This is an optimization exercise on Yosys and OpenROAD, whose aim is small area and a short achievable clock period, not a production implementation. Where RTL was checked, it was by simulation tests only, not by an equivalence proof against the original. Not every run is shown, and edits may drop behaviour that the tests do not exercise. No functional check of the RTL was part of runs 3 to 10. Power and IR drop assume default switching activity.

==> run_1/floorplan.png <==
Bar = 20 microns. Pins as bars on the die edge. Tap cells in grey.
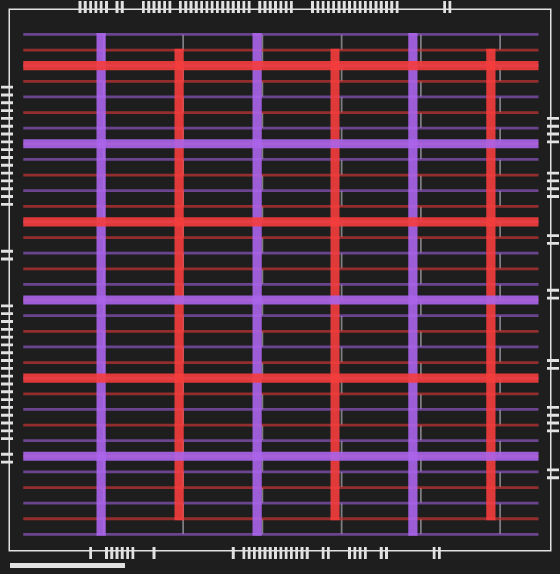
==> run_1/class_map.png <==
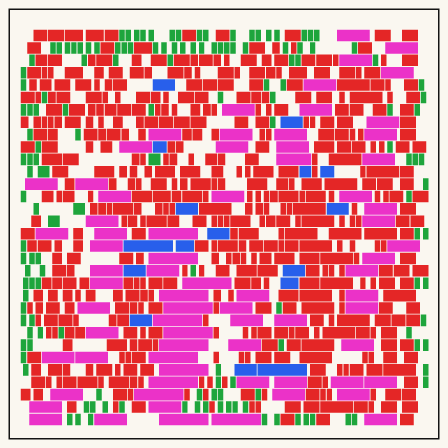
==> run_1/clock_wires.png <==
Bar = 20 microns.
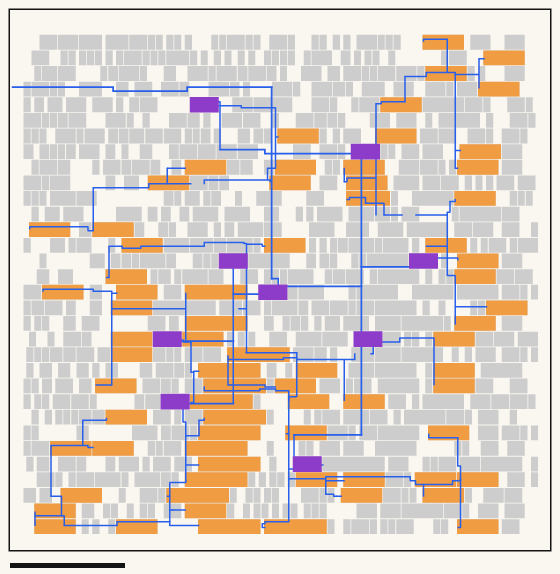
==> design.v <==
`timescale 1ns / 1ps
module window_buffer (
    input clk,
    input rst,
    input in_in,             
    input in_qn,             
    output [31:0] win
);
    localparam [33:0] INV = 34'h0_cccc_cccc;    
    reg [33:0] sr;
    always @(posedge clk) begin
        if (rst)
            sr <= INV;                      
        else
            sr <= {~sr[31:0], in_qn, in_in};
    end
    wire [33:0] flags = sr ^ INV;
    genvar k;
    generate
        for (k = 0; k < 16; k = k + 1) begin : g_win
            assign win[2*k+1] = flags[33-2*k];
            assign win[2*k]   = flags[32-2*k];
        end
    endgenerate
endmodule
`timescale 1ns / 1ps
module uw_match_score (
    input  [31:0] uw_pattern,
    input  [31:0] win,           
    output [1:0]  best_rot,
    output [4:0]  level          
);
    wire [15:0] alpha, beta;
    genvar k;
    generate
        for (k = 0; k < 16; k = k + 1) begin : g_sym
            wire in = win[2*k];
            wire qn = win[2*k+1];
            wire uq = uw_pattern[31-2*k];
            wire ui = uw_pattern[30-2*k];
            wire e  = ~(uq ^ ui);
            assign alpha[k] = (e ? in : qn) ^ uq;
            assign beta[k]  = (e ? qn : in) ^ ui;
        end
    endgenerate
    function [1:0] fa(input x, input y, input z);
        fa = {(x & y) | (x & z) | (y & z), x ^ y ^ z};
    endfunction
    function [1:0] ha(input x, input y);
        ha = {x & y, x ^ y};
    endfunction
    function [4:0] pop16(input [15:0] x);
        reg [1:0] a1, a2, a3, a4, a5, b1, b2, b3, c1, c2, c3, d1, d2, e1, e2, e3;
        begin
            a1 = fa(x[0], x[1], x[2]);
            a2 = fa(x[3], x[4], x[5]);
            a3 = fa(x[6], x[7], x[8]);
            a4 = fa(x[9], x[10], x[11]);
            a5 = fa(x[12], x[13], x[14]);
            b1 = fa(a1[0], a2[0], a3[0]);
            b2 = fa(a4[0], a5[0], x[15]);
            b3 = ha(b1[0], b2[0]);
            c1 = fa(a1[1], a2[1], a3[1]);
            c2 = fa(a4[1], a5[1], b1[1]);
            c3 = fa(c1[0], c2[0], b2[1]);
            d1 = ha(c3[0], b3[1]);
            e1 = fa(c1[1], c2[1], c3[1]);
            e2 = ha(e1[0], d1[1]);
            e3 = ha(e1[1], e2[1]);
            pop16 = {e3[1], e3[0], e2[0], d1[0], b3[0]};
        end
    endfunction
    wire [4:0] a = pop16(alpha);
    wire [4:0] b = pop16(beta);
    wire a_lo = ~(a[4] | a[3]);                  
    wire b_lo = ~(b[4] | b[3]);                  
    wire b_hi = b[4] | (b[3] & (|b[2:0]));        
    wire [4:0] a_mag = a_lo ? (5'd8 - a) : (a - 5'd8);
    wire [4:0] b_mag = b_lo ? (5'd8 - b) : (b - 5'd8);
    assign level    = a_mag + b_mag + 5'd1;
    assign best_rot = {a_lo, a_lo ? b_hi : b_lo};
endmodule
`timescale 1ns / 1ps
module phase_corrector (
    input  [1:0] best_rot,
    input  signed [15:0] i_in,
    input  signed [15:0] q_in,
    output signed [15:0] i_out,
    output signed [15:0] q_out
);
    wire swap  = best_rot[0];
    wire neg_i = best_rot[0] ^ best_rot[1];
    wire neg_q = best_rot[1];
    wire [15:0] a = swap ? q_in : i_in;
    wire [15:0] b = swap ? i_in : q_in;
    wire [15:0] a_low, b_low;    
    assign a_low[0] = 1'b0;
    assign b_low[0] = 1'b0;
    genvar k;
    generate
        for (k = 1; k < 16; k = k + 1) begin : g_or
            assign a_low[k] = |a[k-1:0];
            assign b_low[k] = |b[k-1:0];
        end
    endgenerate
    assign i_out = a ^ (a_low & {16{neg_i}});
    assign q_out = b ^ (b_low & {16{neg_q}});
endmodule
`timescale 1ns / 1ps
module uw_phase_resolver (
    input clk,
    input rst,
    input [31:0] uw_pattern,                 
    output [13:0] mem_addr,                  
    input signed [15:0] rd_i,                
    input signed [15:0] rd_q,                
    output reg wr_en,
    output [13:0] wr_addr,
    output signed [15:0] wr_i,
    output signed [15:0] wr_q,
    output reg [1:0] best_rot,               
    output [13:0] match_index,               
    output reg valid                         
);
    reg [13:0] pos;
    reg        started;
    reg [4:0]  max_level;
    reg [13:0] best_index_n;                 
    wire [14:0] next  = {1'b0, pos} + 15'd1;
    wire        last  = next[14];                
    wire        count = ~last | (~started & ~wr_en);
    assign mem_addr    = next[13:0];
    assign wr_addr     = pos;
    assign match_index = ~(best_index_n | {14{~valid}});
    wire judge = started & ~valid & ~last & (|pos);
    wire [31:0] win;
    window_buffer buffer_inst (
        .clk(clk),
        .rst(rst),
        .in_in(rd_i[15] & started),              
        .in_qn(rd_q[15] & started),
        .win(win)
    );
    wire [1:0] match_rot;
    wire [4:0] match_level;
    uw_match_score scorer (
        .uw_pattern(uw_pattern),
        .win(win),
        .best_rot(match_rot),
        .level(match_level)
    );
    phase_corrector pc_inst (
        .best_rot(best_rot),
        .i_in(rd_i),
        .q_in(rd_q),
        .i_out(wr_i),
        .q_out(wr_q)
    );
    always @(posedge clk) begin
        if (rst) begin
            pos     <= 14'h3fff;
            started <= 1'b0;
            valid   <= 1'b0;
            wr_en   <= 1'b0;
        end else begin
            if (count)
                pos <= next[13:0];
            if (last) begin
                started <= ~(started ^ valid) | wr_en;
                valid   <= valid | started;
                wr_en   <= ~started & valid & ~wr_en;
            end
        end
    end
    wire better = judge && match_level > max_level;
    always @(posedge clk) begin
        if (rst) begin
            max_level <= 5'd0;
            best_rot  <= 2'd0;
        end else if (better) begin
            max_level <= match_level;
            best_rot  <= match_rot;
        end
    end
    always @(posedge clk) begin
        if (better)
            best_index_n <= ~(pos - 14'd17);
    end
endmodule
==> flow/run.sh <==
#!/bin/bash
# Own layout flow: the standard ORFS layout (standard.sh) with two changes:
#  * ABC maps the logic with the area-oriented script in flow/abc_area.script
#    instead of ORFS's speed script (registers, their names and cells are
#    untouched: ABC only maps the combinational logic);
#  * the port buffers that buffer_ports puts on every input and output are
#    sky130_fd_sc_hd__buf_1.
set -euo pipefail
here=$(pwd)
export BUFFER_PORTS_ARGS="-buffer_cell sky130_fd_sc_hd__buf_1"
sed "s#@SCRIPT@#$here/flow/abc_area.script#" flow/abc_override.tcl > flow_abc_override.tcl
sed "s#^source \$::env(SCRIPTS_DIR)/synth.tcl#source $here/flow_abc_override.tcl\n&#" synth_recipe.tcl > flow_synth.tcl
grep -q flow_abc_override flow_synth.tcl
sed "s#SYNTH_SCRIPT=[^ ]*#SYNTH_SCRIPT=$here/flow_synth.tcl#" standard.sh > flow_standard.sh
grep -q "SYNTH_SCRIPT=$here/flow_synth.tcl" flow_standard.sh
bash flow_standard.sh finish > flow_make.log 2>&1
==> flow/abc_area.script <==
&get -n
&st
&dch -f
&nf -a
&put
topo
==> flow/abc_override.tcl <==
# Sourced before ORFS's synth.tcl: its "abc -script <ORFS script> ..." call
# runs with the area-oriented script instead (all other arguments kept).
proc abc {args} {
  set i [lsearch -exact $args -script]
  if { $i >= 0 } {
    set args [lreplace $args [expr {$i + 1}] [expr {$i + 1}] {@SCRIPT@}]
  }
  puts "abc (flow override): $args"
  yosys abc {*}$args
}
==> standard.sh <==
#!/bin/bash
# synth_recipe.tcl (not shown) runs the flow's synth.tcl, then flattens the netlist and writes it again
# the make line also repeats each setting of config.mk as NAME=value (left out here)
make -C /OpenROAD-flow-scripts/flow DESIGN_CONFIG=/design/flow/config.mk WORK_HOME=/design/flow/orfs CLKGATE_MAP_FILE= SYNTH_SCRIPT=/design/flow/synth_recipe.tcl "${@:-finish}"
==> config.mk <==
export PLATFORM = sky130hd
export DESIGN_NAME = uw_phase_resolver
export DESIGN_NICKNAME = uw_phase_resolver
export VERILOG_FILES = /design/flow/design.v
export SDC_FILE = /design/flow/constraint.sdc
export NUM_CORES = 4
export LEC_CHECK = 0
export CAP_MARGIN = 20
export CORE_MARGIN = 2
export CORE_UTILIZATION = 65
export PLACE_DENSITY = 0.75
export SLEW_MARGIN = 20
==> constraint.sdc <==
create_clock -name core_clock -period 28.0 [get_ports {clk}]
set_input_delay 5.6000 -clock core_clock [delete_from_list [all_inputs] [get_ports {clk}]]
set_output_delay 5.6000 -clock core_clock [all_outputs]
set_load 0.01 [all_outputs]
==> impl_metrics.toml, run 1 <==
[setup_path]
startpoint_type = "primary input"
worstPathRequired_ns = 22.40
crit_path_end = "wr_q[12]"
crit_path_start = "rd_i[0]"
critPathKind = "primary input to primary output"

[timing]
skew_ns = 0.0144
hold_violations = 0
relSlewSlack_pct = 33.9
setup_tns_ns = 0

[synthesis]
yosys-top-cells-area = "dfxtp_1, mux2i_1, xor2_1"
synth_top_area_share_pct = 22.0
synth.net_count = 679
synthXorXnorAreaFrac_pct = 18.6
synthMuxAreaShare_pct = 12.5

[worst_hold_path]
hold_end = "buffer_inst.sr[3]"
hold_class = "flop to flop"

[detailed_routing]
wl_met1_microns = 4770
viasPerCell = 5.45
route.detailed.drc = 0

[global_routing]
grt.busiest_layer = "met2"
grt_max_degree = 38

[finish]
fillers = 577
clock_area_share_pct = 3.74
postLayoutCoreUtil_pct = 79.3

[die]
io_pins = 144

[status]
status = "no timing/DRC/antenna violations"

[clock_network]
htree_levels = 3
clockRootBuffer = "clkbuf_8"
-- floorplan.png (at the start) --
legend:
  VDD:
    colour: red
  VSS:
    colour: purple
rows: 32
tap cells: 102
Core Footprint: 7810 sq um
Die Y-Extent: 94.0 microns

-- class_map.png (at the start) --
legend:
  clock drivers and dummy loads:
    colour: blue
    cells: 16
    share_of_their_area: 3.8%
  remaining logic cells:
    colour: red
    cells: 490
    share_of_their_area: 61%
  registers:
    colour: magenta
    cells: 72
    share_of_their_area: 26%
  remaining buffers and delay cells:
    colour: green
    cells: 147
    share_of_their_area: 9.3%

-- clock_wires.png (at the start) --
legend:
  flip-flops:
    colour: orange
    count: 72
  clock wires:
    colour: blue
    length: 935 microns
  clock-net drivers:
    colour: purple
    count: 9
routed clock nets: 10

run 1: power breakdown:
part | switching [mW] | internal [mW]
Sequential | 0.0247 | 0.133
Combinational | 0.279 | 0.181
Clock | 0.0449 | 0.0520
Total | 0.348 | 0.366
run 1: cells in the final DEF, fill, tap and decap left out, types with 2 or more instances in the layout:
cell type and count:
nand2_1 48, or3_1 14, edfxtp_1 14, nor2b_1 2, o31ai_1 6, buf_1 143, mux2i_1 60, xnor2_1 49
a31oi_1 2, fa_1 23, clkbuf_8 9, nand4_1 7, nor3_1 5, o21ai_0 26, and2_0 2, inv_8 2
buf_4 4, a21oi_1 16, a211oi_1 4, nand2b_1 2, ha_1 28, clkinv_1 52, xor2_1 63, nor2_1 46
nand3_1 12, mux2_1 5, inv_6 2, bufinv_16 2, and3_1 4, nor4_1 5, dfxtp_1 57
run 1: critical path, delay by kind of cell:
kind | cells | cell delay, ns
simple gates | 2 | 0.74
compound gates | 1 | 0.34
mux | 1 | 0.33
buf+inv | 2 | 0.24
xor+xnor | 1 | 0.17
run 1: state kept, by name, indices dropped and copies added (netlist names):
name            flops
buffer_inst.sr     34
pos                14
valid               1
wr_en               1
max_level           5
best_index_n       14
started             1
best_rot            2
==> inputs of run 2 (changes only) <==
--- a/config.mk
+++ b/config.mk
@@ -8,5 +8,5 @@
 export CAP_MARGIN = 20
 export CORE_MARGIN = 2
-export CORE_UTILIZATION = 65
-export PLACE_DENSITY = 0.75
+export CORE_UTILIZATION = 40
+export PLACE_DENSITY = 0.6
 export SLEW_MARGIN = 20
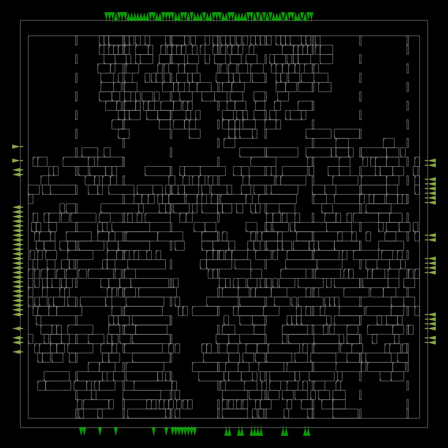
(run_2/placed.png)
num sequential: 72
Non-Filler Instances: 897

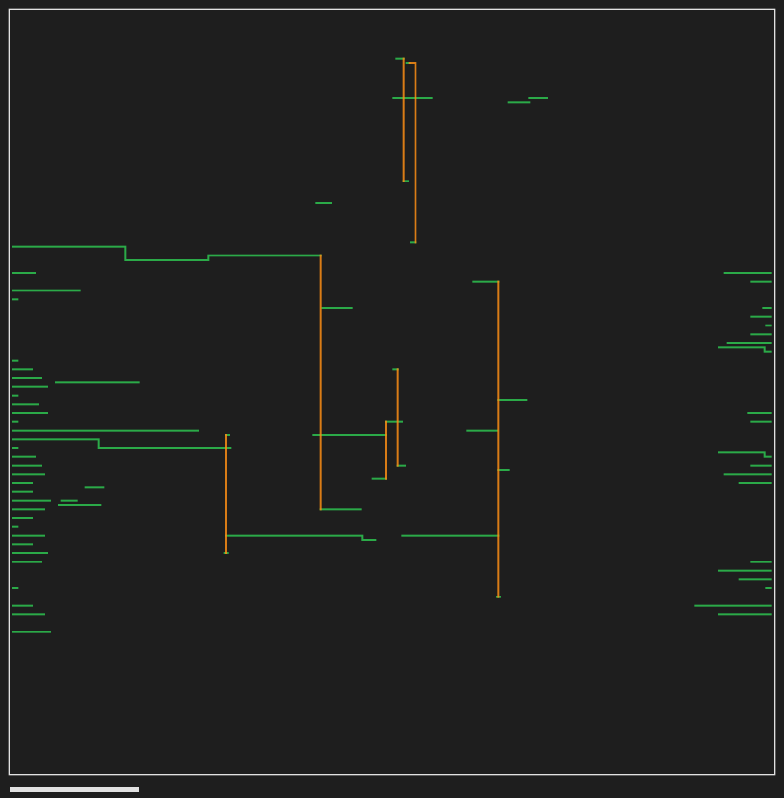
(run_2/layers.png)
Bar = 20 microns. Two of the layers only.
legend:
  M3:
    colour: green
    wire_length: 442 microns
  M4:
    colour: orange
    wire_length: 178 microns
Vias: 4403
Final Routed Wirelength: 12000 microns

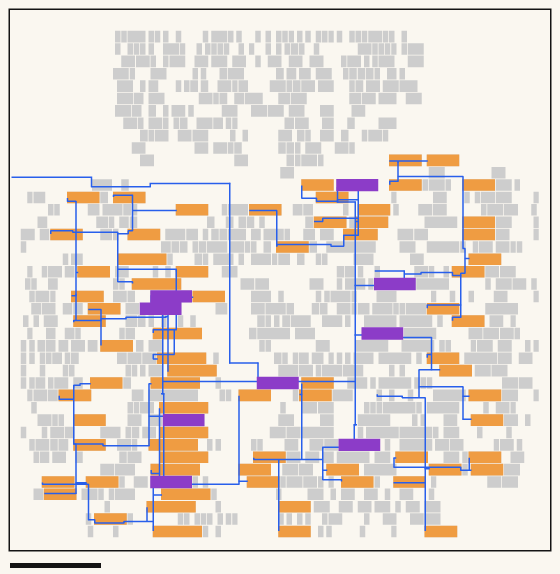
(run_2/clock_wires.png)
Bar = 20 microns.
legend:
  clock-net drivers:
    colour: purple
    count: 9
  flip-flops:
    colour: orange
    count: 72
  clock wires:
    colour: blue
    length: 987 microns
routed clock nets: 10

==> run 2 against run 1 <==
Critical path type unchanged. First-iteration DRC count grew 61%. Still clean on timing, DRC and antenna. Core utilization shrank 29 points. Clock skew is 0.0078 ns lower. Design area increased by 2.7%. Synthesized cell count did not move. Fmax is essentially flat. Total power increased by 1.1%. Worst setup slack worse by 0.013 ns. Critical path depth did not move. Global-route usage decreased by 10 points. Clock-buffer cell count is the same.
==> impl_metrics.toml, run 2 <==
[worst_hold_path]
hold_class = "flop to flop"
hold_end = "buffer_inst.sr[3]"

[power_and_ir_drop]
seqPwrFrac_pct = 21.9
clock_power_share_pct = 16.6
p_sw_mw = 0.334
switching_share_pct = 46.3
power.internal_mw = 0.388
pg_comb_mw = 0.444
pg_seq_mw = 0.158
p_comb_share_pct = 61.5
p_clk_mw = 0.120
power-top-group = "combinational logic"

[synthesis]
synth_top_area_share_pct = 22.0
yosys-top-cells-area = "dfxtp_1, mux2i_1, xor2_1"
syn_avg_cell_area_sq_um = 9.37
synth.net_count = 679

[finish]
postLayoutCoreUtil_pct = 50.0
final_net_count = 837
layout_common_cells = "buf_1, xor2_1, mux2i_1"
largest_register_ffs = 34
top_register = "buffer_inst.sr"
reg.largest.list = "buffer_inst.sr: 34 flops, best_index_n: 14 flops, pos: 14 flops"
fillers = 1244
layout_commonest_cell = "buf_1"
syn_to_final_growth_pct = 20.8

[timing]
fin_crit_sh_pct = 46.6
hold_violations = 0
skew_ns = 0.00660
relSlewSlack_pct = 33.2
slew_violations = 0
setup_tns_ns = 0

[setup_path]
crit_path_start = "rd_i[1]"
arrival_ns = 7.45
worstPathRequired_ns = 22.40
crit_path_end = "wr_q[12]"
worst_setup_path_end_kind = "primary output"
startpoint_type = "primary input"
critPathKind = "primary input to primary output"
crit_fanout = 8

[detailed_routing]
ant_nets = 0
route.detailed.drc = 0

[global_routing]
grt_overflow = 0
grt_max_degree = 38
grt_pass1_vias = 4418
grt_antenna_before_repair = 0

[clock_network]
cts_tree = "yes"
htree_levels = 3

[die]
die_h_microns = 119
io_pins = 144

[status]
status = "no timing/DRC/antenna violations"
==> run 2: cell counts after synthesis <==
Identical to the previous run, type by type.
==> run 2: worst max-delay path, stage by stage <==
cell	delay [ns]
buf_1	0.09
mux2i_1	0.34
nand4_1	0.23
or3_1	0.49
o31ai_1	0.32
xor2_1	0.19
buf_1	0.17
==> run 2: logic make-up (layout without fill, tap and decap cells) <==
family	Yosys count	after routing	synth area share, %
AND/OR/NAND/NOR	151	151	13.3
XOR/XNOR	112	112	18.6
flip-flops	72	72	30.0
multiplexers	65	65	12.5
AO/OA/AOI/OAI	59	59	6.51
buffers and inverters	52	215	3.71
adder cells (fa/ha/maj)	51	51	15.4
==> run 2: cell type report <==
type | instances | area (sq um) | share of cell area, %
timing repair buffer | 147 | 567 | 8.91
sequential | 72 | 1580 | 24.9
inverter | 52 | 195 | 3.07
multi-input combinational | 438 | 3490 | 54.9
clock inverter | 7 | 86.3 | 1.36
tap | 172 | 215 | 3.38
clock buffer | 9 | 225 | 3.54
==> run 2: routing by layer <==
layer	part of all wire, %	wire length [microns]	GRT usage [%]
met2	51	6130	30.1
met4	1.5	178	5.51
met1	44	5240	21.6
met5	0	0	0
met3	3.7	441	2.99
==> inputs of run 3 (changes only) <==
--- a/design.v
+++ b/design.v
@@ -7,18 +7,16 @@
     output [31:0] win
 );
-    localparam [33:0] INV = 34'h0_cccc_cccc;    
     reg [33:0] sr;
     always @(posedge clk) begin
         if (rst)
-            sr <= INV;                      
+            sr <= 34'd0;
         else
-            sr <= {~sr[31:0], in_qn, in_in};
+            sr <= {sr[31:0], in_qn, in_in};
     end
-    wire [33:0] flags = sr ^ INV;
     genvar k;
     generate
         for (k = 0; k < 16; k = k + 1) begin : g_win
-            assign win[2*k+1] = flags[33-2*k];
-            assign win[2*k]   = flags[32-2*k];
+            assign win[2*k+1] = sr[33-2*k];
+            assign win[2*k]   = sr[32-2*k];
         end
     endgenerate
@@ -126,5 +124,5 @@
     reg        started;
     reg [4:0]  max_level;
-    reg [13:0] best_index_n;                 
+    reg [13:0] best_index;
     wire [14:0] next  = {1'b0, pos} + 15'd1;
     wire        last  = next[14];                
@@ -132,5 +130,5 @@
     assign mem_addr    = next[13:0];
     assign wr_addr     = pos;
-    assign match_index = ~(best_index_n | {14{~valid}});
+    assign match_index = valid ? best_index : 14'd0;
     wire judge = started & ~valid & ~last & (|pos);
     wire [31:0] win;
@@ -185,5 +183,5 @@
     always @(posedge clk) begin
         if (better)
-            best_index_n <= ~(pos - 14'd17);
+            best_index <= pos - 14'd17;
     end
 endmodule
==> run.sh (new file) <==
#!/bin/bash
# synth_recipe.tcl (not shown) runs the flow's synth.tcl, then flattens the netlist and writes it again
# the make line also repeats each setting of config.mk as NAME=value (left out here)
make -C /OpenROAD-flow-scripts/flow DESIGN_CONFIG=/design/flow/config.mk WORK_HOME=/design/flow/orfs CLKGATE_MAP_FILE= SYNTH_SCRIPT=/design/flow/synth_recipe.tcl finish
removed: flow/run.sh
removed: flow/abc_area.script
removed: flow/abc_override.tcl
removed: standard.sh
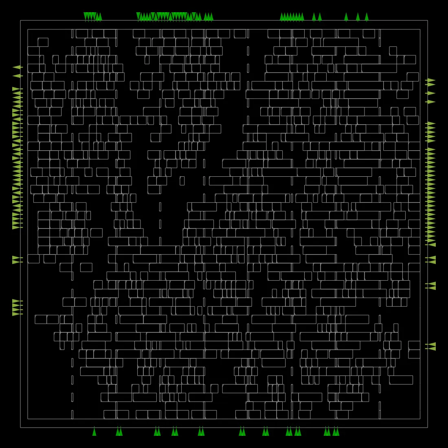
(run_3/placed.png)
final core utilization: 53.2%
Core Footprint: 15100 sq um
FILL cells: 1425
Non-Filler Instances: 1057
# rows: 45

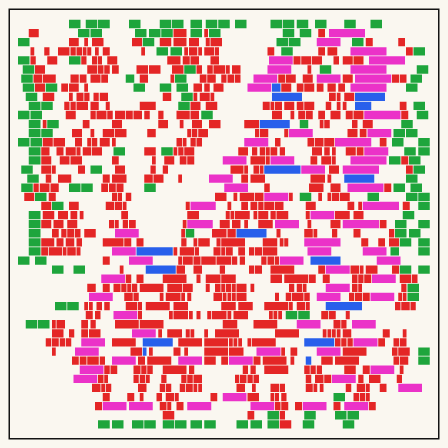
(run_3/class_map.png)
legend:
  remaining logic cells:
    colour: red
    cells: 634
    share_of_their_area: 57%
  registers:
    colour: magenta
    cells: 72
    share_of_their_area: 20%
  remaining buffers and delay cells:
    colour: green
    cells: 147
    share_of_their_area: 19%
  clock drivers and dummy loads:
    colour: blue
    cells: 16
    share_of_their_area: 4.4%

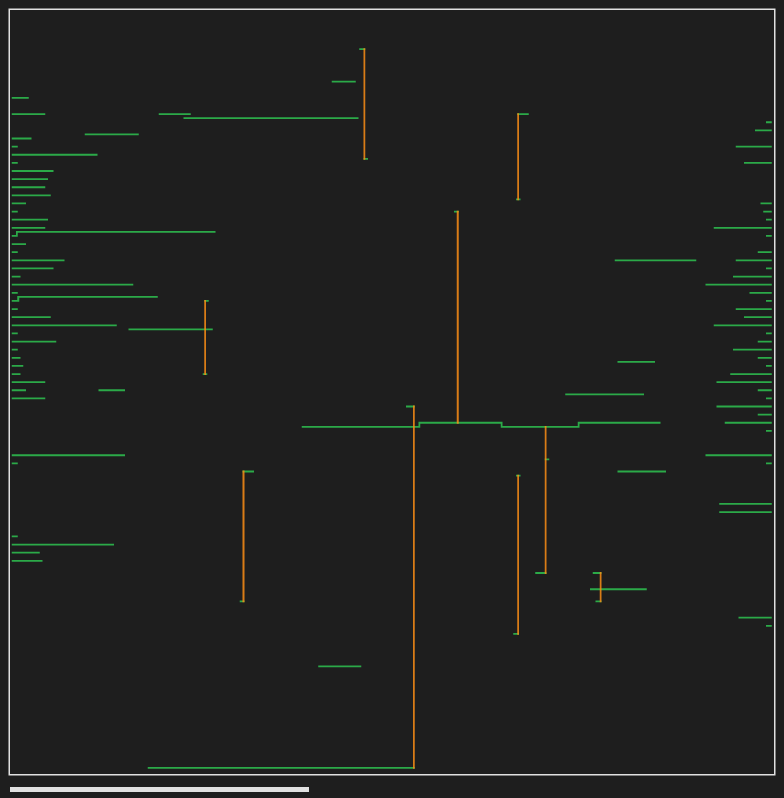
(run_3/layers.png)
Bar = 50 microns. Two of the layers only.
legend:
  M3:
    colour: green
    wire_length: 656 microns
  M4:
    colour: orange
    wire_length: 218 microns

==> run 3 against run 2 <==
Still clean. Fmax shrank 7.7%. Clock power grew 12%. Clock skew hardly changed. Cell count rose by 18%. Hold slack better by 0.099 ns. Combinational power up 38%. Total power up 26%. Synthesized area is 17% higher. Sequential power about the same. Sequential share of layout area fell by 5.2 points. Die area grew 16%. Wire length increased by 26%. Highest routed layer unchanged.
==> impl_metrics.toml, run 3 <==
[global_routing]
met3_usage_pct = 3.34
grt_use_met1_pct = 24.3
grt_max_degree = 98
grt_antenna_before_repair = 0

[detailed_routing]
route.detailed.drc = 0
top_layer_used = "met4"

[clock_network]
htree_levels = 3
cts_tree = "yes"

[setup_path]
worstPathRequired_ns = 22.40
crit_fanout = 8
worst_setup_path_end_kind = "primary output"
critPathKind = "primary input to primary output"
cp_common_cell = "clkdlybuf4s50_1"
startpoint_type = "primary input"
path_cells = "clkdlybuf4s50_1 -> nor3b_1 -> o211ai_1 -> or4b_1 -> o41ai_1 -> xor2_1 -> clkdlybuf4s50_1"

[synthesis]
synth_top_family_by_area = "simple AND/OR/NAND/NOR gates"
syn_avg_cell_area_sq_um = 8.34
synth_compound_area_share_pct = 17.2
synthXorXnorAreaFrac_pct = 7.13

[finish]
largest_register_ffs = 34
reg.largest.list = "buffer_inst.sr: 34 flops, best_index: 14 flops, pos: 14 flops"
syn_to_final_growth_pct = 30.7
layout_common_cells = "clkdlybuf4s50_1, nand2_1, o21ai_0"
final_net_count = 981

[status]
status = "no timing/DRC/antenna violations"

[timing]
setup_tns_ns = 0
relSlewSlack_pct = 39.3
## run 3: critical path: cells and delay by family
kind	cells	cell delay (ns)
and+or+nand+nor	2	1.05
xor gates and xnor gates	1	0.20
buffers and inverters	2	1.09
AOI/OAI and AO/OA	2	0.60
## run 3: layout make-up
type / instances / area (sq um) / share of cell area [%]
Multi-Input combinational cell: 579 / 4200 / 52.3
Inverter: 55 / 206 / 2.57
Sequential cell: 72 / 1580 / 19.7
Tap cell: 188 / 235 / 2.93
Timing Repair Buffer: 147 / 1460 / 18.2
Clock inverter: 6 / 106 / 1.32
Clock buffer: 10 / 239 / 2.98
## run 3: power by group
part	switching, mW	internal, mW
logic	0.306	0.306
clock network	0.0447	0.0890
registers	0.0262	0.134
total	0.377	0.528
## run 3: worst max path at each step
| stage | startpoint | to | slack, ns | cells past startpoint |
|---|---|---|---|---|
| floorplan | rd_q[0] | wr_i[15] | 15.08 | 6 |
| global placement | rd_i[0] | wr_q[15] | 13.91 | 7 |
| detailed placement | rd_i[0] | wr_q[15] | 13.90 | 7 |
| CTS | rd_i[0] | wr_q[15] | 13.86 | 7 |
| global route | rd_i[0] | wr_q[15] | 13.69 | 7 |
| finish | rd_i[0] | wr_q[15] | 13.87 | 7 |
==> inputs of run 4 (changes only) <==
==> flow/run.sh (new file) <==
#!/bin/bash
# Own layout flow: the standard ORFS layout, with the port buffers that
# buffer_ports inserts on every input and output made of the smallest plain
# buffer (sky130_fd_sc_hd__buf_1) instead of ORFS's default choice.
set -euo pipefail
export BUFFER_PORTS_ARGS="-buffer_cell sky130_fd_sc_hd__buf_1"
bash standard.sh finish > standard_flow.log 2>&1
==> standard.sh (new file) <==
#!/bin/bash
# synth_recipe.tcl (not shown) runs the flow's synth.tcl, then flattens the netlist and writes it again
# the make line also repeats each setting of config.mk as NAME=value (left out here)
make -C /OpenROAD-flow-scripts/flow DESIGN_CONFIG=/design/flow/config.mk WORK_HOME=/design/flow/orfs CLKGATE_MAP_FILE= SYNTH_SCRIPT=/design/flow/synth_recipe.tcl "${@:-finish}"
removed: run.sh
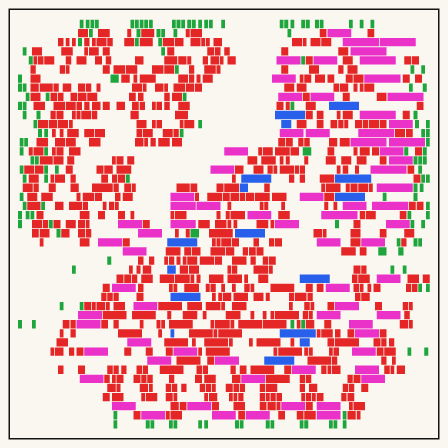
(run_4/class_map.png)
legend:
  remaining logic cells:
    colour: red
    cells: 634
    share_of_their_area: 64%
  clock drivers and dummy loads:
    colour: blue
    cells: 16
    share_of_their_area: 4.7%
  registers:
    colour: magenta
    cells: 72
    share_of_their_area: 23%
  remaining buffers and delay cells:
    colour: green
    cells: 147
    share_of_their_area: 8.3%

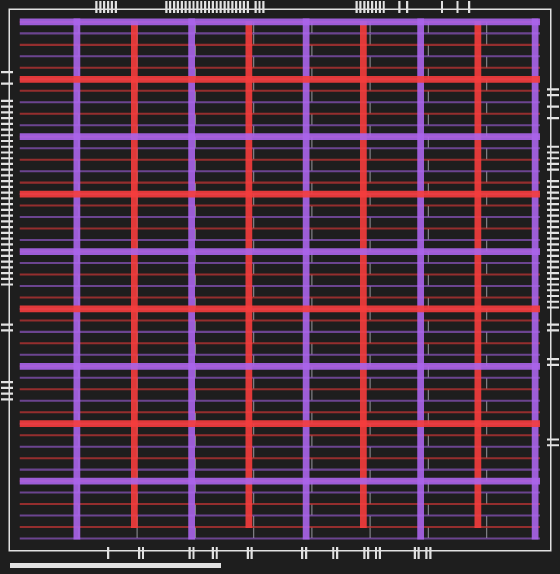
(run_4/floorplan.png)
Bar = 50 microns. Pins as bars on the die edge. Tap cells in grey.
legend:
  VDD:
    colour: red
  VSS:
    colour: purple
met4 straps: 9
met1 rails: 46

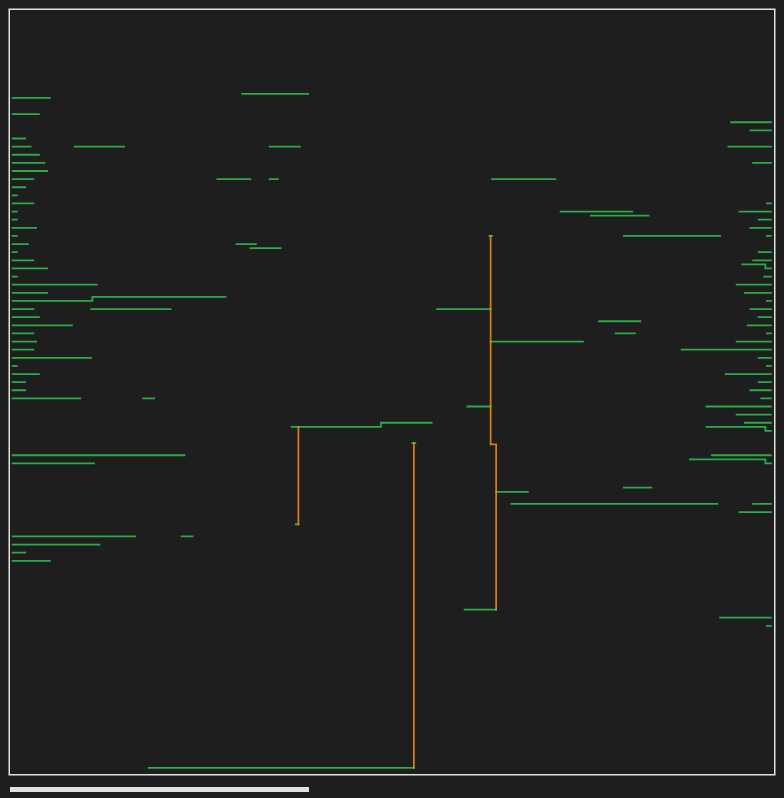
(run_4/layers.png)
Bar = 50 microns. Two of the layers only.
legend:
  M3:
    colour: green
    wire_length: 703 microns
  M4:
    colour: orange
    wire_length: 134 microns
wire length per cell after detailed routing: 12.8 microns
Final Routed Wirelength: 13500 microns
GRT Total Usage: 16.6%
Vias: 5409

==> run 4 against run 3 <==
Clock power decreased by 8%. Critical path depth unchanged. Global-route usage down 2.1 points. Hold slack lost 0.026 ns. Clock-buffer cell count fell by 1. Fmax grew 5.8%. Worst setup slack better by 0.77 ns. Synthesized cell count did not move. Synthesized area stayed put. Design area is 11% lower. Total power down 12%.
==> impl_metrics.toml, run 4 <==
[finish]
num-multi-input-gates = 579
reg.largest.list = "buffer_inst.sr: 34 flops, best_index: 14 flops, pos: 14 flops"
top_area_cell_class = "multi-input gates"
design.seq.count = 72
nonClockInverterCount = 55
largest_register_ffs = 34
layout_common_cells = "buf_1, nand2_1, o21ai_0"
syn_to_final_growth_pct = 15.8

[status]
status = "no timing/DRC/antenna violations"

[power_and_ir_drop]
switching_share_pct = 45.1
power.internal_mw = 0.438
power-top-group = "combinational logic"
p_clk_mw = 0.123
clock_power_share_pct = 15.3
pg_comb_mw = 0.516

[synthesis]
syn_avg_cell_area_sq_um = 8.34

[global_routing]
grt_antenna_before_repair = 0
grt_use_met1_pct = 23.4

[timing]
relSlewSlack_pct = 38.3
setup_tns_ns = 0

[setup_path]
worstPathRequired_ns = 22.40
startpoint_type = "primary input"

[clock_network]
cts_tree = "yes"

[detailed_routing]
route.detailed.drc = 0
top_layer_used = "met4"
run 4: worst max path at each step:
stage / startpoint / endpoint / slack, ns / cells after the start
detailed placement: rd_i[0] / wr_q[15] / 14.68 / 7
global placement: rd_i[0] / wr_q[15] / 14.69 / 7
floorplan: rd_q[0] / wr_i[15] / 15.08 / 6
global route: rd_i[0] / wr_q[15] / 14.47 / 7
finish: rd_i[0] / wr_q[15] / 14.64 / 7
CTS: rd_i[0] / wr_q[15] / 14.64 / 7
run 4: per-stage QoR:
step                      power (mW)  hold WS (ns)  cell area [sq um]  util, %
after global placement         0.678         0.424               6790     45.0
after floorplan                0.564         0.414               6140        -
after global routing           0.883         0.460               7120     47.2
after detailed placement       0.681         0.422               6790     45.0
final                          0.799         0.434               7120     47.2
after CTS                      0.810         0.437               7110     47.1
run 4: logic make-up after synthesis:
| kind of cell | synth area share, % |
|---|---|
| AND/OR/NAND/NOR | 23.8 |
| AO/OA/AOI/OAI | 17.2 |
| XOR/XNOR | 7.13 |
| adder cells (fa/ha/maj) | 13.2 |
| flip-flops | 25.7 |
| multiplexers | 7.00 |
| buffers and inverters | 5.90 |
==> inputs of run 5 (changes only) <==
--- a/design.v
+++ b/design.v
@@ -7,16 +7,18 @@
     output [31:0] win
 );
-    reg [33:0] sr;
+    localparam [31:0] INV = 32'hcccc_cccc;      
+    reg [31:0] sr;
     always @(posedge clk) begin
         if (rst)
-            sr <= 34'd0;
+            sr <= INV;                           
         else
-            sr <= {sr[31:0], in_qn, in_in};
+            sr <= {~sr[29:0], in_qn, in_in};
     end
+    wire [31:0] flags = sr ^ INV;
     genvar k;
     generate
         for (k = 0; k < 16; k = k + 1) begin : g_win
-            assign win[2*k+1] = sr[33-2*k];
-            assign win[2*k]   = sr[32-2*k];
+            assign win[2*k+1] = flags[31-2*k];
+            assign win[2*k]   = flags[30-2*k];
         end
     endgenerate
@@ -74,7 +76,7 @@
     wire b_lo = ~(b[4] | b[3]);                  
     wire b_hi = b[4] | (b[3] & (|b[2:0]));        
-    wire [4:0] a_mag = a_lo ? (5'd8 - a) : (a - 5'd8);
-    wire [4:0] b_mag = b_lo ? (5'd8 - b) : (b - 5'd8);
-    assign level    = a_mag + b_mag + 5'd1;
+    wire [3:0] a_m = {a[4], a[2:0] ^ {3{a_lo}}};
+    wire [3:0] b_m = {b[4], b[2:0] ^ {3{b_lo}}};
+    assign level    = a_m + b_m + {a_lo | b_lo, ~(a_lo ^ b_lo)};
     assign best_rot = {a_lo, a_lo ? b_hi : b_lo};
 endmodule
@@ -124,5 +126,6 @@
     reg        started;
     reg [4:0]  max_level;
-    reg [13:0] best_index;
+    reg [1:0]  rot_found;                    
+    reg [13:0] best_index_n;                 
     wire [14:0] next  = {1'b0, pos} + 15'd1;
     wire        last  = next[14];                
@@ -130,6 +133,6 @@
     assign mem_addr    = next[13:0];
     assign wr_addr     = pos;
-    assign match_index = valid ? best_index : 14'd0;
-    wire judge = started & ~valid & ~last & (|pos);
+    assign match_index = ~(best_index_n | {14{~valid}});
+    wire judge = started & ~valid & ~(&pos[13:1]);
     wire [31:0] win;
     window_buffer buffer_inst (
@@ -175,13 +178,17 @@
         if (rst) begin
             max_level <= 5'd0;
+            rot_found <= 2'd0;
             best_rot  <= 2'd0;
-        end else if (better) begin
-            max_level <= match_level;
-            best_rot  <= match_rot;
+        end else begin
+            if (better) begin
+                max_level <= match_level;
+                rot_found <= match_rot;
+            end
+            best_rot <= rot_found;
         end
     end
     always @(posedge clk) begin
         if (better)
-            best_index <= pos - 14'd17;
+            best_index_n <= ~{pos[13:4] - 10'd1, pos[3:0]};
     end
 endmodule
==> flow/run.sh (replaced) <==
#!/bin/bash
# Own layout flow: the standard ORFS layout (standard.sh) with two changes:
#  * ABC maps the logic with the area-oriented script in flow/abc_area.script
#    instead of ORFS's speed script (registers, their names and cells are
#    untouched: ABC only maps the combinational logic);
#  * the port buffers that buffer_ports puts on every input and output are
#    sky130_fd_sc_hd__buf_1.
set -euo pipefail
here=$(pwd)
export BUFFER_PORTS_ARGS="-buffer_cell sky130_fd_sc_hd__buf_1"
# Clock tree without the dummy loads CTS adds for balance.
export CTS_ARGS="-sink_clustering_enable -repair_clock_nets -dont_use_dummy_load -buf_list sky130_fd_sc_hd__clkbuf_8"
sed "s#@SCRIPT@#$here/flow/abc_area.script#" flow/abc_override.tcl > flow_abc_override.tcl
sed "s#^source \$::env(SCRIPTS_DIR)/synth.tcl#source $here/flow_abc_override.tcl\n&#" synth_recipe.tcl > flow_synth.tcl
grep -q flow_abc_override flow_synth.tcl
sed "s#SYNTH_SCRIPT=[^ ]*#SYNTH_SCRIPT=$here/flow_synth.tcl#" standard.sh > flow_standard.sh
grep -q "SYNTH_SCRIPT=$here/flow_synth.tcl" flow_standard.sh
bash flow_standard.sh finish > flow_make.log 2>&1
==> flow/abc_area.script (new file) <==
&get -n
&st
&dch -f
&nf -a
&put
topo
==> flow/abc_override.tcl (new file) <==
# Sourced before ORFS's synth.tcl: its "abc -script <ORFS script> ..." call
# runs with the area-oriented script instead (all other arguments kept).
proc abc {args} {
  set i [lsearch -exact $args -script]
  if { $i >= 0 } {
    set args [lreplace $args [expr {$i + 1}] [expr {$i + 1}] {@SCRIPT@}]
  }
  puts "abc (flow override): $args"
  yosys abc {*}$args
}
--- a/config.mk
+++ b/config.mk
@@ -8,5 +8,5 @@
 export CAP_MARGIN = 20
 export CORE_MARGIN = 2
-export CORE_UTILIZATION = 40
-export PLACE_DENSITY = 0.6
+export CORE_UTILIZATION = 65
+export PLACE_DENSITY = 0.75
 export SLEW_MARGIN = 20
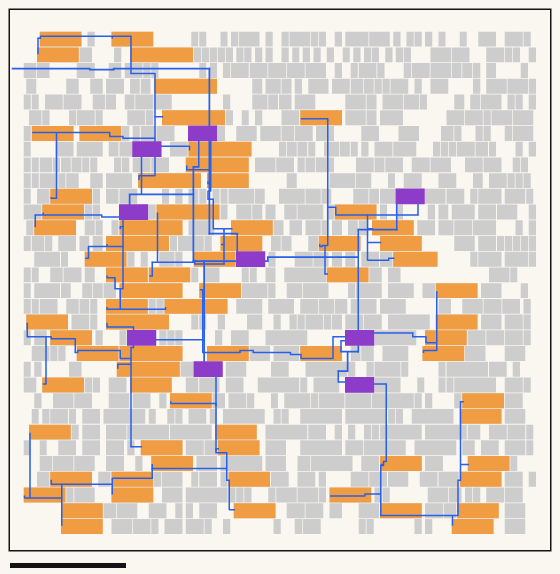
(run_5/clock_wires.png)
Bar = 20 microns.
legend:
  clock wires:
    colour: blue
    length: 828 microns
  flip-flops:
    colour: orange
    count: 72
  clock-net drivers:
    colour: purple
    count: 9
flops lie: all over the die
clk pwr: 0.0617 mW
Clock power frac: 8.4%
Clock Skew: 0.0228 ns
clk latency of the worst-skew pair: 0.35 ns

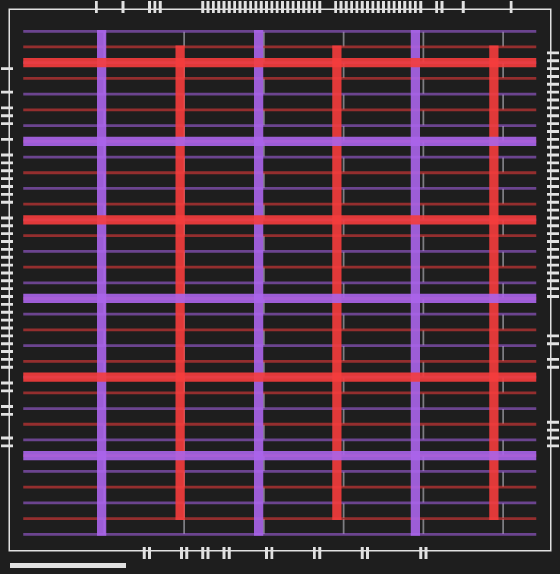
(run_5/floorplan.png)
Bar = 20 microns. Pins as bars on the die edge. Tap cells in grey.
legend:
  VDD:
    colour: red
  VSS:
    colour: purple
met5 straps: 6
met1 rails: 33
rows: 32
met4 straps: 6
tap cells: 102
worst vdd ir: 0.120 mV
Core Footprint: 7730 sq um
Die Y-Extent: 93.4 microns
Die W: 93.4 microns

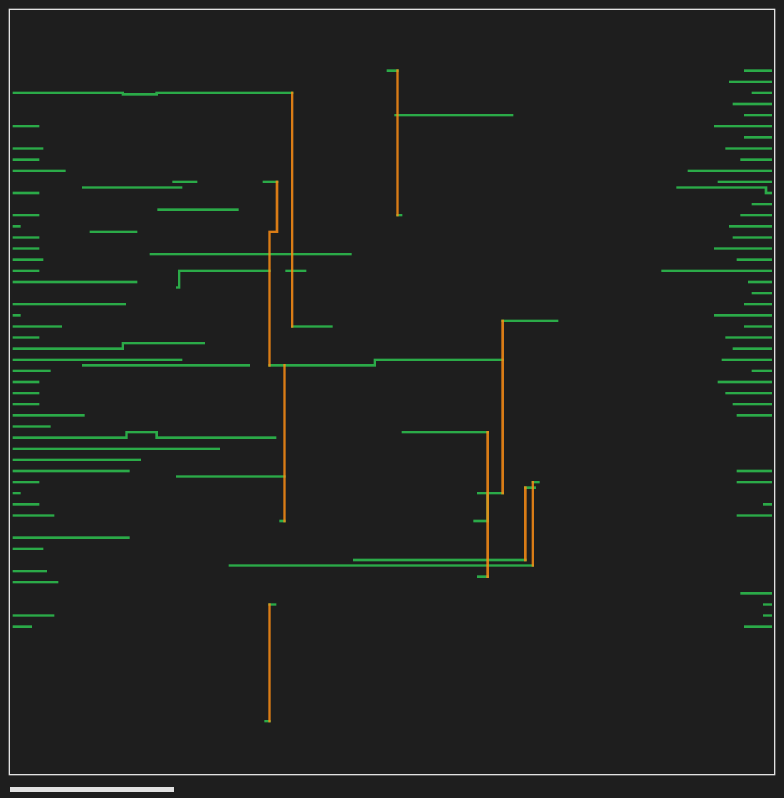
(run_5/layers.png)
Bar = 20 microns. Two of the layers only.
legend:
  M3:
    colour: green
    wire_length: 734 microns
  M4:
    colour: orange
    wire_length: 161 microns

==> run 5 against run 4 <==
Combinational power decreased by 1%. Die area is 47% lower. Worst setup slack better by 0.22 ns. Clock power decreased by about 50%. Fmax is 1.7% higher. Flip-flop and latch count unchanged. Global-route usage rose by 9.7 points. Largest cell class unchanged. Clock skew grew 0.016 ns.
==> impl_metrics.toml, run 5 <==
[status]
status = "no timing/DRC/antenna violations"

[synthesis]
synth_top_family_by_area = "XOR/XNOR gates"
syn_avg_cell_area_sq_um = 9.70
synth_compound_area_share_pct = 6.57
synthMuxAreaShare_pct = 12.5
yosys.area_share.simple_pct = 13.0
synth-edff-count = 14
synth_adder_area_share_pct = 15.6

[timing]
setup_tns_ns = 0
setup_viol = 0
relSlewSlack_pct = 30.0
tightest_slew_ns = 1.05

[power_and_ir_drop]
fin_total_pwr_mw = 0.735
power.internal_mw = 0.370
switching_share_pct = 49.7
power-top-group = "combinational logic"
pg_comb_mw = 0.510

[placed_design]
placed_area_sq_um = 5870

[setup_path]
crit_cells = 7
crit_path_start = "rd_q[0]"
crit_path_end = "wr_i[15]"
startpoint_type = "primary input"

[clock_network]
clockRootBuffer = "clkbuf_8"
cts_tree = "yes"
numCtsBuffers = 9

[global_routing]
grt_usage_pct = 26.3
grt_antenna_before_repair = 0

[finish]
diodes = 0
syn_to_final_growth_pct = 15.3
fin_area_sq_um = 6000
reg.largest.list = "buffer_inst.sr: 32 flops, best_index_n: 14 flops, pos: 14 flops"
layout_common_cells = "buf_1, xor2_1, dfxtp_1"
largest_register_ffs = 32
register_area_sq_um = 1580
postLayoutCoreUtil_pct = 77.6

[detailed_routing]
wl_per_cell_microns = 14.0
wl_microns = 11100
vias = 4262
[run 5: cells by family after synthesis]
kind of cell / count (synthesis)
buffers and inverters: 48
AND/OR/NAND/NOR: 136
AO/OA/AOI/OAI: 57
multiplexers: 64
flip-flops: 72
adder cells (fa/ha/maj): 50
XOR/XNOR: 109
[run 5: cell type report]
type | count | share of cell area [%]
Multi-Input combinational cell | 416 | 57.4
Sequential cell | 72 | 26.4
Timing Repair Buffer | 143 | 8.97
Inverter | 48 | 3.00
Tap cell | 102 | 2.13
Clock buffer | 9 | 2.07
[run 5: per-stage QoR]
stage / cells / hold slack, ns
after floorplan: 536 / 0.382
after global placement: 781 / 0.393
after detailed placement: 781 / 0.394
after CTS: 790 / 0.399
after global routing: 790 / 0.414
final: 790 / 0.399
[run 5: layer usage]
| metal | track usage [%] | wire length, microns |
|---|---|---|
| met5 | 0 | 0 |
| met3 | 6.53 | 733 |
| met2 | 47.6 | 5630 |
| met4 | 7.35 | 160 |
| met1 | 30.8 | 4540 |
==> inputs of run 6 (changes only) <==
--- a/design.v
+++ b/design.v
@@ -159,18 +159,8 @@
     );
     always @(posedge clk) begin
-        if (rst) begin
-            pos     <= 14'h3fff;
-            started <= 1'b0;
-            valid   <= 1'b0;
-            wr_en   <= 1'b0;
-        end else begin
-            if (count)
-                pos <= next[13:0];
-            if (last) begin
-                started <= ~(started ^ valid) | wr_en;
-                valid   <= valid | started;
-                wr_en   <= ~started & valid & ~wr_en;
-            end
-        end
+        pos     <= next[13:0] | {14{rst | ~count}};
+        started <= ~rst & (last ? ~(started ^ valid) | wr_en : started);
+        valid   <= ~rst & (valid | (last & started));
+        wr_en   <= ~rst & (last ? ~started & valid & ~wr_en : wr_en);
     end
     wire better = judge && match_level > max_level;
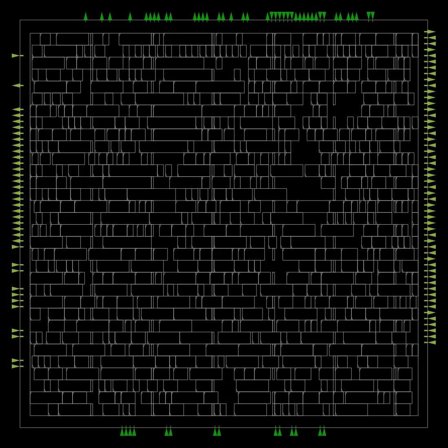
(run_6/placed.png)
FILL cells: 580
final core utilization: 77.1%
Non-Filler Instances: 779

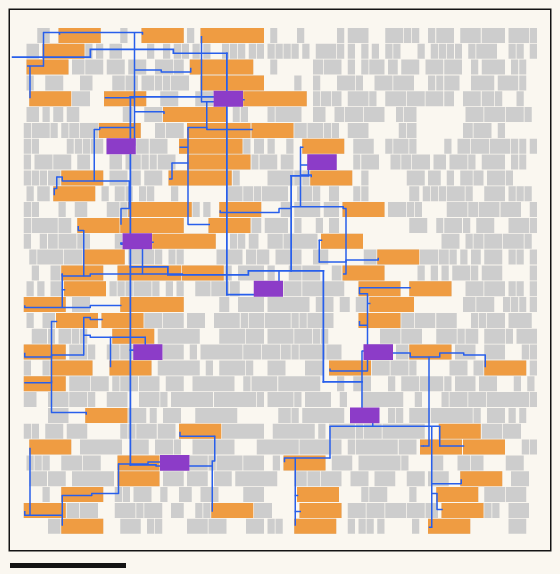
(run_6/clock_wires.png)
Bar = 20 microns.
legend:
  clock wires:
    colour: blue
    length: 893 microns
  clock-net drivers:
    colour: purple
    count: 9
  flip-flops:
    colour: orange
    count: 72
flops lie: all over the die
routed clock nets: 10

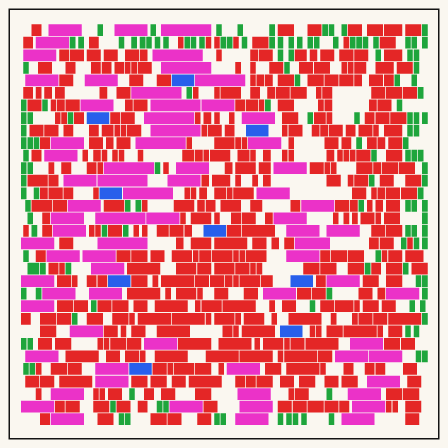
(run_6/class_map.png)
legend:
  remaining logic cells:
    colour: red
    cells: 452
    share_of_their_area: 61%
  registers:
    colour: magenta
    cells: 72
    share_of_their_area: 27%
  clock-net drivers:
    colour: blue
    cells: 9
    share_of_their_area: 2.1%
  remaining buffers and delay cells:
    colour: green
    cells: 144
    share_of_their_area: 9.4%
post-route cell area: 5920 sq um
# rows: 32
sequential cell area share: 26.7%
Core Footprint: 7690 sq um

==> run 6 against run 5 <==
Die area is 1.4% lower. Total power decreased by 9.9%. Via count fell by 4.2%. Critical path depth unchanged.
==> impl_metrics.toml, run 6 <==
[status]
status = "no timing/DRC/antenna violations"

[detailed_routing]
vias = 4083
wl_met2_microns = 5080
wl_per_cell_microns = 13.6
wl_met1_microns = 4660
top_layer_used = "met4"

[global_routing]
grt_antenna_before_repair = 0
grt_use_met1_pct = 29.7
grt.busiest_layer = "met2"
grtUsageMet2_pct = 43.7
grt_usage_pct = 25.0

[clock_network]
numCtsBuffers = 9
cts_tree = "yes"

[power_and_ir_drop]
clock_power_share_pct = 9.4
switching_share_pct = 45.9
power.internal_mw = 0.358
pg_comb_mw = 0.444
ir_drop_mv = 0.100
power-top-group = "combinational logic"
p_clk_mw = 0.0622

[synthesis]
synth-edff-count = 14

[setup_path]
crit_path_end = "wr_q[12]"

[timing]
holdWs_ns = 0.403
skew_ns = 0.0232
tightest_slew_ns = 0.999

[finish]
diodes = 0
reg.largest.list = "buffer_inst.sr: 32 flops, best_index_n: 14 flops, pos: 14 flops"
layout_common_cells = "buf_1, xnor2_1, mux2i_1"

[die]
die_h_microns = 92.8
[run 6: per-stage QoR]
stage,instances,utilization (%),power (mW),instance area (sq um)
6_report,779,77.1,0.662,5920
5_1_grt,779,77.1,0.733,5920
4_1_cts,779,77.0,0.664,5920
3_5_place_dp,770,75.4,0.598,5800
3_3_place_gp,770,75.4,0.582,5800
2_1_floorplan,524,-,0.489,5120
[run 6: cell families after synthesis]
group	share of synthesized area, %
AO/OA/AOI/OAI	5.45
multiplexers	12.8
AND/OR/NAND/NOR	13.5
flip-flops	30.9
adder cells (fa/ha/maj)	15.6
buffers and inverters	3.22
XOR/XNOR	18.5
[run 6: area by class of cell]
class,count,area (sq um),share of cell area (%)
clock buffer,9,124,2.09
tap,102,128,2.15
sequential,72,1580,26.7
timing repair buffer,144,544,9.19
multi-input combinational,408,3380,57.1
inverter,44,165,2.79
[run 6: worst max-delay path, cell delays in order]
cell,delay [ns]
buf_1,0.08
mux2i_1,0.36
nand4_1,0.24
or3_1,0.49
o31ai_1,0.32
xor2_1,0.17
buf_1,0.17
==> inputs of run 7 (changes only) <==
--- a/flow/run.sh
+++ b/flow/run.sh
@@ -10,5 +10,5 @@
 export BUFFER_PORTS_ARGS="-buffer_cell sky130_fd_sc_hd__buf_1"
 # Clock tree without the dummy loads CTS adds for balance.
-export CTS_ARGS="-sink_clustering_enable -repair_clock_nets -dont_use_dummy_load -buf_list sky130_fd_sc_hd__clkbuf_8"
+export CTS_ARGS="-sink_clustering_enable -repair_clock_nets -dont_use_dummy_load -buf_list {sky130_fd_sc_hd__clkbuf_4 sky130_fd_sc_hd__clkbuf_8} -sink_clustering_size 30 -sink_clustering_max_diameter 80"
 sed "s#@SCRIPT@#$here/flow/abc_area.script#" flow/abc_override.tcl > flow_abc_override.tcl
 sed "s#^source \$::env(SCRIPTS_DIR)/synth.tcl#source $here/flow_abc_override.tcl\n&#" synth_recipe.tcl > flow_synth.tcl
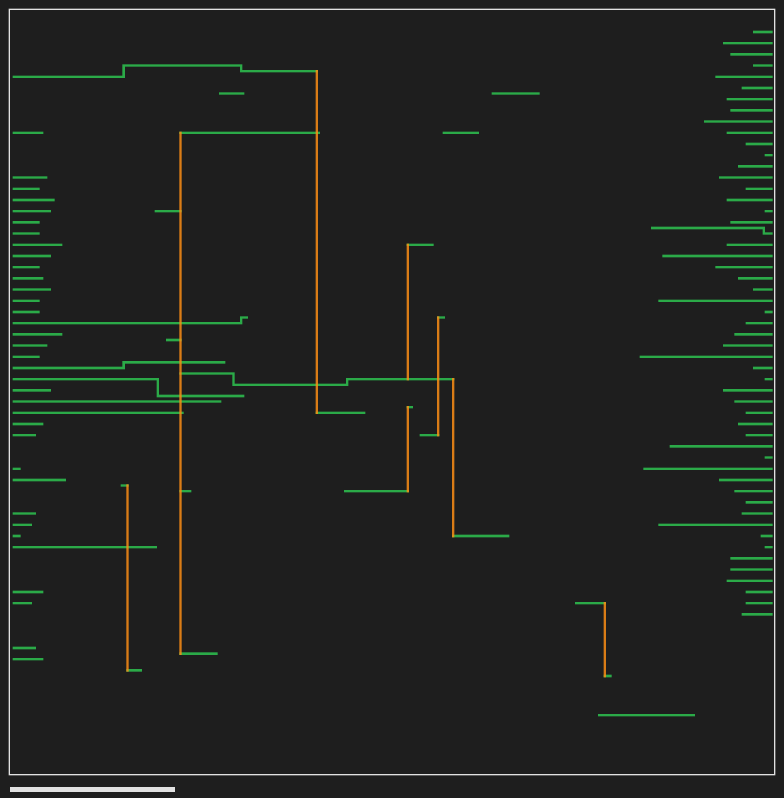
(run_7/layers.png)
Bar = 20 microns. Two of the layers only.
legend:
  M4:
    colour: orange
    wire_length: 196 microns
  M3:
    colour: green
    wire_length: 678 microns
wire length per cell after detailed routing: 13.6 microns
Final Routed Wirelength: 10600 microns

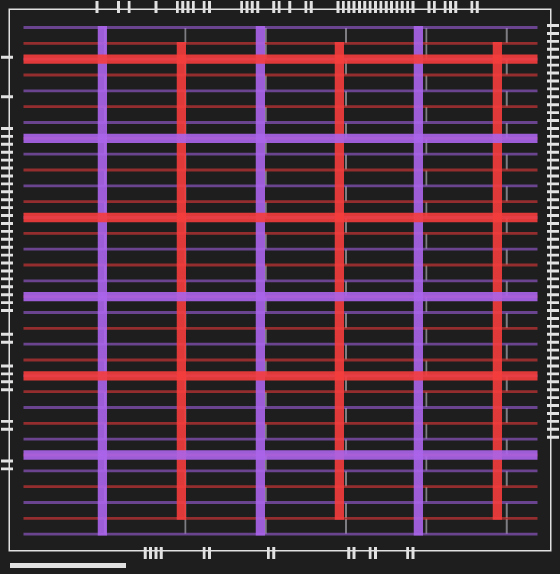
(run_7/floorplan.png)
Bar = 20 microns. Pins as bars on the die edge. Tap cells in grey.
legend:
  VSS:
    colour: purple
  VDD:
    colour: red
met5 straps: 6
tap cells: 102

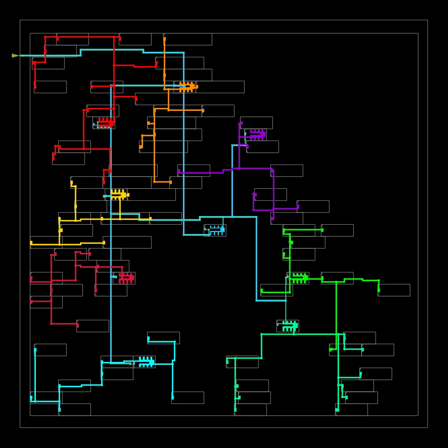
(run_7/cts.png)
H-tree depth: 3
clk sink count: 72
Root Driver: clkbuf_8
CTS Buf Count: 9

==> run 7 against run 6 <==
Still clean on timing, DRC and antenna. Flip-flop and latch count is the same. Worst setup slack is the same. Core utilization is the same. Non-clock buffer count is the same. Synthesized area is the same. Cell count is the same. First-iteration DRC count is the same. Critical path type unchanged. Highest routed layer unchanged.
==> impl_metrics.toml, run 7 <==
[status]
status = "no timing/DRC/antenna violations"

[finish]
clock_area_share_pct = 2.09
nonClockInverterCount = 44
design.seq.count = 72
sh_seq_area_pct = 26.7
multi_input_area_sq_um = 3380
diodes = 0
fin_area_sq_um = 5920
multi_input_area_share_pct = 57.1
register_area_sq_um = 1580
postLayoutCoreUtil_pct = 77.1
signal_buffers = 144

[setup_path]
critPathMaxStageDelay_ns = 0.49
cp_common_cell = "buf_1"
path_cells = "buf_1 -> mux2i_1 -> nand4_1 -> or3_1 -> o31ai_1 -> xor2_1 -> buf_1"

[detailed_routing]
top_layer_used = "met4"
ant_nets = 0
vias = 4083
wl_met2_microns = 5080
wl_met1_microns = 4660

[global_routing]
grt_antenna_before_repair = 0
met3_usage_pct = 6.27
grt_use_met1_pct = 29.7
grt.busiest_layer = "met2"
grtUsageMet2_pct = 43.7
grt_usage_pct = 25.0

[power_and_ir_drop]
p_clk_mw = 0.0622
ir_drop_mv = 0.100
clock_power_share_pct = 9.4
power.internal_mw = 0.358
pg_comb_mw = 0.444
switching_share_pct = 45.9

[timing]
skew_ns = 0.0232
setup_viol = 0
holdWs_ns = 0.403
tightest_slew_ns = 0.999

[die]
tap_cells = 102
core-area_sq_um = 7690
core.rowCount = 32

[synthesis]
synth-edff-count = 14

[worst_hold_path]
hold_class = "flop to flop"

[clock_network]
cts_tree = "yes"
post_cts_buffers = 0
-- run 7: stage by stage --
stage,instances,total power [mW]
final,779,0.662
after CTS,779,0.664
after global placement,770,0.582
after floorplan,524,0.489
after detailed placement,770,0.598
after global routing,779,0.733
-- run 7: critical path: cells and delay by family --
kind / cells / cell delay [ns]
and+or+nand+nor: 2 / 0.73
muxes: 1 / 0.36
xor gates and xnor gates: 1 / 0.17
AOI/OAI and AO/OA: 1 / 0.32
buffers and inverters: 2 / 0.25
-- run 7: cell families (layout without fill, tap and decap cells) --
logic type               after synthesis  in the layout  share of synthesized area (%)
XOR/XNOR                             108            108                           18.5
buffers and inverters                 44            197                           3.22
multiplexers                          65             65                           12.8
adder cells (fa/ha/maj)               49             49                           15.6
AND/OR/NAND/NOR                      140            140                           13.5
flip-flops                            72             72                           30.9
AO/OA/AOI/OAI                         46             46                           5.45
-- run 7: final timing paths --
path,from,slack [ns],to
setup / recovery,rd_i[0],14.97,wr_q[12]
hold / removal,buffer_inst.sr[5],0.40,buffer_inst.sr[7]
setup reg to reg,buffer_inst.sr[25],20.51,best_index_n[12]
hold reg to reg,buffer_inst.sr[5],0.40,buffer_inst.sr[7]
==> inputs of run 8 (changes only) <==
==> flow/run.sh (replaced) <==
#!/bin/bash
# Own layout flow: the standard ORFS layout (standard.sh) with these changes:
#  * ABC maps the logic with the area-oriented script in flow/abc_area.script
#    instead of ORFS's speed script, and only full adders are extracted as
#    adder cells (flow/abc_override.tcl; registers, their names and cells are
#    untouched: both only change how the combinational logic is mapped);
#  * the port buffers that buffer_ports puts on every input and output are
#    sky130_fd_sc_hd__buf_1.
set -euo pipefail
here=$(pwd)
export BUFFER_PORTS_ARGS="-buffer_cell sky130_fd_sc_hd__buf_1"
# Clock tree without the dummy loads CTS adds for balance.
export CTS_ARGS="-sink_clustering_enable -repair_clock_nets -dont_use_dummy_load -buf_list sky130_fd_sc_hd__clkbuf_8"
sed "s#@SCRIPT@#$here/flow/abc_area.script#" flow/abc_override.tcl > flow_abc_override.tcl
sed "s#^source \$::env(SCRIPTS_DIR)/synth.tcl#source $here/flow_abc_override.tcl\n&#" synth_recipe.tcl > flow_synth.tcl
grep -q flow_abc_override flow_synth.tcl
sed "s#SYNTH_SCRIPT=[^ ]*#SYNTH_SCRIPT=$here/flow_synth.tcl#" standard.sh > flow_standard.sh
grep -q "SYNTH_SCRIPT=$here/flow_synth.tcl" flow_standard.sh
bash flow_standard.sh finish > flow_make.log 2>&1
--- a/flow/abc_override.tcl
+++ b/flow/abc_override.tcl
@@ -9,2 +9,9 @@
   yosys abc {*}$args
 }
+
+# ORFS's "extract_fa" call extracts only full adders: half adders stay plain
+# gates, which ABC maps without the inverters a half-adder cell often needs.
+proc extract_fa {args} {
+  puts "extract_fa (flow override): -fa"
+  yosys extract_fa -fa
+}
--- a/config.mk
+++ b/config.mk
@@ -8,5 +8,5 @@
 export CAP_MARGIN = 20
 export CORE_MARGIN = 2
-export CORE_UTILIZATION = 65
-export PLACE_DENSITY = 0.75
+export CORE_UTILIZATION = 80
+export PLACE_DENSITY = 0.88
 export SLEW_MARGIN = 20
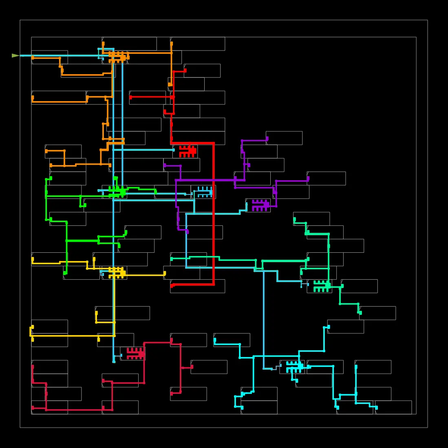
(run_8/cts.png)

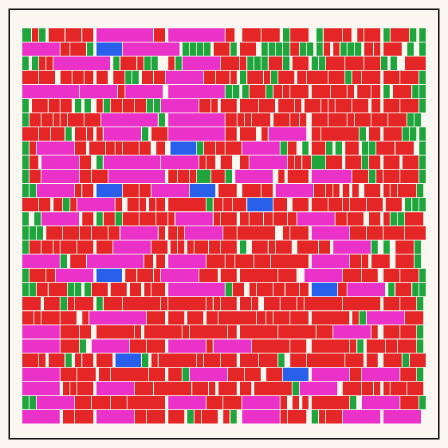
(run_8/class_map.png)
legend:
  clock-net drivers:
    colour: blue
    cells: 9
    share_of_their_area: 2.2%
  remaining buffers and delay cells:
    colour: green
    cells: 145
    share_of_their_area: 9.9%
  registers:
    colour: magenta
    cells: 72
    share_of_their_area: 28%
  remaining logic cells:
    colour: red
    cells: 429
    share_of_their_area: 60%

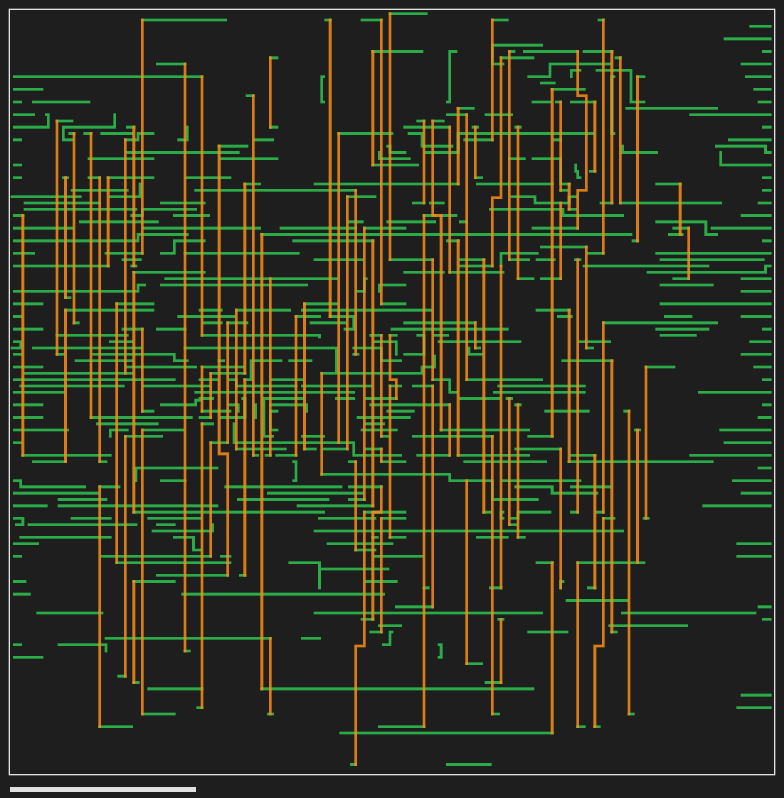
(run_8/layers.png)
Bar = 20 microns. Two of the layers only.
legend:
  M3:
    colour: green
    wire_length: 2110 microns
  M4:
    colour: orange
    wire_length: 2030 microns
wire length per cell after detailed routing: 24.2 microns
GRT Total Usage: 54.7%
Final Routed Wirelength: 17600 microns
Vias: 5067

==> run 8 against run 7 <==
Non-clock buffer count grew 1. Hold slack better by 0.013 ns. First-iteration DRC count rose to 5.8 times the previous value. Die area down 21%. Still clean. Synthesized area decreased by 4.2%. Total power is 8.4% higher. Critical endpoint is now best_index_n[11].
==> impl_metrics.toml, run 8 <==
[setup_path]
crit_cells = 23
rr_startpoint = "buffer_inst.sr[24]"
cp_common_cell = "fa_1"
r2r-end = "best_index_n[11]"
rrSetupSlack_ns = 19.70
critPathMaxStageDelay_ns = 0.70
path_cells = "buf_1 -> xnor2_1 -> mux2i_1 -> xnor2_1 -> fa_1 -> clkinv_1 -> fa_1 -> clkinv_1 -> fa_1 -> fa_1 -> fa_1 -> nor4bb_1 -> nor2_1 -> xnor2_1 -> fa_1 -> nor2b_1 -> fa_1 -> clkinv_1 -> maj3_1 -> maj3_1 -> o21a_1 -> nor2_1 -> buf_4"
path_delay_family = "adder cells"
crit_path_end = "best_index_n[11]"
cp.buffers_inverters = 5

[detailed_routing]
top_layer_used = "met4"
wl_met1_microns = 5390
wl_met2_microns = 8100
ant_nets = 0

[clock_network]
cts_tree = "yes"
post_cts_buffers = 0
htree_levels = 3
clock_sinks = 72

[synthesis]
yosys.area_share.simple_pct = 15.3
synthXorXnorAreaFrac_pct = 20.0
synth_compound_area_share_pct = 6.68
synth_adder_area_share_pct = 10.6
synth_top_family_by_area = "XOR/XNOR gates"

[die]
core.rowCount = 28
core-area_sq_um = 5920

[finish]
fin_area_sq_um = 5680
instances_no_fill = 730
postLayoutCoreUtil_pct = 95.9

[power_and_ir_drop]
fin_total_pwr_mw = 0.717

[timing]
tightest_slew_ns = 1.10
skew_ns = 0.0247

[global_routing]
grt_antenna_before_repair = 0

[worst_hold_path]
hold_class = "flop to flop"

[status]
status = "no timing/DRC/antenna violations"

[placed_design]
dp_cells = 721
[run 8: cells by family after synthesis]
logic type      after synthesis
fa+ha+maj                    27
compound gates               55
buf+inv                      24
simple gates                146
flops                        72
xor+xnor                    112
mux                          65
[run 8: worst register-to-register path, delay by kind of cell, from the launching register on]
kind / cells / cell delay (ns)
flops: 1 / 0.37
fa+ha+maj: 9 / 4.27
mux: 1 / 0.10
simple gates: 4 / 1.92
xor+xnor: 2 / 0.47
compound gates: 1 / 0.15
buf+inv: 4 / 0.71
[run 8: where the power goes]
group | internal [mW] | switching [mW] | total [mW]
registers | 0.132 | 0.0335 | 0.166
logic | 0.176 | 0.309 | 0.485
clock network | 0.0287 | 0.0377 | 0.0665
total | 0.337 | 0.380 | 0.717
[run 8: final cells by class]
cell class / count / area, sq um / share of cell area [%]
clock buffer: 9 / 124 / 2.18
inverter: 24 / 90.1 / 1.59
multi-input combinational: 405 / 3240 / 57.0
sequential: 72 / 1580 / 27.9
tap: 75 / 93.8 / 1.65
timing repair buffer: 145 / 553 / 9.74
[run 8: routing by layer]
metal / track usage (%) / up-vias
li1: - / 2005
met1: 53.6 / 2245
met5: 0 / -
met2: 84.9 / 595
met3: 23.7 / 222
met4: 53.2 / 0
==> inputs of run 9 (changes only) <==
--- a/config.mk
+++ b/config.mk
@@ -8,5 +8,5 @@
 export CAP_MARGIN = 20
 export CORE_MARGIN = 2
-export CORE_UTILIZATION = 80
-export PLACE_DENSITY = 0.88
+export CORE_UTILIZATION = 65
+export PLACE_DENSITY = 0.75
 export SLEW_MARGIN = 20
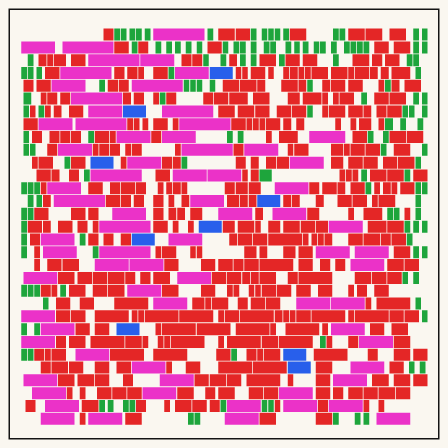
(run_9/class_map.png)
legend:
  remaining logic cells:
    colour: red
    cells: 429
    share_of_their_area: 60%
  clock-net drivers:
    colour: blue
    cells: 9
    share_of_their_area: 2.2%
  remaining buffers and delay cells:
    colour: green
    cells: 145
    share_of_their_area: 9.9%
  registers:
    colour: magenta
    cells: 72
    share_of_their_area: 28%

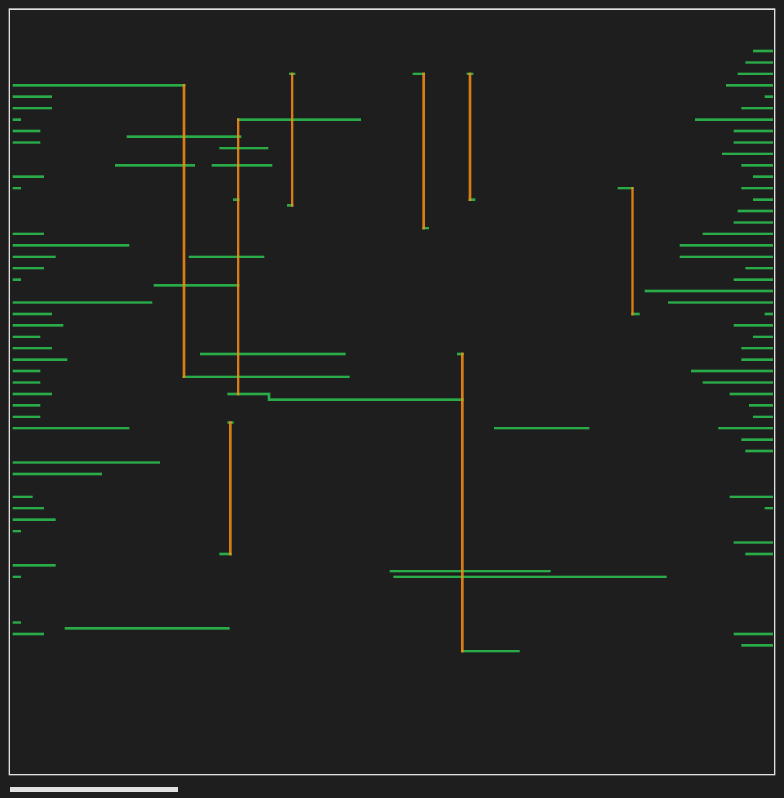
(run_9/layers.png)
Bar = 20 microns. Two of the layers only.
legend:
  M4:
    colour: orange
    wire_length: 182 microns
  M3:
    colour: green
    wire_length: 611 microns

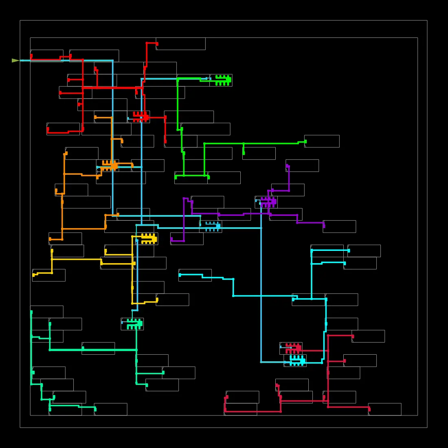
(run_9/cts.png)

==> run 9 against run 8 <==
Critical path depth down 12. Via count down 21%. Combinational power down 16%. Wire length down 40%. Critical path type is now primary input to primary output. Highest routed layer unchanged.
==> impl_metrics.toml, run 9 <==
[status]
status = "no timing/DRC/antenna violations"

[setup_path]
r2r-end = "max_level[2]"
cp.buffers_inverters = 2
critPathMaxStageDelay_ns = 0.29
crit_cells = 11
path_cells = "buf_1 -> mux2i_1 -> and4_1 -> and3_1 -> nand3_1 -> nor3_1 -> a21oi_1 -> nor2_1 -> o21ai_0 -> xnor2_1 -> buf_1"
cp_common_cell = "buf_1"
rrSetupSlack_ns = 21.04
path_delay_family = "simple AND/OR/NAND/NOR gates"

[placed_design]
dp_cells = 744

[die]
core-area_sq_um = 7290
core.rowCount = 31

[global_routing]
grt.busiest_layer = "met2"
grt_use_met1_pct = 32.8
grtUsageMet2_pct = 47.5
grt_usage_pct = 26.8
met3_usage_pct = 5.09
grt_antenna_before_repair = 0
grt_pass1_vias = 4072

[timing]
tightest_slew_ns = 0.975
skew_ns = 0.0194

[power_and_ir_drop]
seqPwrFrac_pct = 25.4
switching_share_pct = 47.0
p_sw_mw = 0.294
fin_total_pwr_mw = 0.626
ir_drop_mv = 0.0734
leakage_nw = 1.98
pg_comb_mw = 0.405
pg_seq_mw = 0.159
clock_power_share_pct = 9.9
p_comb_share_pct = 64.7
power-top-group = "combinational logic"
power.internal_mw = 0.332

[clock_network]
cts_tree = "yes"
htree_levels = 3
post_cts_buffers = 0
clockRootBuffer = "clkbuf_8"

[finish]
fin_area_sq_um = 5710
postLayoutCoreUtil_pct = 78.3
instances_no_fill = 754

[detailed_routing]
wl_met1_microns = 4500
wl_microns = 10600
wl_per_cell_microns = 14.0
wl_met2_microns = 5300
vias = 4018

[worst_hold_path]
hold_class = "flop to flop"
run 9: how the worst max path moves through the flow:
stage | from | to | slack (ns)
CTS | rd_q[0] | wr_i[15] | 14.63
global placement | rd_q[0] | wr_i[15] | 14.74
floorplan | rd_q[0] | wr_i[15] | 15.07
global route | rd_q[0] | wr_i[15] | 14.46
detailed placement | rd_q[0] | wr_i[15] | 14.65
finish | rd_q[0] | wr_i[15] | 14.73
run 9: kinds of logic (layout without fill, tap and decap cells):
| group | Yosys count | in the layout | synth area share (%) |
|---|---|---|---|
| simple gates | 146 | 146 | 15.3 |
| xor+xnor | 112 | 112 | 20.0 |
| flops | 72 | 72 | 32.2 |
| mux | 65 | 65 | 13.4 |
| compound gates | 55 | 55 | 6.68 |
| fa+ha+maj | 27 | 27 | 10.6 |
| buf+inv | 24 | 178 | 1.84 |
run 9: area by class of cell:
class                      instances  area, sq um  area share (%)
multi-input combinational        405         3240            56.7
clock buffer                       9          124            2.17
tap                               99          124            2.17
sequential                        72         1580            27.7
timing repair buffer             145          551            9.64
inverter                          24         90.1            1.58
==> inputs of run 10 (changes only) <==
==> flow/run.sh (replaced) <==
#!/bin/bash
# Own layout flow: the standard ORFS layout (standard.sh) with these changes:
#  * ABC maps the logic with scripts of its own instead of ORFS's speed
#    script (delay-oriented for the wr_i/wr_q cone, area-oriented for the
#    rest), and only full adders are extracted as adder cells (see
#    flow/abc_override.tcl; registers, their names and cells are untouched:
#    both only change how the combinational logic is mapped);
#  * the port buffers that buffer_ports puts on every input and output are
#    sky130_fd_sc_hd__buf_1.
set -euo pipefail
here=$(pwd)
export BUFFER_PORTS_ARGS="-buffer_cell sky130_fd_sc_hd__buf_1"
# Clock tree without the dummy loads CTS adds for balance.
export CTS_ARGS="-sink_clustering_enable -repair_clock_nets -dont_use_dummy_load -buf_list sky130_fd_sc_hd__clkbuf_8"
sed "s#@DIR@#$here/flow#g" flow/abc_override.tcl > flow_abc_override.tcl
sed "s#^source \$::env(SCRIPTS_DIR)/synth.tcl#source $here/flow_abc_override.tcl\n&#" synth_recipe.tcl > flow_synth.tcl
grep -q flow_abc_override flow_synth.tcl
sed "s#SYNTH_SCRIPT=[^ ]*#SYNTH_SCRIPT=$here/flow_synth.tcl#" standard.sh > flow_standard.sh
grep -q "SYNTH_SCRIPT=$here/flow_synth.tcl" flow_standard.sh
bash flow_standard.sh finish > flow_make.log 2>&1
==> flow/abc_delay.script (new file) <==
&get -n
&st
&dch -f
&if -g -K 6
&synch2
&nf
&put
topo
==> flow/abc_override.tcl (replaced) <==
# Sourced before ORFS's synth.tcl (flow/run.sh fills in @DIR@).
#
# ORFS's "abc -script <ORFS speed script> ..." call maps the logic in two
# runs, all other arguments kept:
#  * first the combinational cone of the wr_i/wr_q outputs (the phase
#    corrector, from the rd_i/rd_q inputs and the registers) with the
#    delay-oriented script flow/abc_delay.script, as it lies on the
#    input-to-output path;
#  * then all the rest with the area-oriented script flow/abc_area.script.
# Registers are already mapped by then and are not touched.
proc abc {args} {
  set i [lsearch -exact $args -script]
  set delay_args [lreplace $args [expr {$i + 1}] [expr {$i + 1}] {@DIR@/abc_delay.script}]
  set area_args [lreplace $args [expr {$i + 1}] [expr {$i + 1}] {@DIR@/abc_area.script}]
  yosys select -set corrector o:wr_i o:wr_q %u %ci*:-sky130_fd_sc_hd__dfxtp_1,sky130_fd_sc_hd__edfxtp_1
  puts "abc (flow override, wr_i/wr_q cone): $delay_args"
  yosys abc {*}$delay_args @corrector
  yosys select -clear
  puts "abc (flow override, the rest): $area_args"
  yosys abc {*}$area_args
}

# ORFS's "extract_fa" call extracts only full adders: half adders stay plain
# gates, which ABC maps without the inverters a half-adder cell often needs.
proc extract_fa {args} {
  puts "extract_fa (flow override): -fa"
  yosys extract_fa -fa
}
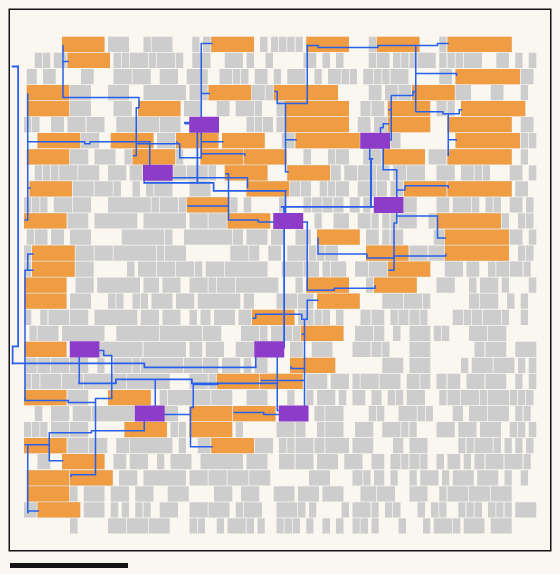
(run_10/clock_wires.png)
Bar = 20 microns.
legend:
  clock-net drivers:
    colour: purple
    count: 9
  clock wires:
    colour: blue
    length: 844 microns
  flip-flops:
    colour: orange
    count: 72
flops lie: all over the die
routed clock nets: 10

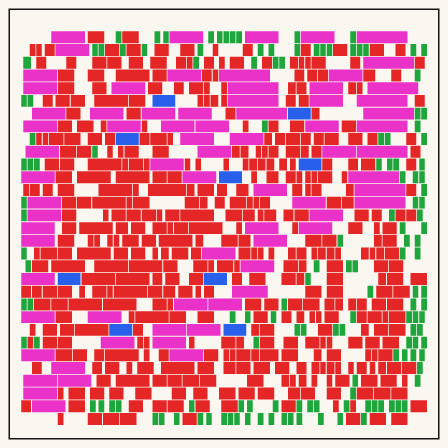
(run_10/class_map.png)
legend:
  registers:
    colour: magenta
    cells: 72
    share_of_their_area: 28%
  clock-net drivers:
    colour: blue
    cells: 9
    share_of_their_area: 2.2%
  remaining logic cells:
    colour: red
    cells: 437
    share_of_their_area: 60%
  remaining buffers and delay cells:
    colour: green
    cells: 143
    share_of_their_area: 9.5%

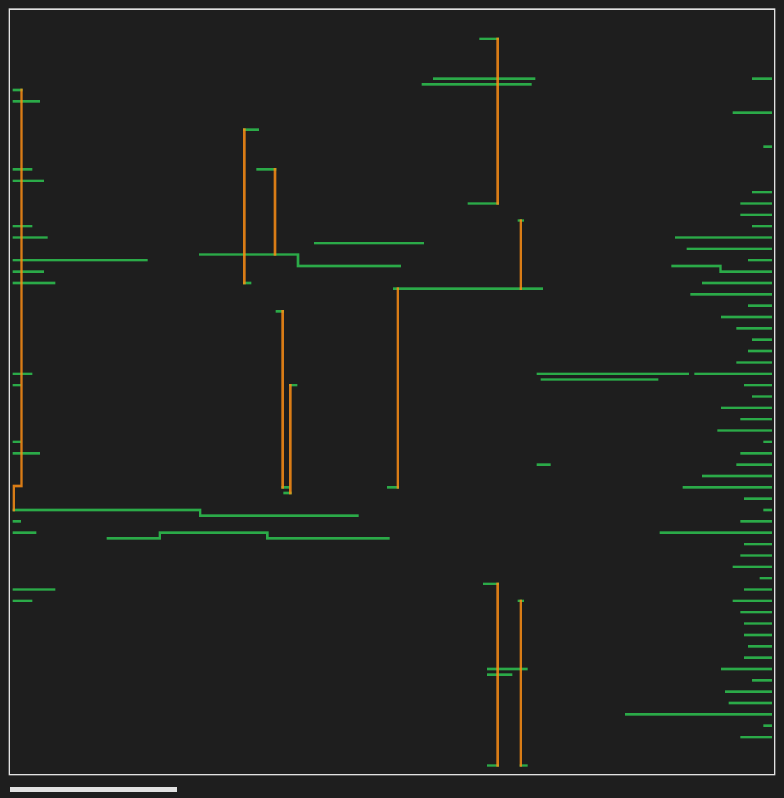
(run_10/layers.png)
Bar = 20 microns. Two of the layers only.
legend:
  M3:
    colour: green
    wire_length: 515 microns
  M4:
    colour: orange
    wire_length: 207 microns
Vias: 4035
wire length per cell after detailed routing: 13.6 microns

==> run 10 against run 9 <==
First-iteration DRC count is 26% lower. Worst setup slack got worse by 0.24 ns. Highest routed layer unchanged. Global-route usage down 1.2 points. Core utilization is 0.37 points higher. Critical endpoint is now max_level[0].
==> impl_metrics.toml, run 10 <==
[status]
status = "no timing/DRC/antenna violations"

[finish]
fin_area_sq_um = 5770
design.seq.count = 72
num-multi-input-gates = 405
clock_area_share_pct = 2.15
multi_input_area_sq_um = 3280
instances_no_fill = 760
register_area_sq_um = 1580
top_area_cell_class = "multi-input gates"
postLayoutCoreUtil_pct = 78.6
sh_seq_area_pct = 27.5
signal_buffers = 143

[detailed_routing]
wl_microns = 10400
wl_met1_microns = 4250

[setup_path]
cp.buffers_inverters = 4
path_cells = "buf_1 -> xor2_1 -> mux2i_1 -> xnor2_1 -> fa_1 -> clkinv_1 -> fa_1 -> clkinv_1 -> fa_1 -> fa_1 -> fa_1 -> nor4bb_1 -> nor2_1 -> xnor2_1 -> fa_1 -> nor2b_1 -> fa_1 -> maj3_1 -> maj3_1 -> o211ai_1 -> clkinv_1 -> a211oi_1"
critPathMaxStageDelay_ns = 0.71
path_delay_family = "adder cells"

[power_and_ir_drop]
fin_total_pwr_mw = 0.607
pg_seq_mw = 0.151
pg_comb_mw = 0.395
seqPwrFrac_pct = 24.9
ir_drop_mv = 0.0912
p_comb_share_pct = 65.0
power.internal_mw = 0.338
switching_share_pct = 44.4

[clock_network]
cts_tree = "yes"
htree_levels = 3
post_cts_buffers = 0

[global_routing]
grt.busiest_layer = "met2"
grt_use_met1_pct = 29.8
grt_usage_pct = 25.6

[die]
core-area_sq_um = 7330
tap_cells = 99

[timing]
skew_ns = 0.0367
## run 10: changes by cell type in the layout (fill, tap and decap cells not counted), moves of 3 or more
cell / previous run / this run
and2_0: 4 / 1
nor3_1: 3 / 6
mux2_1: 5 / 1
clkinv_1: 24 / 32
a21oi_1: 18 / 15
mux2i_1: 60 / 67
xnor2_1: 64 / 59
nand3_1: 3 / 7
o21a_1: 6 / 3
xor2_1: 48 / 55
nand4_1: 4 / 11
nand2_1: 25 / 20
## run 10: final timing paths
kind	from	end	slack (ns)	cells past startpoint
worst max register to register	buffer_inst.sr[28]	max_level[0]	19.92	20
worst min-delay path	buffer_inst.sr[0]	buffer_inst.sr[2]	0.41	1
worst min register to register	buffer_inst.sr[0]	buffer_inst.sr[2]	0.41	1
worst max-delay path	uw_pattern[24]	max_level[0]	14.49	22
## run 10: logic make-up (layout without fill, tap and decap cells)
group,Yosys count,count (layout),synth area share [%]
simple gates,148,148,15.3
xor+xnor,115,115,20.5
compound gates,46,46,5.66
buf+inv,32,184,2.41
flops,72,72,31.8
mux,68,68,13.7
fa+ha+maj,28,28,10.7
==> inputs of run 11 (changes only) <==
--- a/design.v
+++ b/design.v
@@ -124,21 +124,22 @@
 );
     reg [13:0] pos;
-    reg        started;
+    reg        held;
     reg [4:0]  max_level;
-    reg [1:0]  rot_found;                    
+    reg        better_d;                     
+    reg [1:0]  rot_d;                        
     reg [13:0] best_index_n;                 
     wire [14:0] next  = {1'b0, pos} + 15'd1;
     wire        last  = next[14];                
-    wire        count = ~last | (~started & ~wr_en);
+    wire        hold  = last & held;
     assign mem_addr    = next[13:0];
     assign wr_addr     = pos;
     assign match_index = ~(best_index_n | {14{~valid}});
-    wire judge = started & ~valid & ~(&pos[13:1]);
+    wire judge = ~valid & ~(&pos[13:1]);
     wire [31:0] win;
     window_buffer buffer_inst (
         .clk(clk),
         .rst(rst),
-        .in_in(rd_i[15] & started),              
-        .in_qn(rd_q[15] & started),
+        .in_in(rd_i[15] & ~last),                
+        .in_qn(rd_q[15] & ~last),
         .win(win)
     );
@@ -159,26 +160,27 @@
     );
     always @(posedge clk) begin
-        pos     <= next[13:0] | {14{rst | ~count}};
-        started <= ~rst & (last ? ~(started ^ valid) | wr_en : started);
-        valid   <= ~rst & (valid | (last & started));
-        wr_en   <= ~rst & (last ? ~started & valid & ~wr_en : wr_en);
+        pos   <= next[13:0] | {14{rst | hold}};
+        held  <= ~rst & (last ? valid | ~held : held);
+        valid <= ~rst & (valid | (last & held));
+        wr_en <= ~rst & (last ? valid & ~wr_en & ~held : wr_en);
     end
     wire better = judge && match_level > max_level;
     always @(posedge clk) begin
-        if (rst) begin
+        if (rst)
             max_level <= 5'd0;
-            rot_found <= 2'd0;
-            best_rot  <= 2'd0;
-        end else begin
-            if (better) begin
-                max_level <= match_level;
-                rot_found <= match_rot;
-            end
-            best_rot <= rot_found;
-        end
+        else if (better)
+            max_level <= match_level;
+        better_d <= ~rst & better;
+        rot_d    <= match_rot;
     end
     always @(posedge clk) begin
-        if (better)
-            best_index_n <= ~{pos[13:4] - 10'd1, pos[3:0]};
+        if (rst)
+            best_rot <= 2'd0;
+        else if (better_d)
+            best_rot <= rot_d;
+    end
+    always @(posedge clk) begin
+        if (better_d)
+            best_index_n <= ~(pos - 14'd17);
     end
 endmodule
--- a/flow/run.sh
+++ b/flow/run.sh
@@ -11,4 +11,5 @@
 here=$(pwd)
 export BUFFER_PORTS_ARGS="-buffer_cell sky130_fd_sc_hd__buf_1"
+export SETUP_SLACK_MARGIN=15.35
 # Clock tree without the dummy loads CTS adds for balance.
 export CTS_ARGS="-sink_clustering_enable -repair_clock_nets -dont_use_dummy_load -buf_list sky130_fd_sc_hd__clkbuf_8"
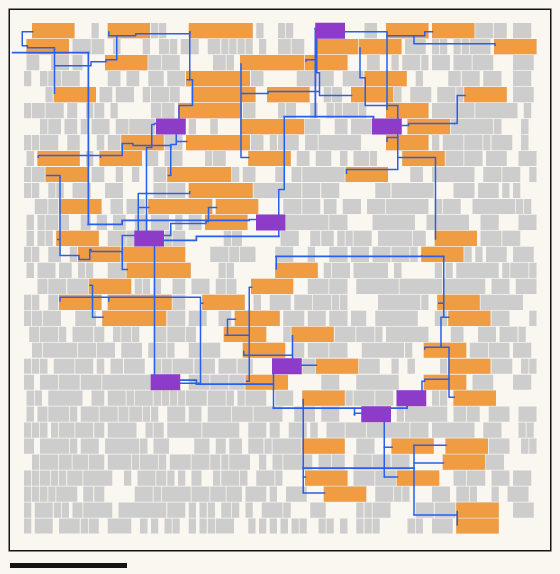
(run_11/clock_wires.png)
Bar = 20 microns.
legend:
  flip-flops:
    colour: orange
    count: 73
  clock-net drivers:
    colour: purple
    count: 9
  clock wires:
    colour: blue
    length: 863 microns
routed clock nets: 10
Clock Skew: 0.0289 ns
clk pwr: 0.0616 mW
Clock power frac: 7.5%

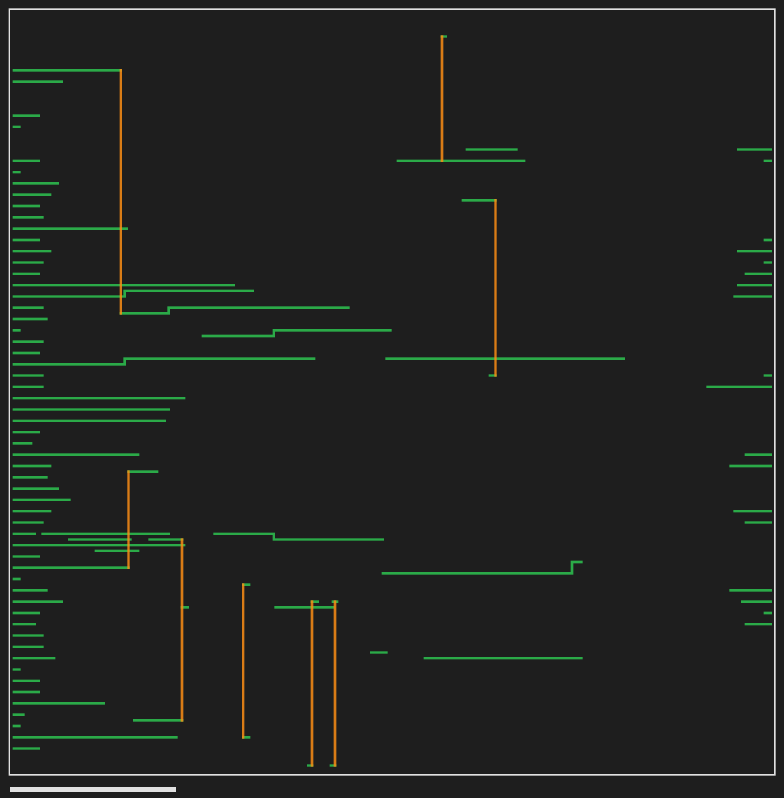
(run_11/layers.png)
Bar = 20 microns. Two of the layers only.
legend:
  M3:
    colour: green
    wire_length: 678 microns
  M4:
    colour: orange
    wire_length: 156 microns
GRT Total Usage: 25.7%
wire length per cell after detailed routing: 14.1 microns

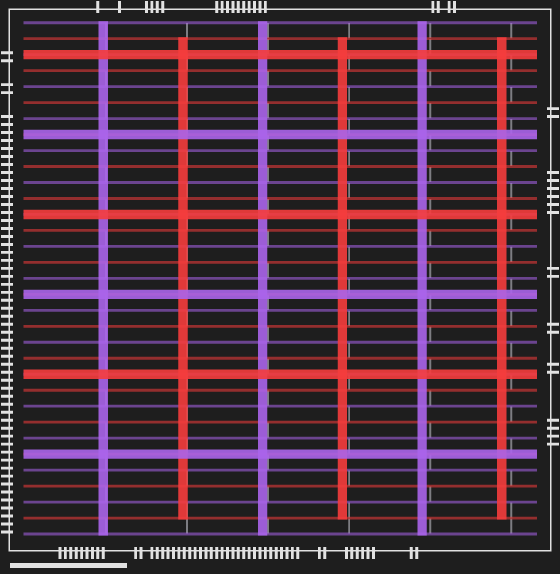
(run_11/floorplan.png)
Bar = 20 microns. Pins as bars on the die edge. Tap cells in grey.
legend:
  VSS:
    colour: purple
  VDD:
    colour: red
tap cells: 102
met4 straps: 6
met5 straps: 6
rows: 32
Die W: 91.9 microns
Core Footprint: 7610 sq um
worst vdd ir: 0.0855 mV
Die Y-Extent: 91.9 microns

==> run 11 against run 10 <==
Cell count increased by 1.7%. Total power increased by 35%. Sequential share of layout area decreased by 1.0 points. Worst setup slack improved by 0.79 ns. Global-route usage increased by 0.073 points. Highest routed layer unchanged. Die area increased by 0.90%. Wire length increased by 5.4%. Flip-flop and latch count increased by 1. Still clean. First-iteration DRC count decreased by 14%. Sequential power increased by 15%. Critical path depth decreased by 15. Largest cell class unchanged.
==> impl_metrics.toml, run 11 <==
[status]
status = "no timing/DRC/antenna violations"

[finish]
postLayoutCoreUtil_pct = 79.7
fin_area_sq_um = 6060
drive_gt1_share_pct = 8.64
instances_no_fill = 773

[setup_path]
crit_path_start = "rd_q[1]"
r2r-end = "max_level[3]"
rr_startpoint = "buffer_inst.sr[24]"
critPathMaxStageDelay_ns = 0.46
path_cells = "clkbuf_2 -> mux2i_4 -> nand4_1 -> o31a_4 -> a21oi_1 -> xor2_1 -> buf_2"
arrival_ns = 7.12
crit_cells = 7
crit_path_end = "wr_q[12]"
rr_worst_depth = 21
worst_setup_path_end_kind = "primary output"
path_delay_family = "compound AO/OA/AOI/OAI gates"

[detailed_routing]
vias = 4102
wl_met1_microns = 4550
wl_microns = 10900

[worst_hold_path]
min_from = "buffer_inst.sr[0]"
hold_end = "buffer_inst.sr[2]"
min_path_cells = 1

[clock_network]
cts.clk_slew.worst_paths_ns = 0.05
htree_levels = 3

[synthesis]
async_reset_ff_share_pct = 0
synth-seq-cells = 73
ys_seq_area_share_pct = 31.9

[global_routing]
grt.busiest_layer = "met2"
grt_use_met1_pct = 31.5

[power_and_ir_drop]
fin_total_pwr_mw = 0.817
run 11: cell type report:
type / count / area (sq um)
clock buffers: 9 / 124
fillers: 544 / 1550
inverters: 27 / 101
multi-input cells: 410 / 3470
flip-flops and latches: 73 / 1600
well taps: 102 / 128
repair buffers: 152 / 634
run 11: cells by family (layout without fill, tap and decap cells):
| kind of cell | count (synthesis) | count (layout) | synth area share (%) |
|---|---|---|---|
| simple gates | 152 | 152 | 15.8 |
| xor+xnor | 118 | 118 | 20.8 |
| flops | 73 | 73 | 31.9 |
| mux | 68 | 68 | 13.6 |
| compound gates | 44 | 44 | 5.30 |
| fa+ha+maj | 28 | 28 | 10.6 |
| buf+inv | 27 | 188 | 2.02 |
run 11: repair_timing:
| item | in CTS | in global routing |
|---|---|---|
| endpoints found under the setup margin | 13 | 23 |
| buffers inserted | 2 | 6 |
| pin swaps | 2 | 4 |
| resized for setup | 8 | 46 |
run 11: report_power, final:
group          switching [mW]  internal, mW
Sequential             0.0358         0.138
Combinational           0.308         0.273
Clock                  0.0330        0.0286
Total                   0.377         0.440
==> inputs of run 12 (changes only) <==
--- a/flow/run.sh
+++ b/flow/run.sh
@@ -11,5 +11,4 @@
 here=$(pwd)
 export BUFFER_PORTS_ARGS="-buffer_cell sky130_fd_sc_hd__buf_1"
-export SETUP_SLACK_MARGIN=15.35
 # Clock tree without the dummy loads CTS adds for balance.
 export CTS_ARGS="-sink_clustering_enable -repair_clock_nets -dont_use_dummy_load -buf_list sky130_fd_sc_hd__clkbuf_8"
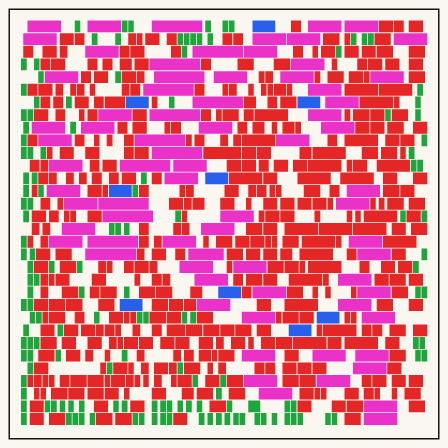
(run_12/class_map.png)
legend:
  clock-net drivers:
    colour: blue
    cells: 9
    share_of_their_area: 2.2%
  remaining logic cells:
    colour: red
    cells: 437
    share_of_their_area: 60%
  registers:
    colour: magenta
    cells: 73
    share_of_their_area: 28%
  remaining buffers and delay cells:
    colour: green
    cells: 144
    share_of_their_area: 9.5%

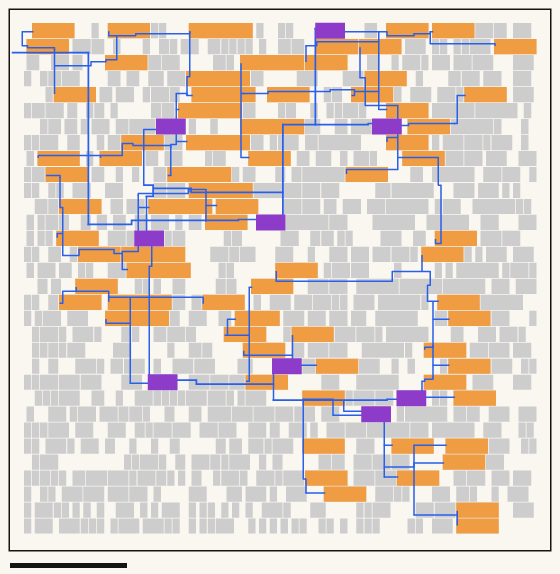
(run_12/clock_wires.png)
Bar = 20 microns.
legend:
  clock wires:
    colour: blue
    length: 871 microns
  clock-net drivers:
    colour: purple
    count: 9
  flip-flops:
    colour: orange
    count: 73
routed clock nets: 10
Clock power frac: 8.0%
Clock Skew: 0.0284 ns
clk pwr: 0.0621 mW

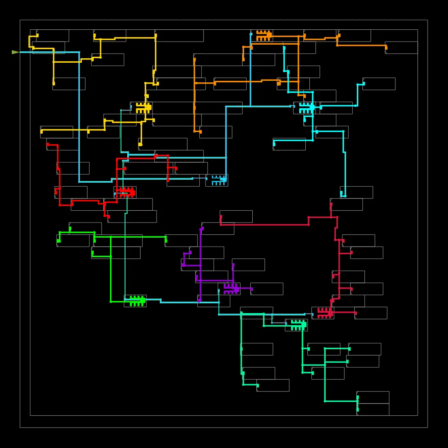
(run_12/cts.png)
num sequential: 73
clk sink count: 73

==> run 12 against run 11 <==
Still clean. Register-to-register slack worse by 0.28 ns. Fmax down 1.5%. Clock skew decreased by 0.00051 ns. Largest power group unchanged. Highest routed layer unchanged.
==> impl_metrics.toml, run 12 <==
[setup_path]
path_delay_family = "compound AO/OA/AOI/OAI gates"
worst_setup_path_end_kind = "primary output"
crit_fanout = 8
path_cells = "buf_1 -> mux2i_1 -> nand4_1 -> o31a_1 -> a21oi_1 -> xor2_1 -> buf_1"
worst_path_max_delay_cell = "o31a_1"
arrival_ns = 7.31
critPathMaxStageDelay_ns = 0.48

[timing]
hold_violations = 0
slew_violations = 0
clock.fmax_mhz = 77.5
rsz0062_at_grt = "no"

[synthesis]
async_reset_ff_share_pct = 0
yosys.cell_types.count = 37
ys_seq_area_share_pct = 31.9
synth-seq-cells = 73
syn_inst = 510
synth_top_area_share_pct = 23.5

[power_and_ir_drop]
seqPwrFrac_pct = 22.2
power.internal_mw = 0.415
fin_total_pwr_mw = 0.779
p_sw_mw = 0.364
p_comb_share_pct = 69.9
pg_seq_mw = 0.173
power-top-group = "combinational logic"
switching_share_pct = 46.7
ir_drop_mv = 0.0855
pg_comb_mw = 0.545

[finish]
top_register = "buffer_inst.sr"
drive_gt1_share_pct = 1.96
postLayoutCoreUtil_pct = 76.7
instances_no_fill = 765
fin_area_sq_um = 5830

[die]
die_width_microns = 91.9
die_h_microns = 91.9
core-area_sq_um = 7610

[worst_hold_path]
hold_class = "flop to flop"

[detailed_routing]
wl_met1_microns = 4540
wl_met2_microns = 5090
wl_microns = 10400
vias = 3996
wl_per_cell_microns = 13.6

[clock_network]
cts-resized-gates = 0
post_cts_buffers = 0
htree_levels = 3
cts_buffer_depth = 2
cts.clk_slew.worst_paths_ns = 0.05

[placed_design]
placed_area_sq_um = 5700
preCtsSetupSlack_ns = 15.10
dpl.hpwl_microns = 8140
gp_congestion = 0.860

[status]
status = "no timing/DRC/antenna violations"

[global_routing]
grt_usage_pct = 25.5
grt_pass1_wl_microns = 17400
-- run 12: cell counts after synthesis --
No cell type changed its count.
-- run 12: final timing paths --
| kind | start | endpoint | slack (ns) | depth (start not counted) |
|---|---|---|---|---|
| worst min register to register | buffer_inst.sr[0] | buffer_inst.sr[2] | 0.41 | 1 |
| worst max-delay path | rd_i[1] | wr_q[14] | 15.09 | 7 |
| worst min-delay path | buffer_inst.sr[0] | buffer_inst.sr[2] | 0.41 | 1 |
| worst max register to register | buffer_inst.sr[24] | max_level[4] | 20.86 | 20 |
-- run 12: logic make-up after synthesis --
group                      share of synthesized area, %
AOI/OAI and AO/OA                                  5.30
adders and majority gates                          10.6
DFF                                                31.9
buffers and inverters                              2.02
and+or+nand+nor                                    15.8
xor gates and xnor gates                           20.8
muxes                                              13.6
-- run 12: final cells by class --
class                           count  area, sq um
Timing Repair Buffer              144          544
Clock buffer                        9          124
Tap cell                          102          128
Fill cell                         592         1780
Sequential cell                    73         1600
Inverter                           27          101
Multi-Input combinational cell    410         3330
-- run 12: metal layers --
metal,track usage [%],vias to the layer above
met3,7.64,17
met2,44.1,97
met4,7.21,0
met1,31.0,1852
met5,0,-
li1,-,2030
==> inputs of run 13 (changes only) <==
==> flow/abc_area.script (replaced) <==
&get -n
&st
&dc2
&dch
&nf -a -R 1000
&put
topo
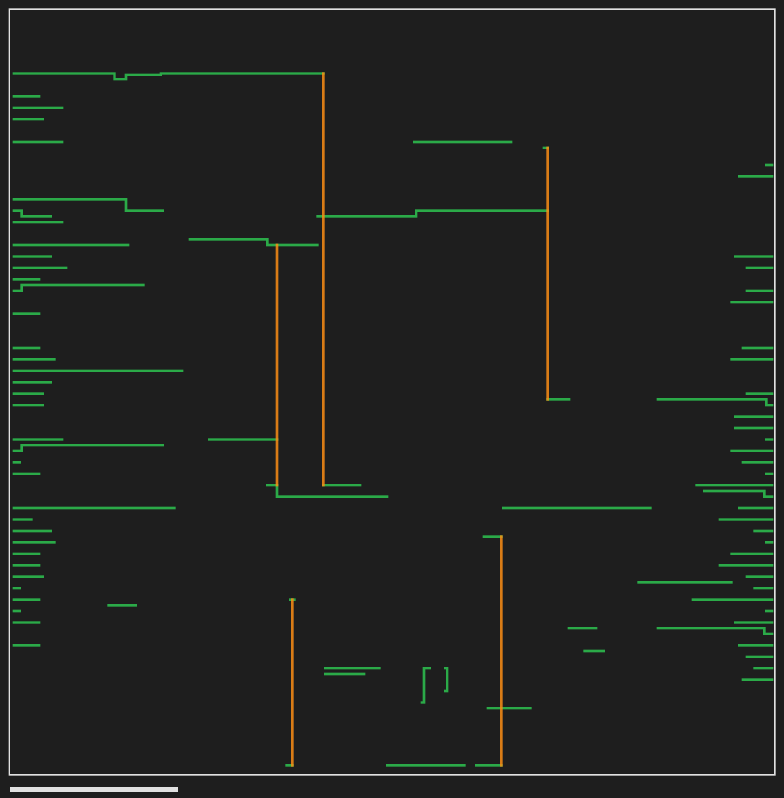
(run_13/layers.png)
Bar = 20 microns. Two of the layers only.
legend:
  M4:
    colour: orange
    wire_length: 154 microns
  M3:
    colour: green
    wire_length: 564 microns
Final Routed Wirelength: 10300 microns
wire length per cell after detailed routing: 13.6 microns

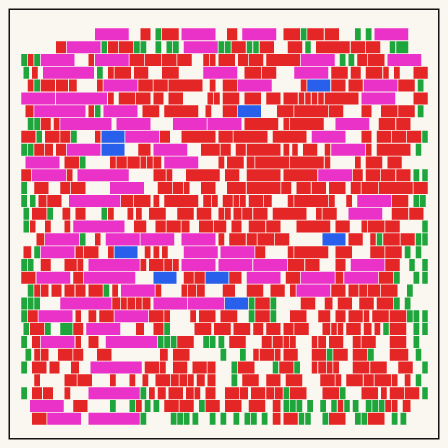
(run_13/class_map.png)
legend:
  registers:
    colour: magenta
    cells: 73
    share_of_their_area: 29%
  remaining buffers and delay cells:
    colour: green
    cells: 145
    share_of_their_area: 9.9%
  remaining logic cells:
    colour: red
    cells: 433
    share_of_their_area: 59%
  clock-net drivers:
    colour: blue
    cells: 9
    share_of_their_area: 2.2%
post-route cell area: 5700 sq um
Core Footprint: 7290 sq um
sequential cell area share: 28.1%
# rows: 31

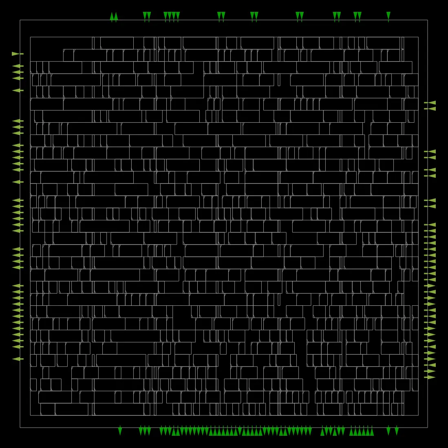
(run_13/placed.png)
Non-Filler Instances: 759
final core utilization: 78.2%

==> run 13 against run 12 <==
Highest routed layer unchanged. Sequential share of layout area rose by 0.62 points. Register-to-register slack better by 0.67 ns. Core utilization is 1.5 points higher. Fmax increased by 0.68%. Wire length shrank 0.65%. Critical path depth stayed put. Worst setup slack improved by 0.087 ns. First-iteration DRC count up 15%. Sequential power barely moved.
==> impl_metrics.toml, run 13 <==
[setup_path]
path_cells = "buf_1 -> mux2i_1 -> a41oi_1 -> a21oi_1 -> o21ai_0 -> xnor2_1 -> buf_1"
rr_startpoint = "buffer_inst.sr[31]"
crit_fanout = 6
crit_path_start = "rd_q[0]"
worst_setup_path_end_kind = "primary output"
critPathMaxStageDelay_ns = 0.40

[power_and_ir_drop]
fin_total_pwr_mw = 0.686
clock_power_share_pct = 8.9
p_comb_share_pct = 65.8
p_clk_mw = 0.0613
p_sw_mw = 0.325
power-top-group = "combinational logic"
ir_drop_mv = 0.0928

[clock_network]
cts-resized-gates = 0
cts.clk_slew.worst_paths_ns = 0.07
htree_levels = 3

[placed_design]
gp_congestion = 0.926
preCtsSetupSlack_ns = 15.22
dpl.hpwl_microns = 8160

[die]
die_width_microns = 90.8
die_h_microns = 90.8

[finish]
drive_gt1_share_pct = 1.82

[status]
status = "no timing/DRC/antenna violations"

[timing]
rsz0062_at_grt = "no"
skew_ns = 0.0375
slew_violations = 0

[global_routing]
grtUsageMet2_pct = 45.5
grt_pass1_wl_microns = 17300

[detailed_routing]
wl_met1_microns = 4300
wl_met2_microns = 5290
vias = 4035

[synthesis]
async_reset_ff_share_pct = 0
[run 13: changes by cell type after synthesis, moves of 4 or more]
cell and change:
nand2_1 +7, nand3_1 -6, nand4_1 -4, nor2_1 +13, nor2b_1 -12, nor3_1 +4
o21ai_0 +4, xnor2_1 -9
[run 13: final cells by class]
cell class                 instances  area [sq um]
clock buffer                       9           124
fill                             553          1590
inverter                          25          93.8
multi-input combinational        408          3210
sequential                        73          1600
tap                               99           124
timing repair buffer             145           552
[run 13: cells by family (layout without fill, tap and decap cells)]
kind of cell	count (synthesis)	in the layout	share of synthesized area [%]
flip-flops	73	73	32.7
buffers and inverters	25	179	1.91
XOR/XNOR	108	108	19.3
AND/OR/NAND/NOR	149	149	14.7
AO/OA/AOI/OAI	57	57	7.04
adder cells (fa/ha/maj)	27	27	10.6
multiplexers	67	67	13.8
[run 13: critical path, delay by kind of cell]
kind / cells / cell delay, ns
multiplexers: 1 / 0.30
buffers and inverters: 2 / 0.25
XOR/XNOR: 1 / 0.20
AO/OA/AOI/OAI: 3 / 0.87
[run 13: worst paths after layout]
kind	to	slack (ns)
max	wr_i[9]	15.18
min	buffer_inst.sr[11]	0.40
max reg2reg	max_level[1]	21.53
min reg2reg	buffer_inst.sr[11]	0.40
==> inputs of run 14 (changes only) <==
--- a/flow/run.sh
+++ b/flow/run.sh
@@ -11,4 +11,6 @@
 here=$(pwd)
 export BUFFER_PORTS_ARGS="-buffer_cell sky130_fd_sc_hd__buf_1"
+export SETUP_SLACK_MARGIN=15.25
+export SETUP_MOVE_SEQUENCE=sizeup
 # Clock tree without the dummy loads CTS adds for balance.
 export CTS_ARGS="-sink_clustering_enable -repair_clock_nets -dont_use_dummy_load -buf_list sky130_fd_sc_hd__clkbuf_8"
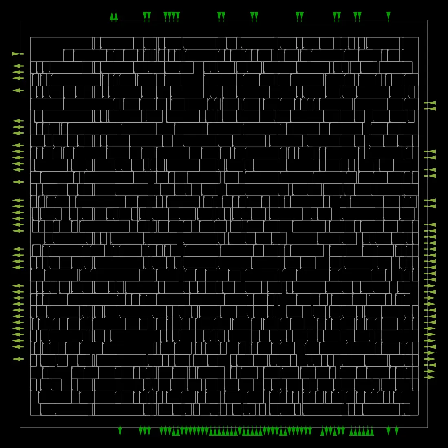
(run_14/placed.png)
FILL cells: 526
final core utilization: 79.9%
sequential cell area share: 27.5%

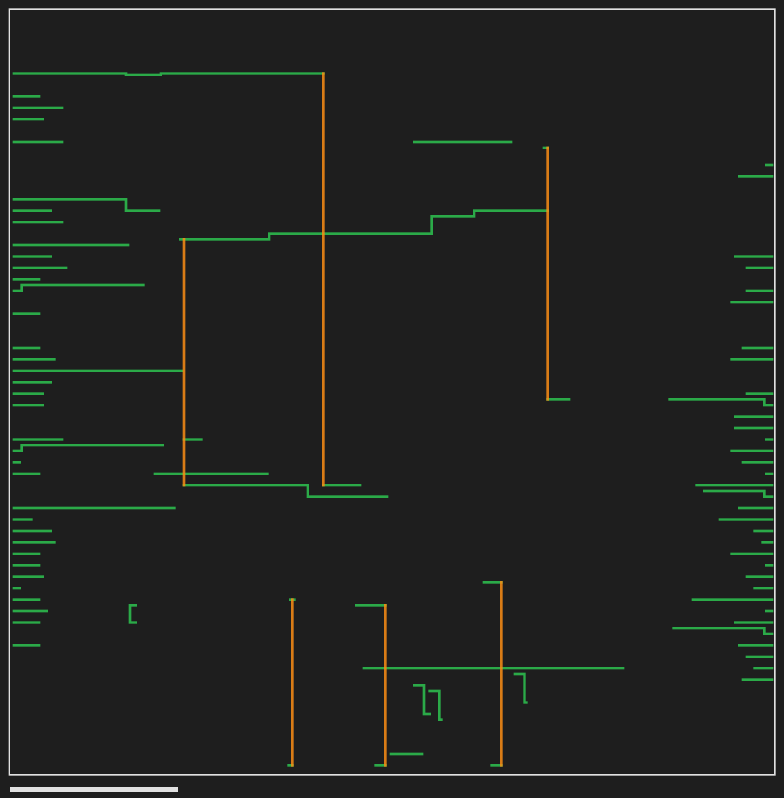
(run_14/layers.png)
Bar = 20 microns. Two of the layers only.
legend:
  M4:
    colour: orange
    wire_length: 169 microns
  M3:
    colour: green
    wire_length: 561 microns
Vias: 4052
GRT Total Usage: 25.6%
wire length per cell after detailed routing: 13.9 microns

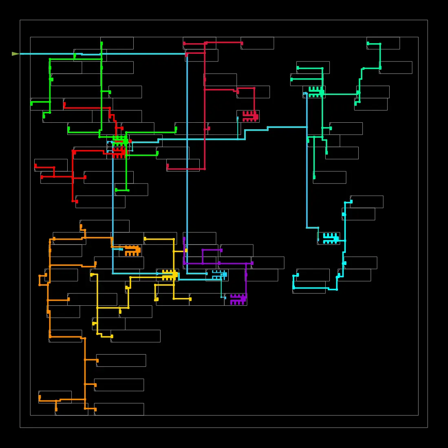
(run_14/cts.png)

==> run 14 against run 13 <==
Still clean. Flip-flop and latch count unchanged. Sequential share of layout area decreased by 0.59 points. Critical path depth unchanged. Total power increased by 2.0%. Hold slack about the same. Clock skew about the same. Clock power about the same. Wire length increased by 2.3%. Combinational power increased by 2%. Sequential power about the same. Synthesized cell count unchanged. Non-clock buffer count unchanged. Critical endpoint is now wr_q[10]. Largest cell class unchanged.
==> impl_metrics.toml, run 14 <==
[power_and_ir_drop]
ir_drop_mv = 0.0926
clock_power_share_pct = 8.8
pg_seq_mw = 0.175
p_sw_mw = 0.331
p_comb_share_pct = 66.2
power-top-group = "combinational logic"
fin_total_pwr_mw = 0.700
p_clk_mw = 0.0614

[die]
core-area_sq_um = 7290
die_width_microns = 90.8
core.rowCount = 31
die_h_microns = 90.8

[synthesis]
ys_seq_area_share_pct = 32.7
synth-edff-count = 14
netlist_area_sq_um = 4900
yosysMostFrequentCell = "mux2i_1"
async_reset_ff_share_pct = 0

[setup_path]
cp_common_cell = "buf_1"
crit_path_start = "rd_q[1]"
path_delay_family = "compound AO/OA/AOI/OAI gates"
rr_startpoint = "buffer_inst.sr[31]"
crit_path_end = "wr_q[10]"
critPathKind = "primary input to primary output"
crit_cells = 7
crit_fanout = 8
critPathMaxStageDelay_ns = 0.46
path_cells = "buf_1 -> mux2i_4 -> nand4_1 -> o31a_4 -> a21oi_2 -> xor2_1 -> buf_1"
rrSetupSlack_ns = 21.52
r2r-end = "max_level[1]"
worst_setup_path_end_kind = "primary output"

[placed_design]
io_buffer_count = 143
dpl.hpwl_microns = 8160
gp_congestion = 0.926

[finish]
drive_gt1_share_pct = 5.76
layout_common_cells = "buf_1, dfxtp_1, xor2_1, nor2_1, mux2i_1"
instances_no_fill = 759

[worst_hold_path]
hold_end = "buffer_inst.sr[11]"
min_from = "buffer_inst.sr[9]"

[detailed_routing]
drt_iter0_markers = 99
wl_microns = 10600
drt_first_pass_iters = 4
route.detailed.drc = 0

[clock_network]
cts.clk_slew.worst_paths_ns = 0.07
cts-resized-gates = 2
post_cts_buffers = 0
htree_levels = 3

[timing]
relSlewSlack_pct = 22.1
tightest_slew_ns = 1.17
skew_ns = 0.0375
slew_violations = 0
rsz0062_at_grt = "yes"

[global_routing]
grt_antenna_before_repair = 0
grt_overflow = 0
grt_pass1_wl_microns = 17300

[status]
status = "no timing/DRC/antenna violations"
-- run 14: cell families (layout without fill, tap and decap cells) --
kind of cell / Yosys count / after routing / share of synthesized area (%)
and+or+nand+nor: 149 / 149 / 14.7
xor gates and xnor gates: 108 / 108 / 19.3
DFF: 73 / 73 / 32.7
muxes: 67 / 67 / 13.8
AOI/OAI and AO/OA: 57 / 57 / 7.04
adders and majority gates: 27 / 27 / 10.6
buffers and inverters: 25 / 179 / 1.91
-- run 14: final cells by class --
class                           instances  area [sq um]  area share [%]
Clock buffer                            9           124            2.13
Inverter                               25          93.8            1.61
Multi-Input combinational cell        408          3320            57.0
Sequential cell                        73          1600            27.5
Tap cell                               99           124            2.13
Timing Repair Buffer                  145           561            9.62
-- run 14: stage by stage --
step                worst slack (ns)  util [%]  cell area, sq um
floorplan                      15.60         -              4900
global placement               15.31      76.4              5570
detailed placement             15.22      76.4              5570
CTS                            15.30      78.2              5700
global route                   15.18      79.9              5830
finish                         15.28      79.9              5830
-- run 14: metal layers --
layer  global-route usage (%)  vias to the layer above  wire [microns]
li1                         -                     2018               -
met1                     30.5                     1918            4410
met2                     45.7                      102            5410
met3                     6.18                       14             560
met4                     8.08                        0             168
met5                        0                        -               0
==> inputs of run 15 (changes only) <==
--- a/flow/run.sh
+++ b/flow/run.sh
@@ -11,6 +11,4 @@
 here=$(pwd)
 export BUFFER_PORTS_ARGS="-buffer_cell sky130_fd_sc_hd__buf_1"
-export SETUP_SLACK_MARGIN=15.25
-export SETUP_MOVE_SEQUENCE=sizeup
 # Clock tree without the dummy loads CTS adds for balance.
 export CTS_ARGS="-sink_clustering_enable -repair_clock_nets -dont_use_dummy_load -buf_list sky130_fd_sc_hd__clkbuf_8"
--- a/config.mk
+++ b/config.mk
@@ -8,5 +8,5 @@
 export CAP_MARGIN = 20
 export CORE_MARGIN = 2
-export CORE_UTILIZATION = 65
-export PLACE_DENSITY = 0.75
+export CORE_UTILIZATION = 55
+export PLACE_DENSITY = 0.65
 export SLEW_MARGIN = 20
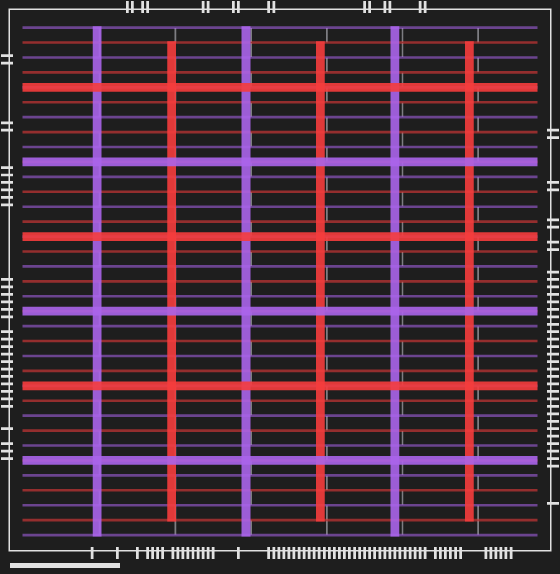
(run_15/floorplan.png)
Bar = 20 microns. Pins as bars on the die edge. Tap cells in grey.
legend:
  VDD:
    colour: red
  VSS:
    colour: purple
met1 rails: 35
signal pins: 144
Die W: 98.4 microns
Die Y-Extent: 98.4 microns
worst vdd ir: 0.0718 mV

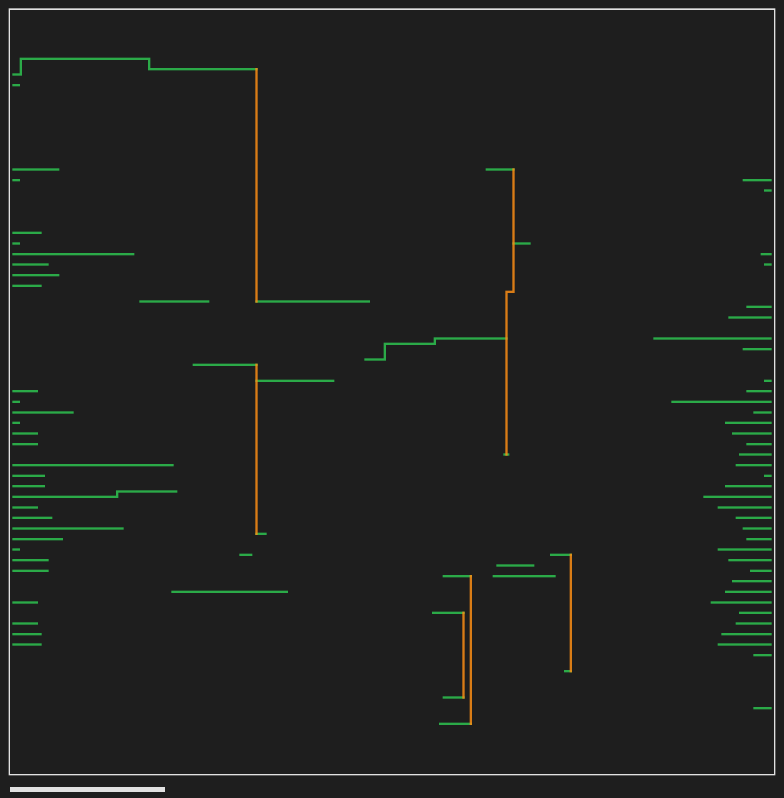
(run_15/layers.png)
Bar = 20 microns. Two of the layers only.
legend:
  M4:
    colour: orange
    wire_length: 134 microns
  M3:
    colour: green
    wire_length: 471 microns

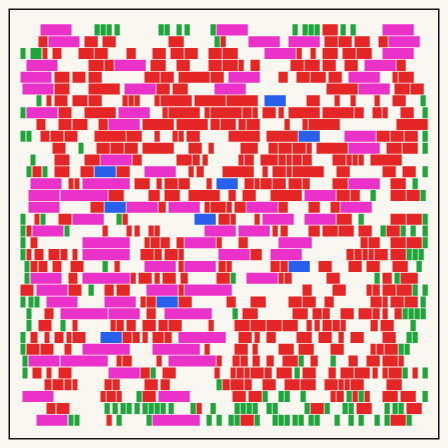
(run_15/class_map.png)
legend:
  clock-net drivers:
    colour: blue
    cells: 9
    share_of_their_area: 2.2%
  registers:
    colour: magenta
    cells: 73
    share_of_their_area: 29%
  remaining logic cells:
    colour: red
    cells: 433
    share_of_their_area: 59%
  remaining buffers and delay cells:
    colour: green
    cells: 144
    share_of_their_area: 9.8%

==> run 15 against run 14 <==
Still clean on timing, DRC and antenna. Global-route usage shrank 3.8 points. Non-clock buffer count shrank 1. Critical path depth is the same. Sequential share of layout area grew 0.55 points. Synthesized cell count is the same. Core utilization shrank 14 points. Die area grew 17%. Clock power grew 2%. Hold slack gained 0.0040 ns. Sequential power is essentially flat. Clock-buffer cell count is the same. Highest routed layer unchanged.
==> impl_metrics.toml, run 15 <==
[finish]
fin_area_sq_um = 5710
nonClockInverterCount = 25
design.seq.count = 73
postLayoutCoreUtil_pct = 65.8
multi_input_area_share_pct = 56.2
fillers = 767

[timing]
setup_slack_ns = 15.19
rsz0062_at_grt = "no"

[setup_path]
path_cells = "buf_1 -> mux2i_1 -> a41oi_1 -> a21oi_1 -> o21ai_0 -> xnor2_1 -> buf_1"
crit_path_end = "wr_i[10]"
crit_fanout = 6
rrSetupSlack_ns = 21.35
critPathMaxStageDelay_ns = 0.40
critPathKind = "primary input to primary output"

[placed_design]
gp_congestion = 0.919
placed_area_sq_um = 5580

[detailed_routing]
vias = 4016

[status]
status = "no timing/DRC/antenna violations"

[die]
core.rowCount = 34
core-area_sq_um = 8680

[clock_network]
cts-resized-gates = 0
cts.clk_slew.worst_paths_ns = 0.05
post_cts_buffers = 0
htree_levels = 3

[power_and_ir_drop]
fin_total_pwr_mw = 0.691

[global_routing]
grt_pass1_wl_microns = 17300
grt_usage_pct = 21.8
grt_antenna_before_repair = 0
grt_overflow = 0

[synthesis]
async_reset_ff_share_pct = 0
synth-edff-count = 14

[worst_hold_path]
min_from = "buffer_inst.sr[1]"
==> run 15: power groups by stage <==
stage / sequential, mW / clock (mW) / combinational (mW)
finish: 0.173 / 0.0628 / 0.455
global route: 0.178 / 0.0679 / 0.511
CTS: 0.173 / 0.0646 / 0.458
detailed placement: 0.175 / 0 / 0.455
global placement: 0.174 / 0 / 0.441
floorplan: 0.172 / 0 / 0.341
==> run 15: kinds of logic (layout without fill, tap and decap cells) <==
| kind of cell | count (synthesis) | count (layout) | synth area share (%) |
|---|---|---|---|
| adders and majority gates | 27 | 27 | 10.6 |
| and+or+nand+nor | 149 | 149 | 14.7 |
| buffers and inverters | 25 | 178 | 1.91 |
| AOI/OAI and AO/OA | 57 | 57 | 7.04 |
| muxes | 67 | 67 | 13.8 |
| xor gates and xnor gates | 108 | 108 | 19.3 |
| DFF | 73 | 73 | 32.7 |
==> run 15: critical path: cells and delay by family <==
kind,cells,cell delay [ns]
buf+inv,2,0.25
mux,1,0.28
compound gates,3,0.86
xor+xnor,1,0.21
==> run 15: layer usage <==
metal	wire length, microns	track usage (%)	vias up
met3	470	4.54	15
met5	0	0	-
li1	-	-	2020
met4	134	6.53	0
met2	5180	38.1	94
met1	4770	27.3	1887

## Gallery

Placed cells, one colour a class.
shot_01.png
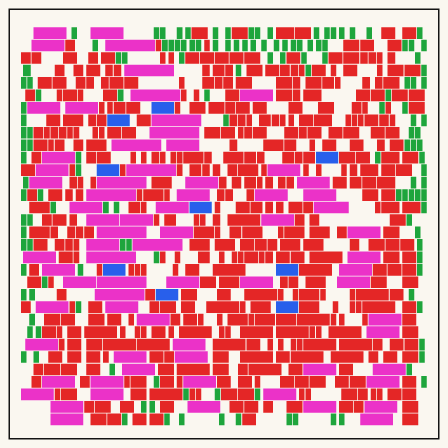
shot_02.png
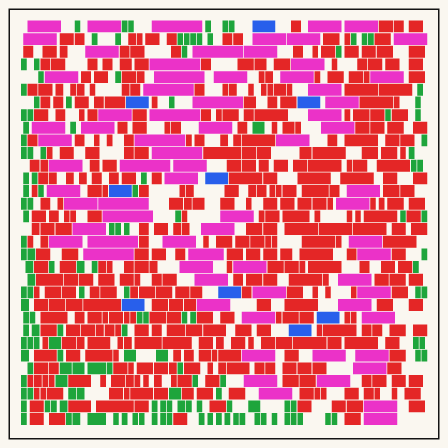
shot_03.png
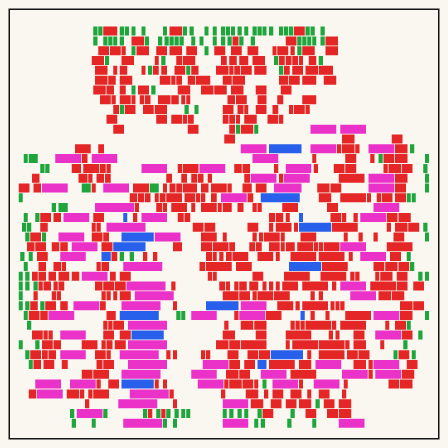
shot_04.png
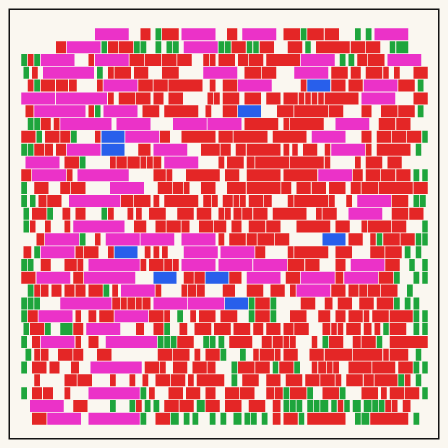
- lowest utilization: shot_03.png
For run 11, see shot_02.png.
For run 5, see shot_01.png.
For run 2, see shot_03.png.
For run 14, see shot_04.png.

Key to shot_02.png:
legend:
  clock-net drivers:
    colour: blue
    cells: 9
    share_of_their_area: 2.1%
  remaining logic cells:
    colour: red
    cells: 437
    share_of_their_area: 60%
  registers:
    colour: magenta
    cells: 73
    share_of_their_area: 27%
  remaining buffers and delay cells:
    colour: green
    cells: 152
    share_of_their_area: 11%


==> screenshots <==
Floorplan with the power grid.
Bar = 20 microns. Pins as bars on the die edge. Tap cells in grey.
Plate I
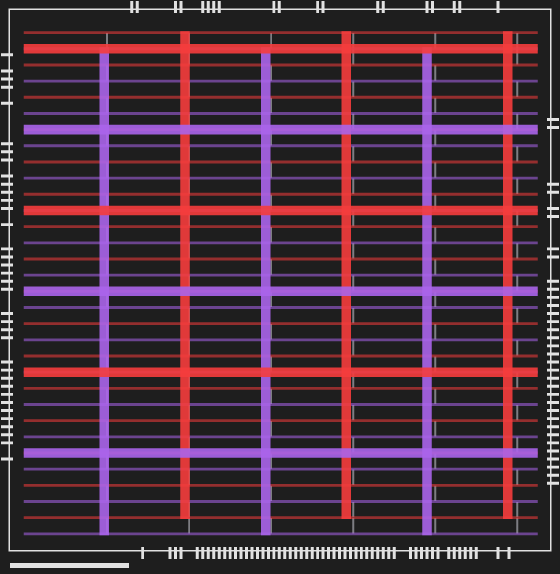
Plate II
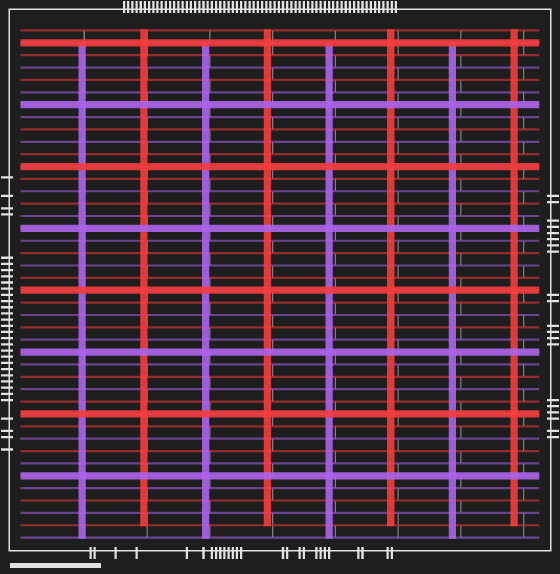
Plate III
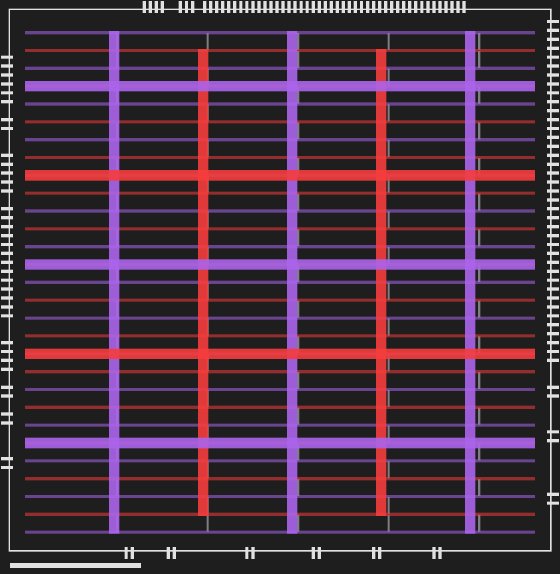
Plate II: run 2
Plate I: run 13
Plate III: run 8
- largest die: Plate II
- smallest die: Plate III

[port drivers added, routing unchanged]
Ports are ideal in the flow. The routed layouts listed here were re-timed in OpenROAD. Step 1 sets driving cells, clkbuf_16 on the clock port and buf_2 on the other inputs (assumed; they add their load-dependent delay and slew). Step 2 moves the port delays by t, midway between the first and last clock arrival at a register: inputs arrive t later, outputs are due t later. That takes back most of the time a late clock gives input paths. a / b / c = no drivers / after step 1 / after step 2; a / b = the first two.
run	t (ns)	setup WS [ns]	worst hold slack (ns)	slew at the worst register clock pin (ns)	cell pins on the clock port's net
run 1	0.392	14.968 / 14.945 / 14.945	0.370 / 0.370 / 0.370	0.09 / 0.09	1
run 2	0.360	14.955 / 14.930 / 14.930	0.361 / 0.361 / 0.361	0.06 / 0.06	1
run 3	0.374	13.868 / 13.846 / 13.846	0.460 / 0.460 / 0.460	0.06 / 0.06	1
run 4	0.363	14.641 / 14.616 / 14.616	0.434 / 0.434 / 0.434	0.06 / 0.06	1
run 5	0.367	14.858 / 14.837 / 14.567	0.399 / 0.399 / 0.399	0.08 / 0.08	1
run 6	0.383	14.970 / 14.945 / 14.711	0.403 / 0.403 / 0.403	0.08 / 0.08	1
run 7	0.383	14.970 / 14.945 / 14.711	0.403 / 0.403 / 0.403	0.08 / 0.08	1
run 8	0.394	14.272 / 14.281 / 13.887	0.416 / 0.416 / 0.416	0.09 / 0.09	1
run 9	0.370	14.732 / 14.711 / 14.711	0.401 / 0.401 / 0.401	0.08 / 0.08	1
run 10	0.369	14.491 / 14.499 / 14.129	0.406 / 0.406 / 0.406	0.09 / 0.09	1
run 11	0.363	15.283 / 15.261 / 15.261	0.409 / 0.409 / 0.409	0.08 / 0.08	1
run 12	0.364	15.089 / 15.066 / 15.066	0.409 / 0.409 / 0.409	0.08 / 0.08	1
run 13	0.364	15.175 / 15.153 / 15.153	0.400 / 0.400 / 0.400	0.09 / 0.09	1
run 14	0.366	15.278 / 15.252 / 15.252	0.400 / 0.400 / 0.400	0.09 / 0.09	1
run 15	0.365	15.189 / 15.170 / 15.170	0.404 / 0.404 / 0.404	0.09 / 0.09	1
After both steps every run listed still meets setup and hold. The setup slack of run 8, which loses most, moves by +0.009 ns with the drivers and by -0.385 ns with both steps.
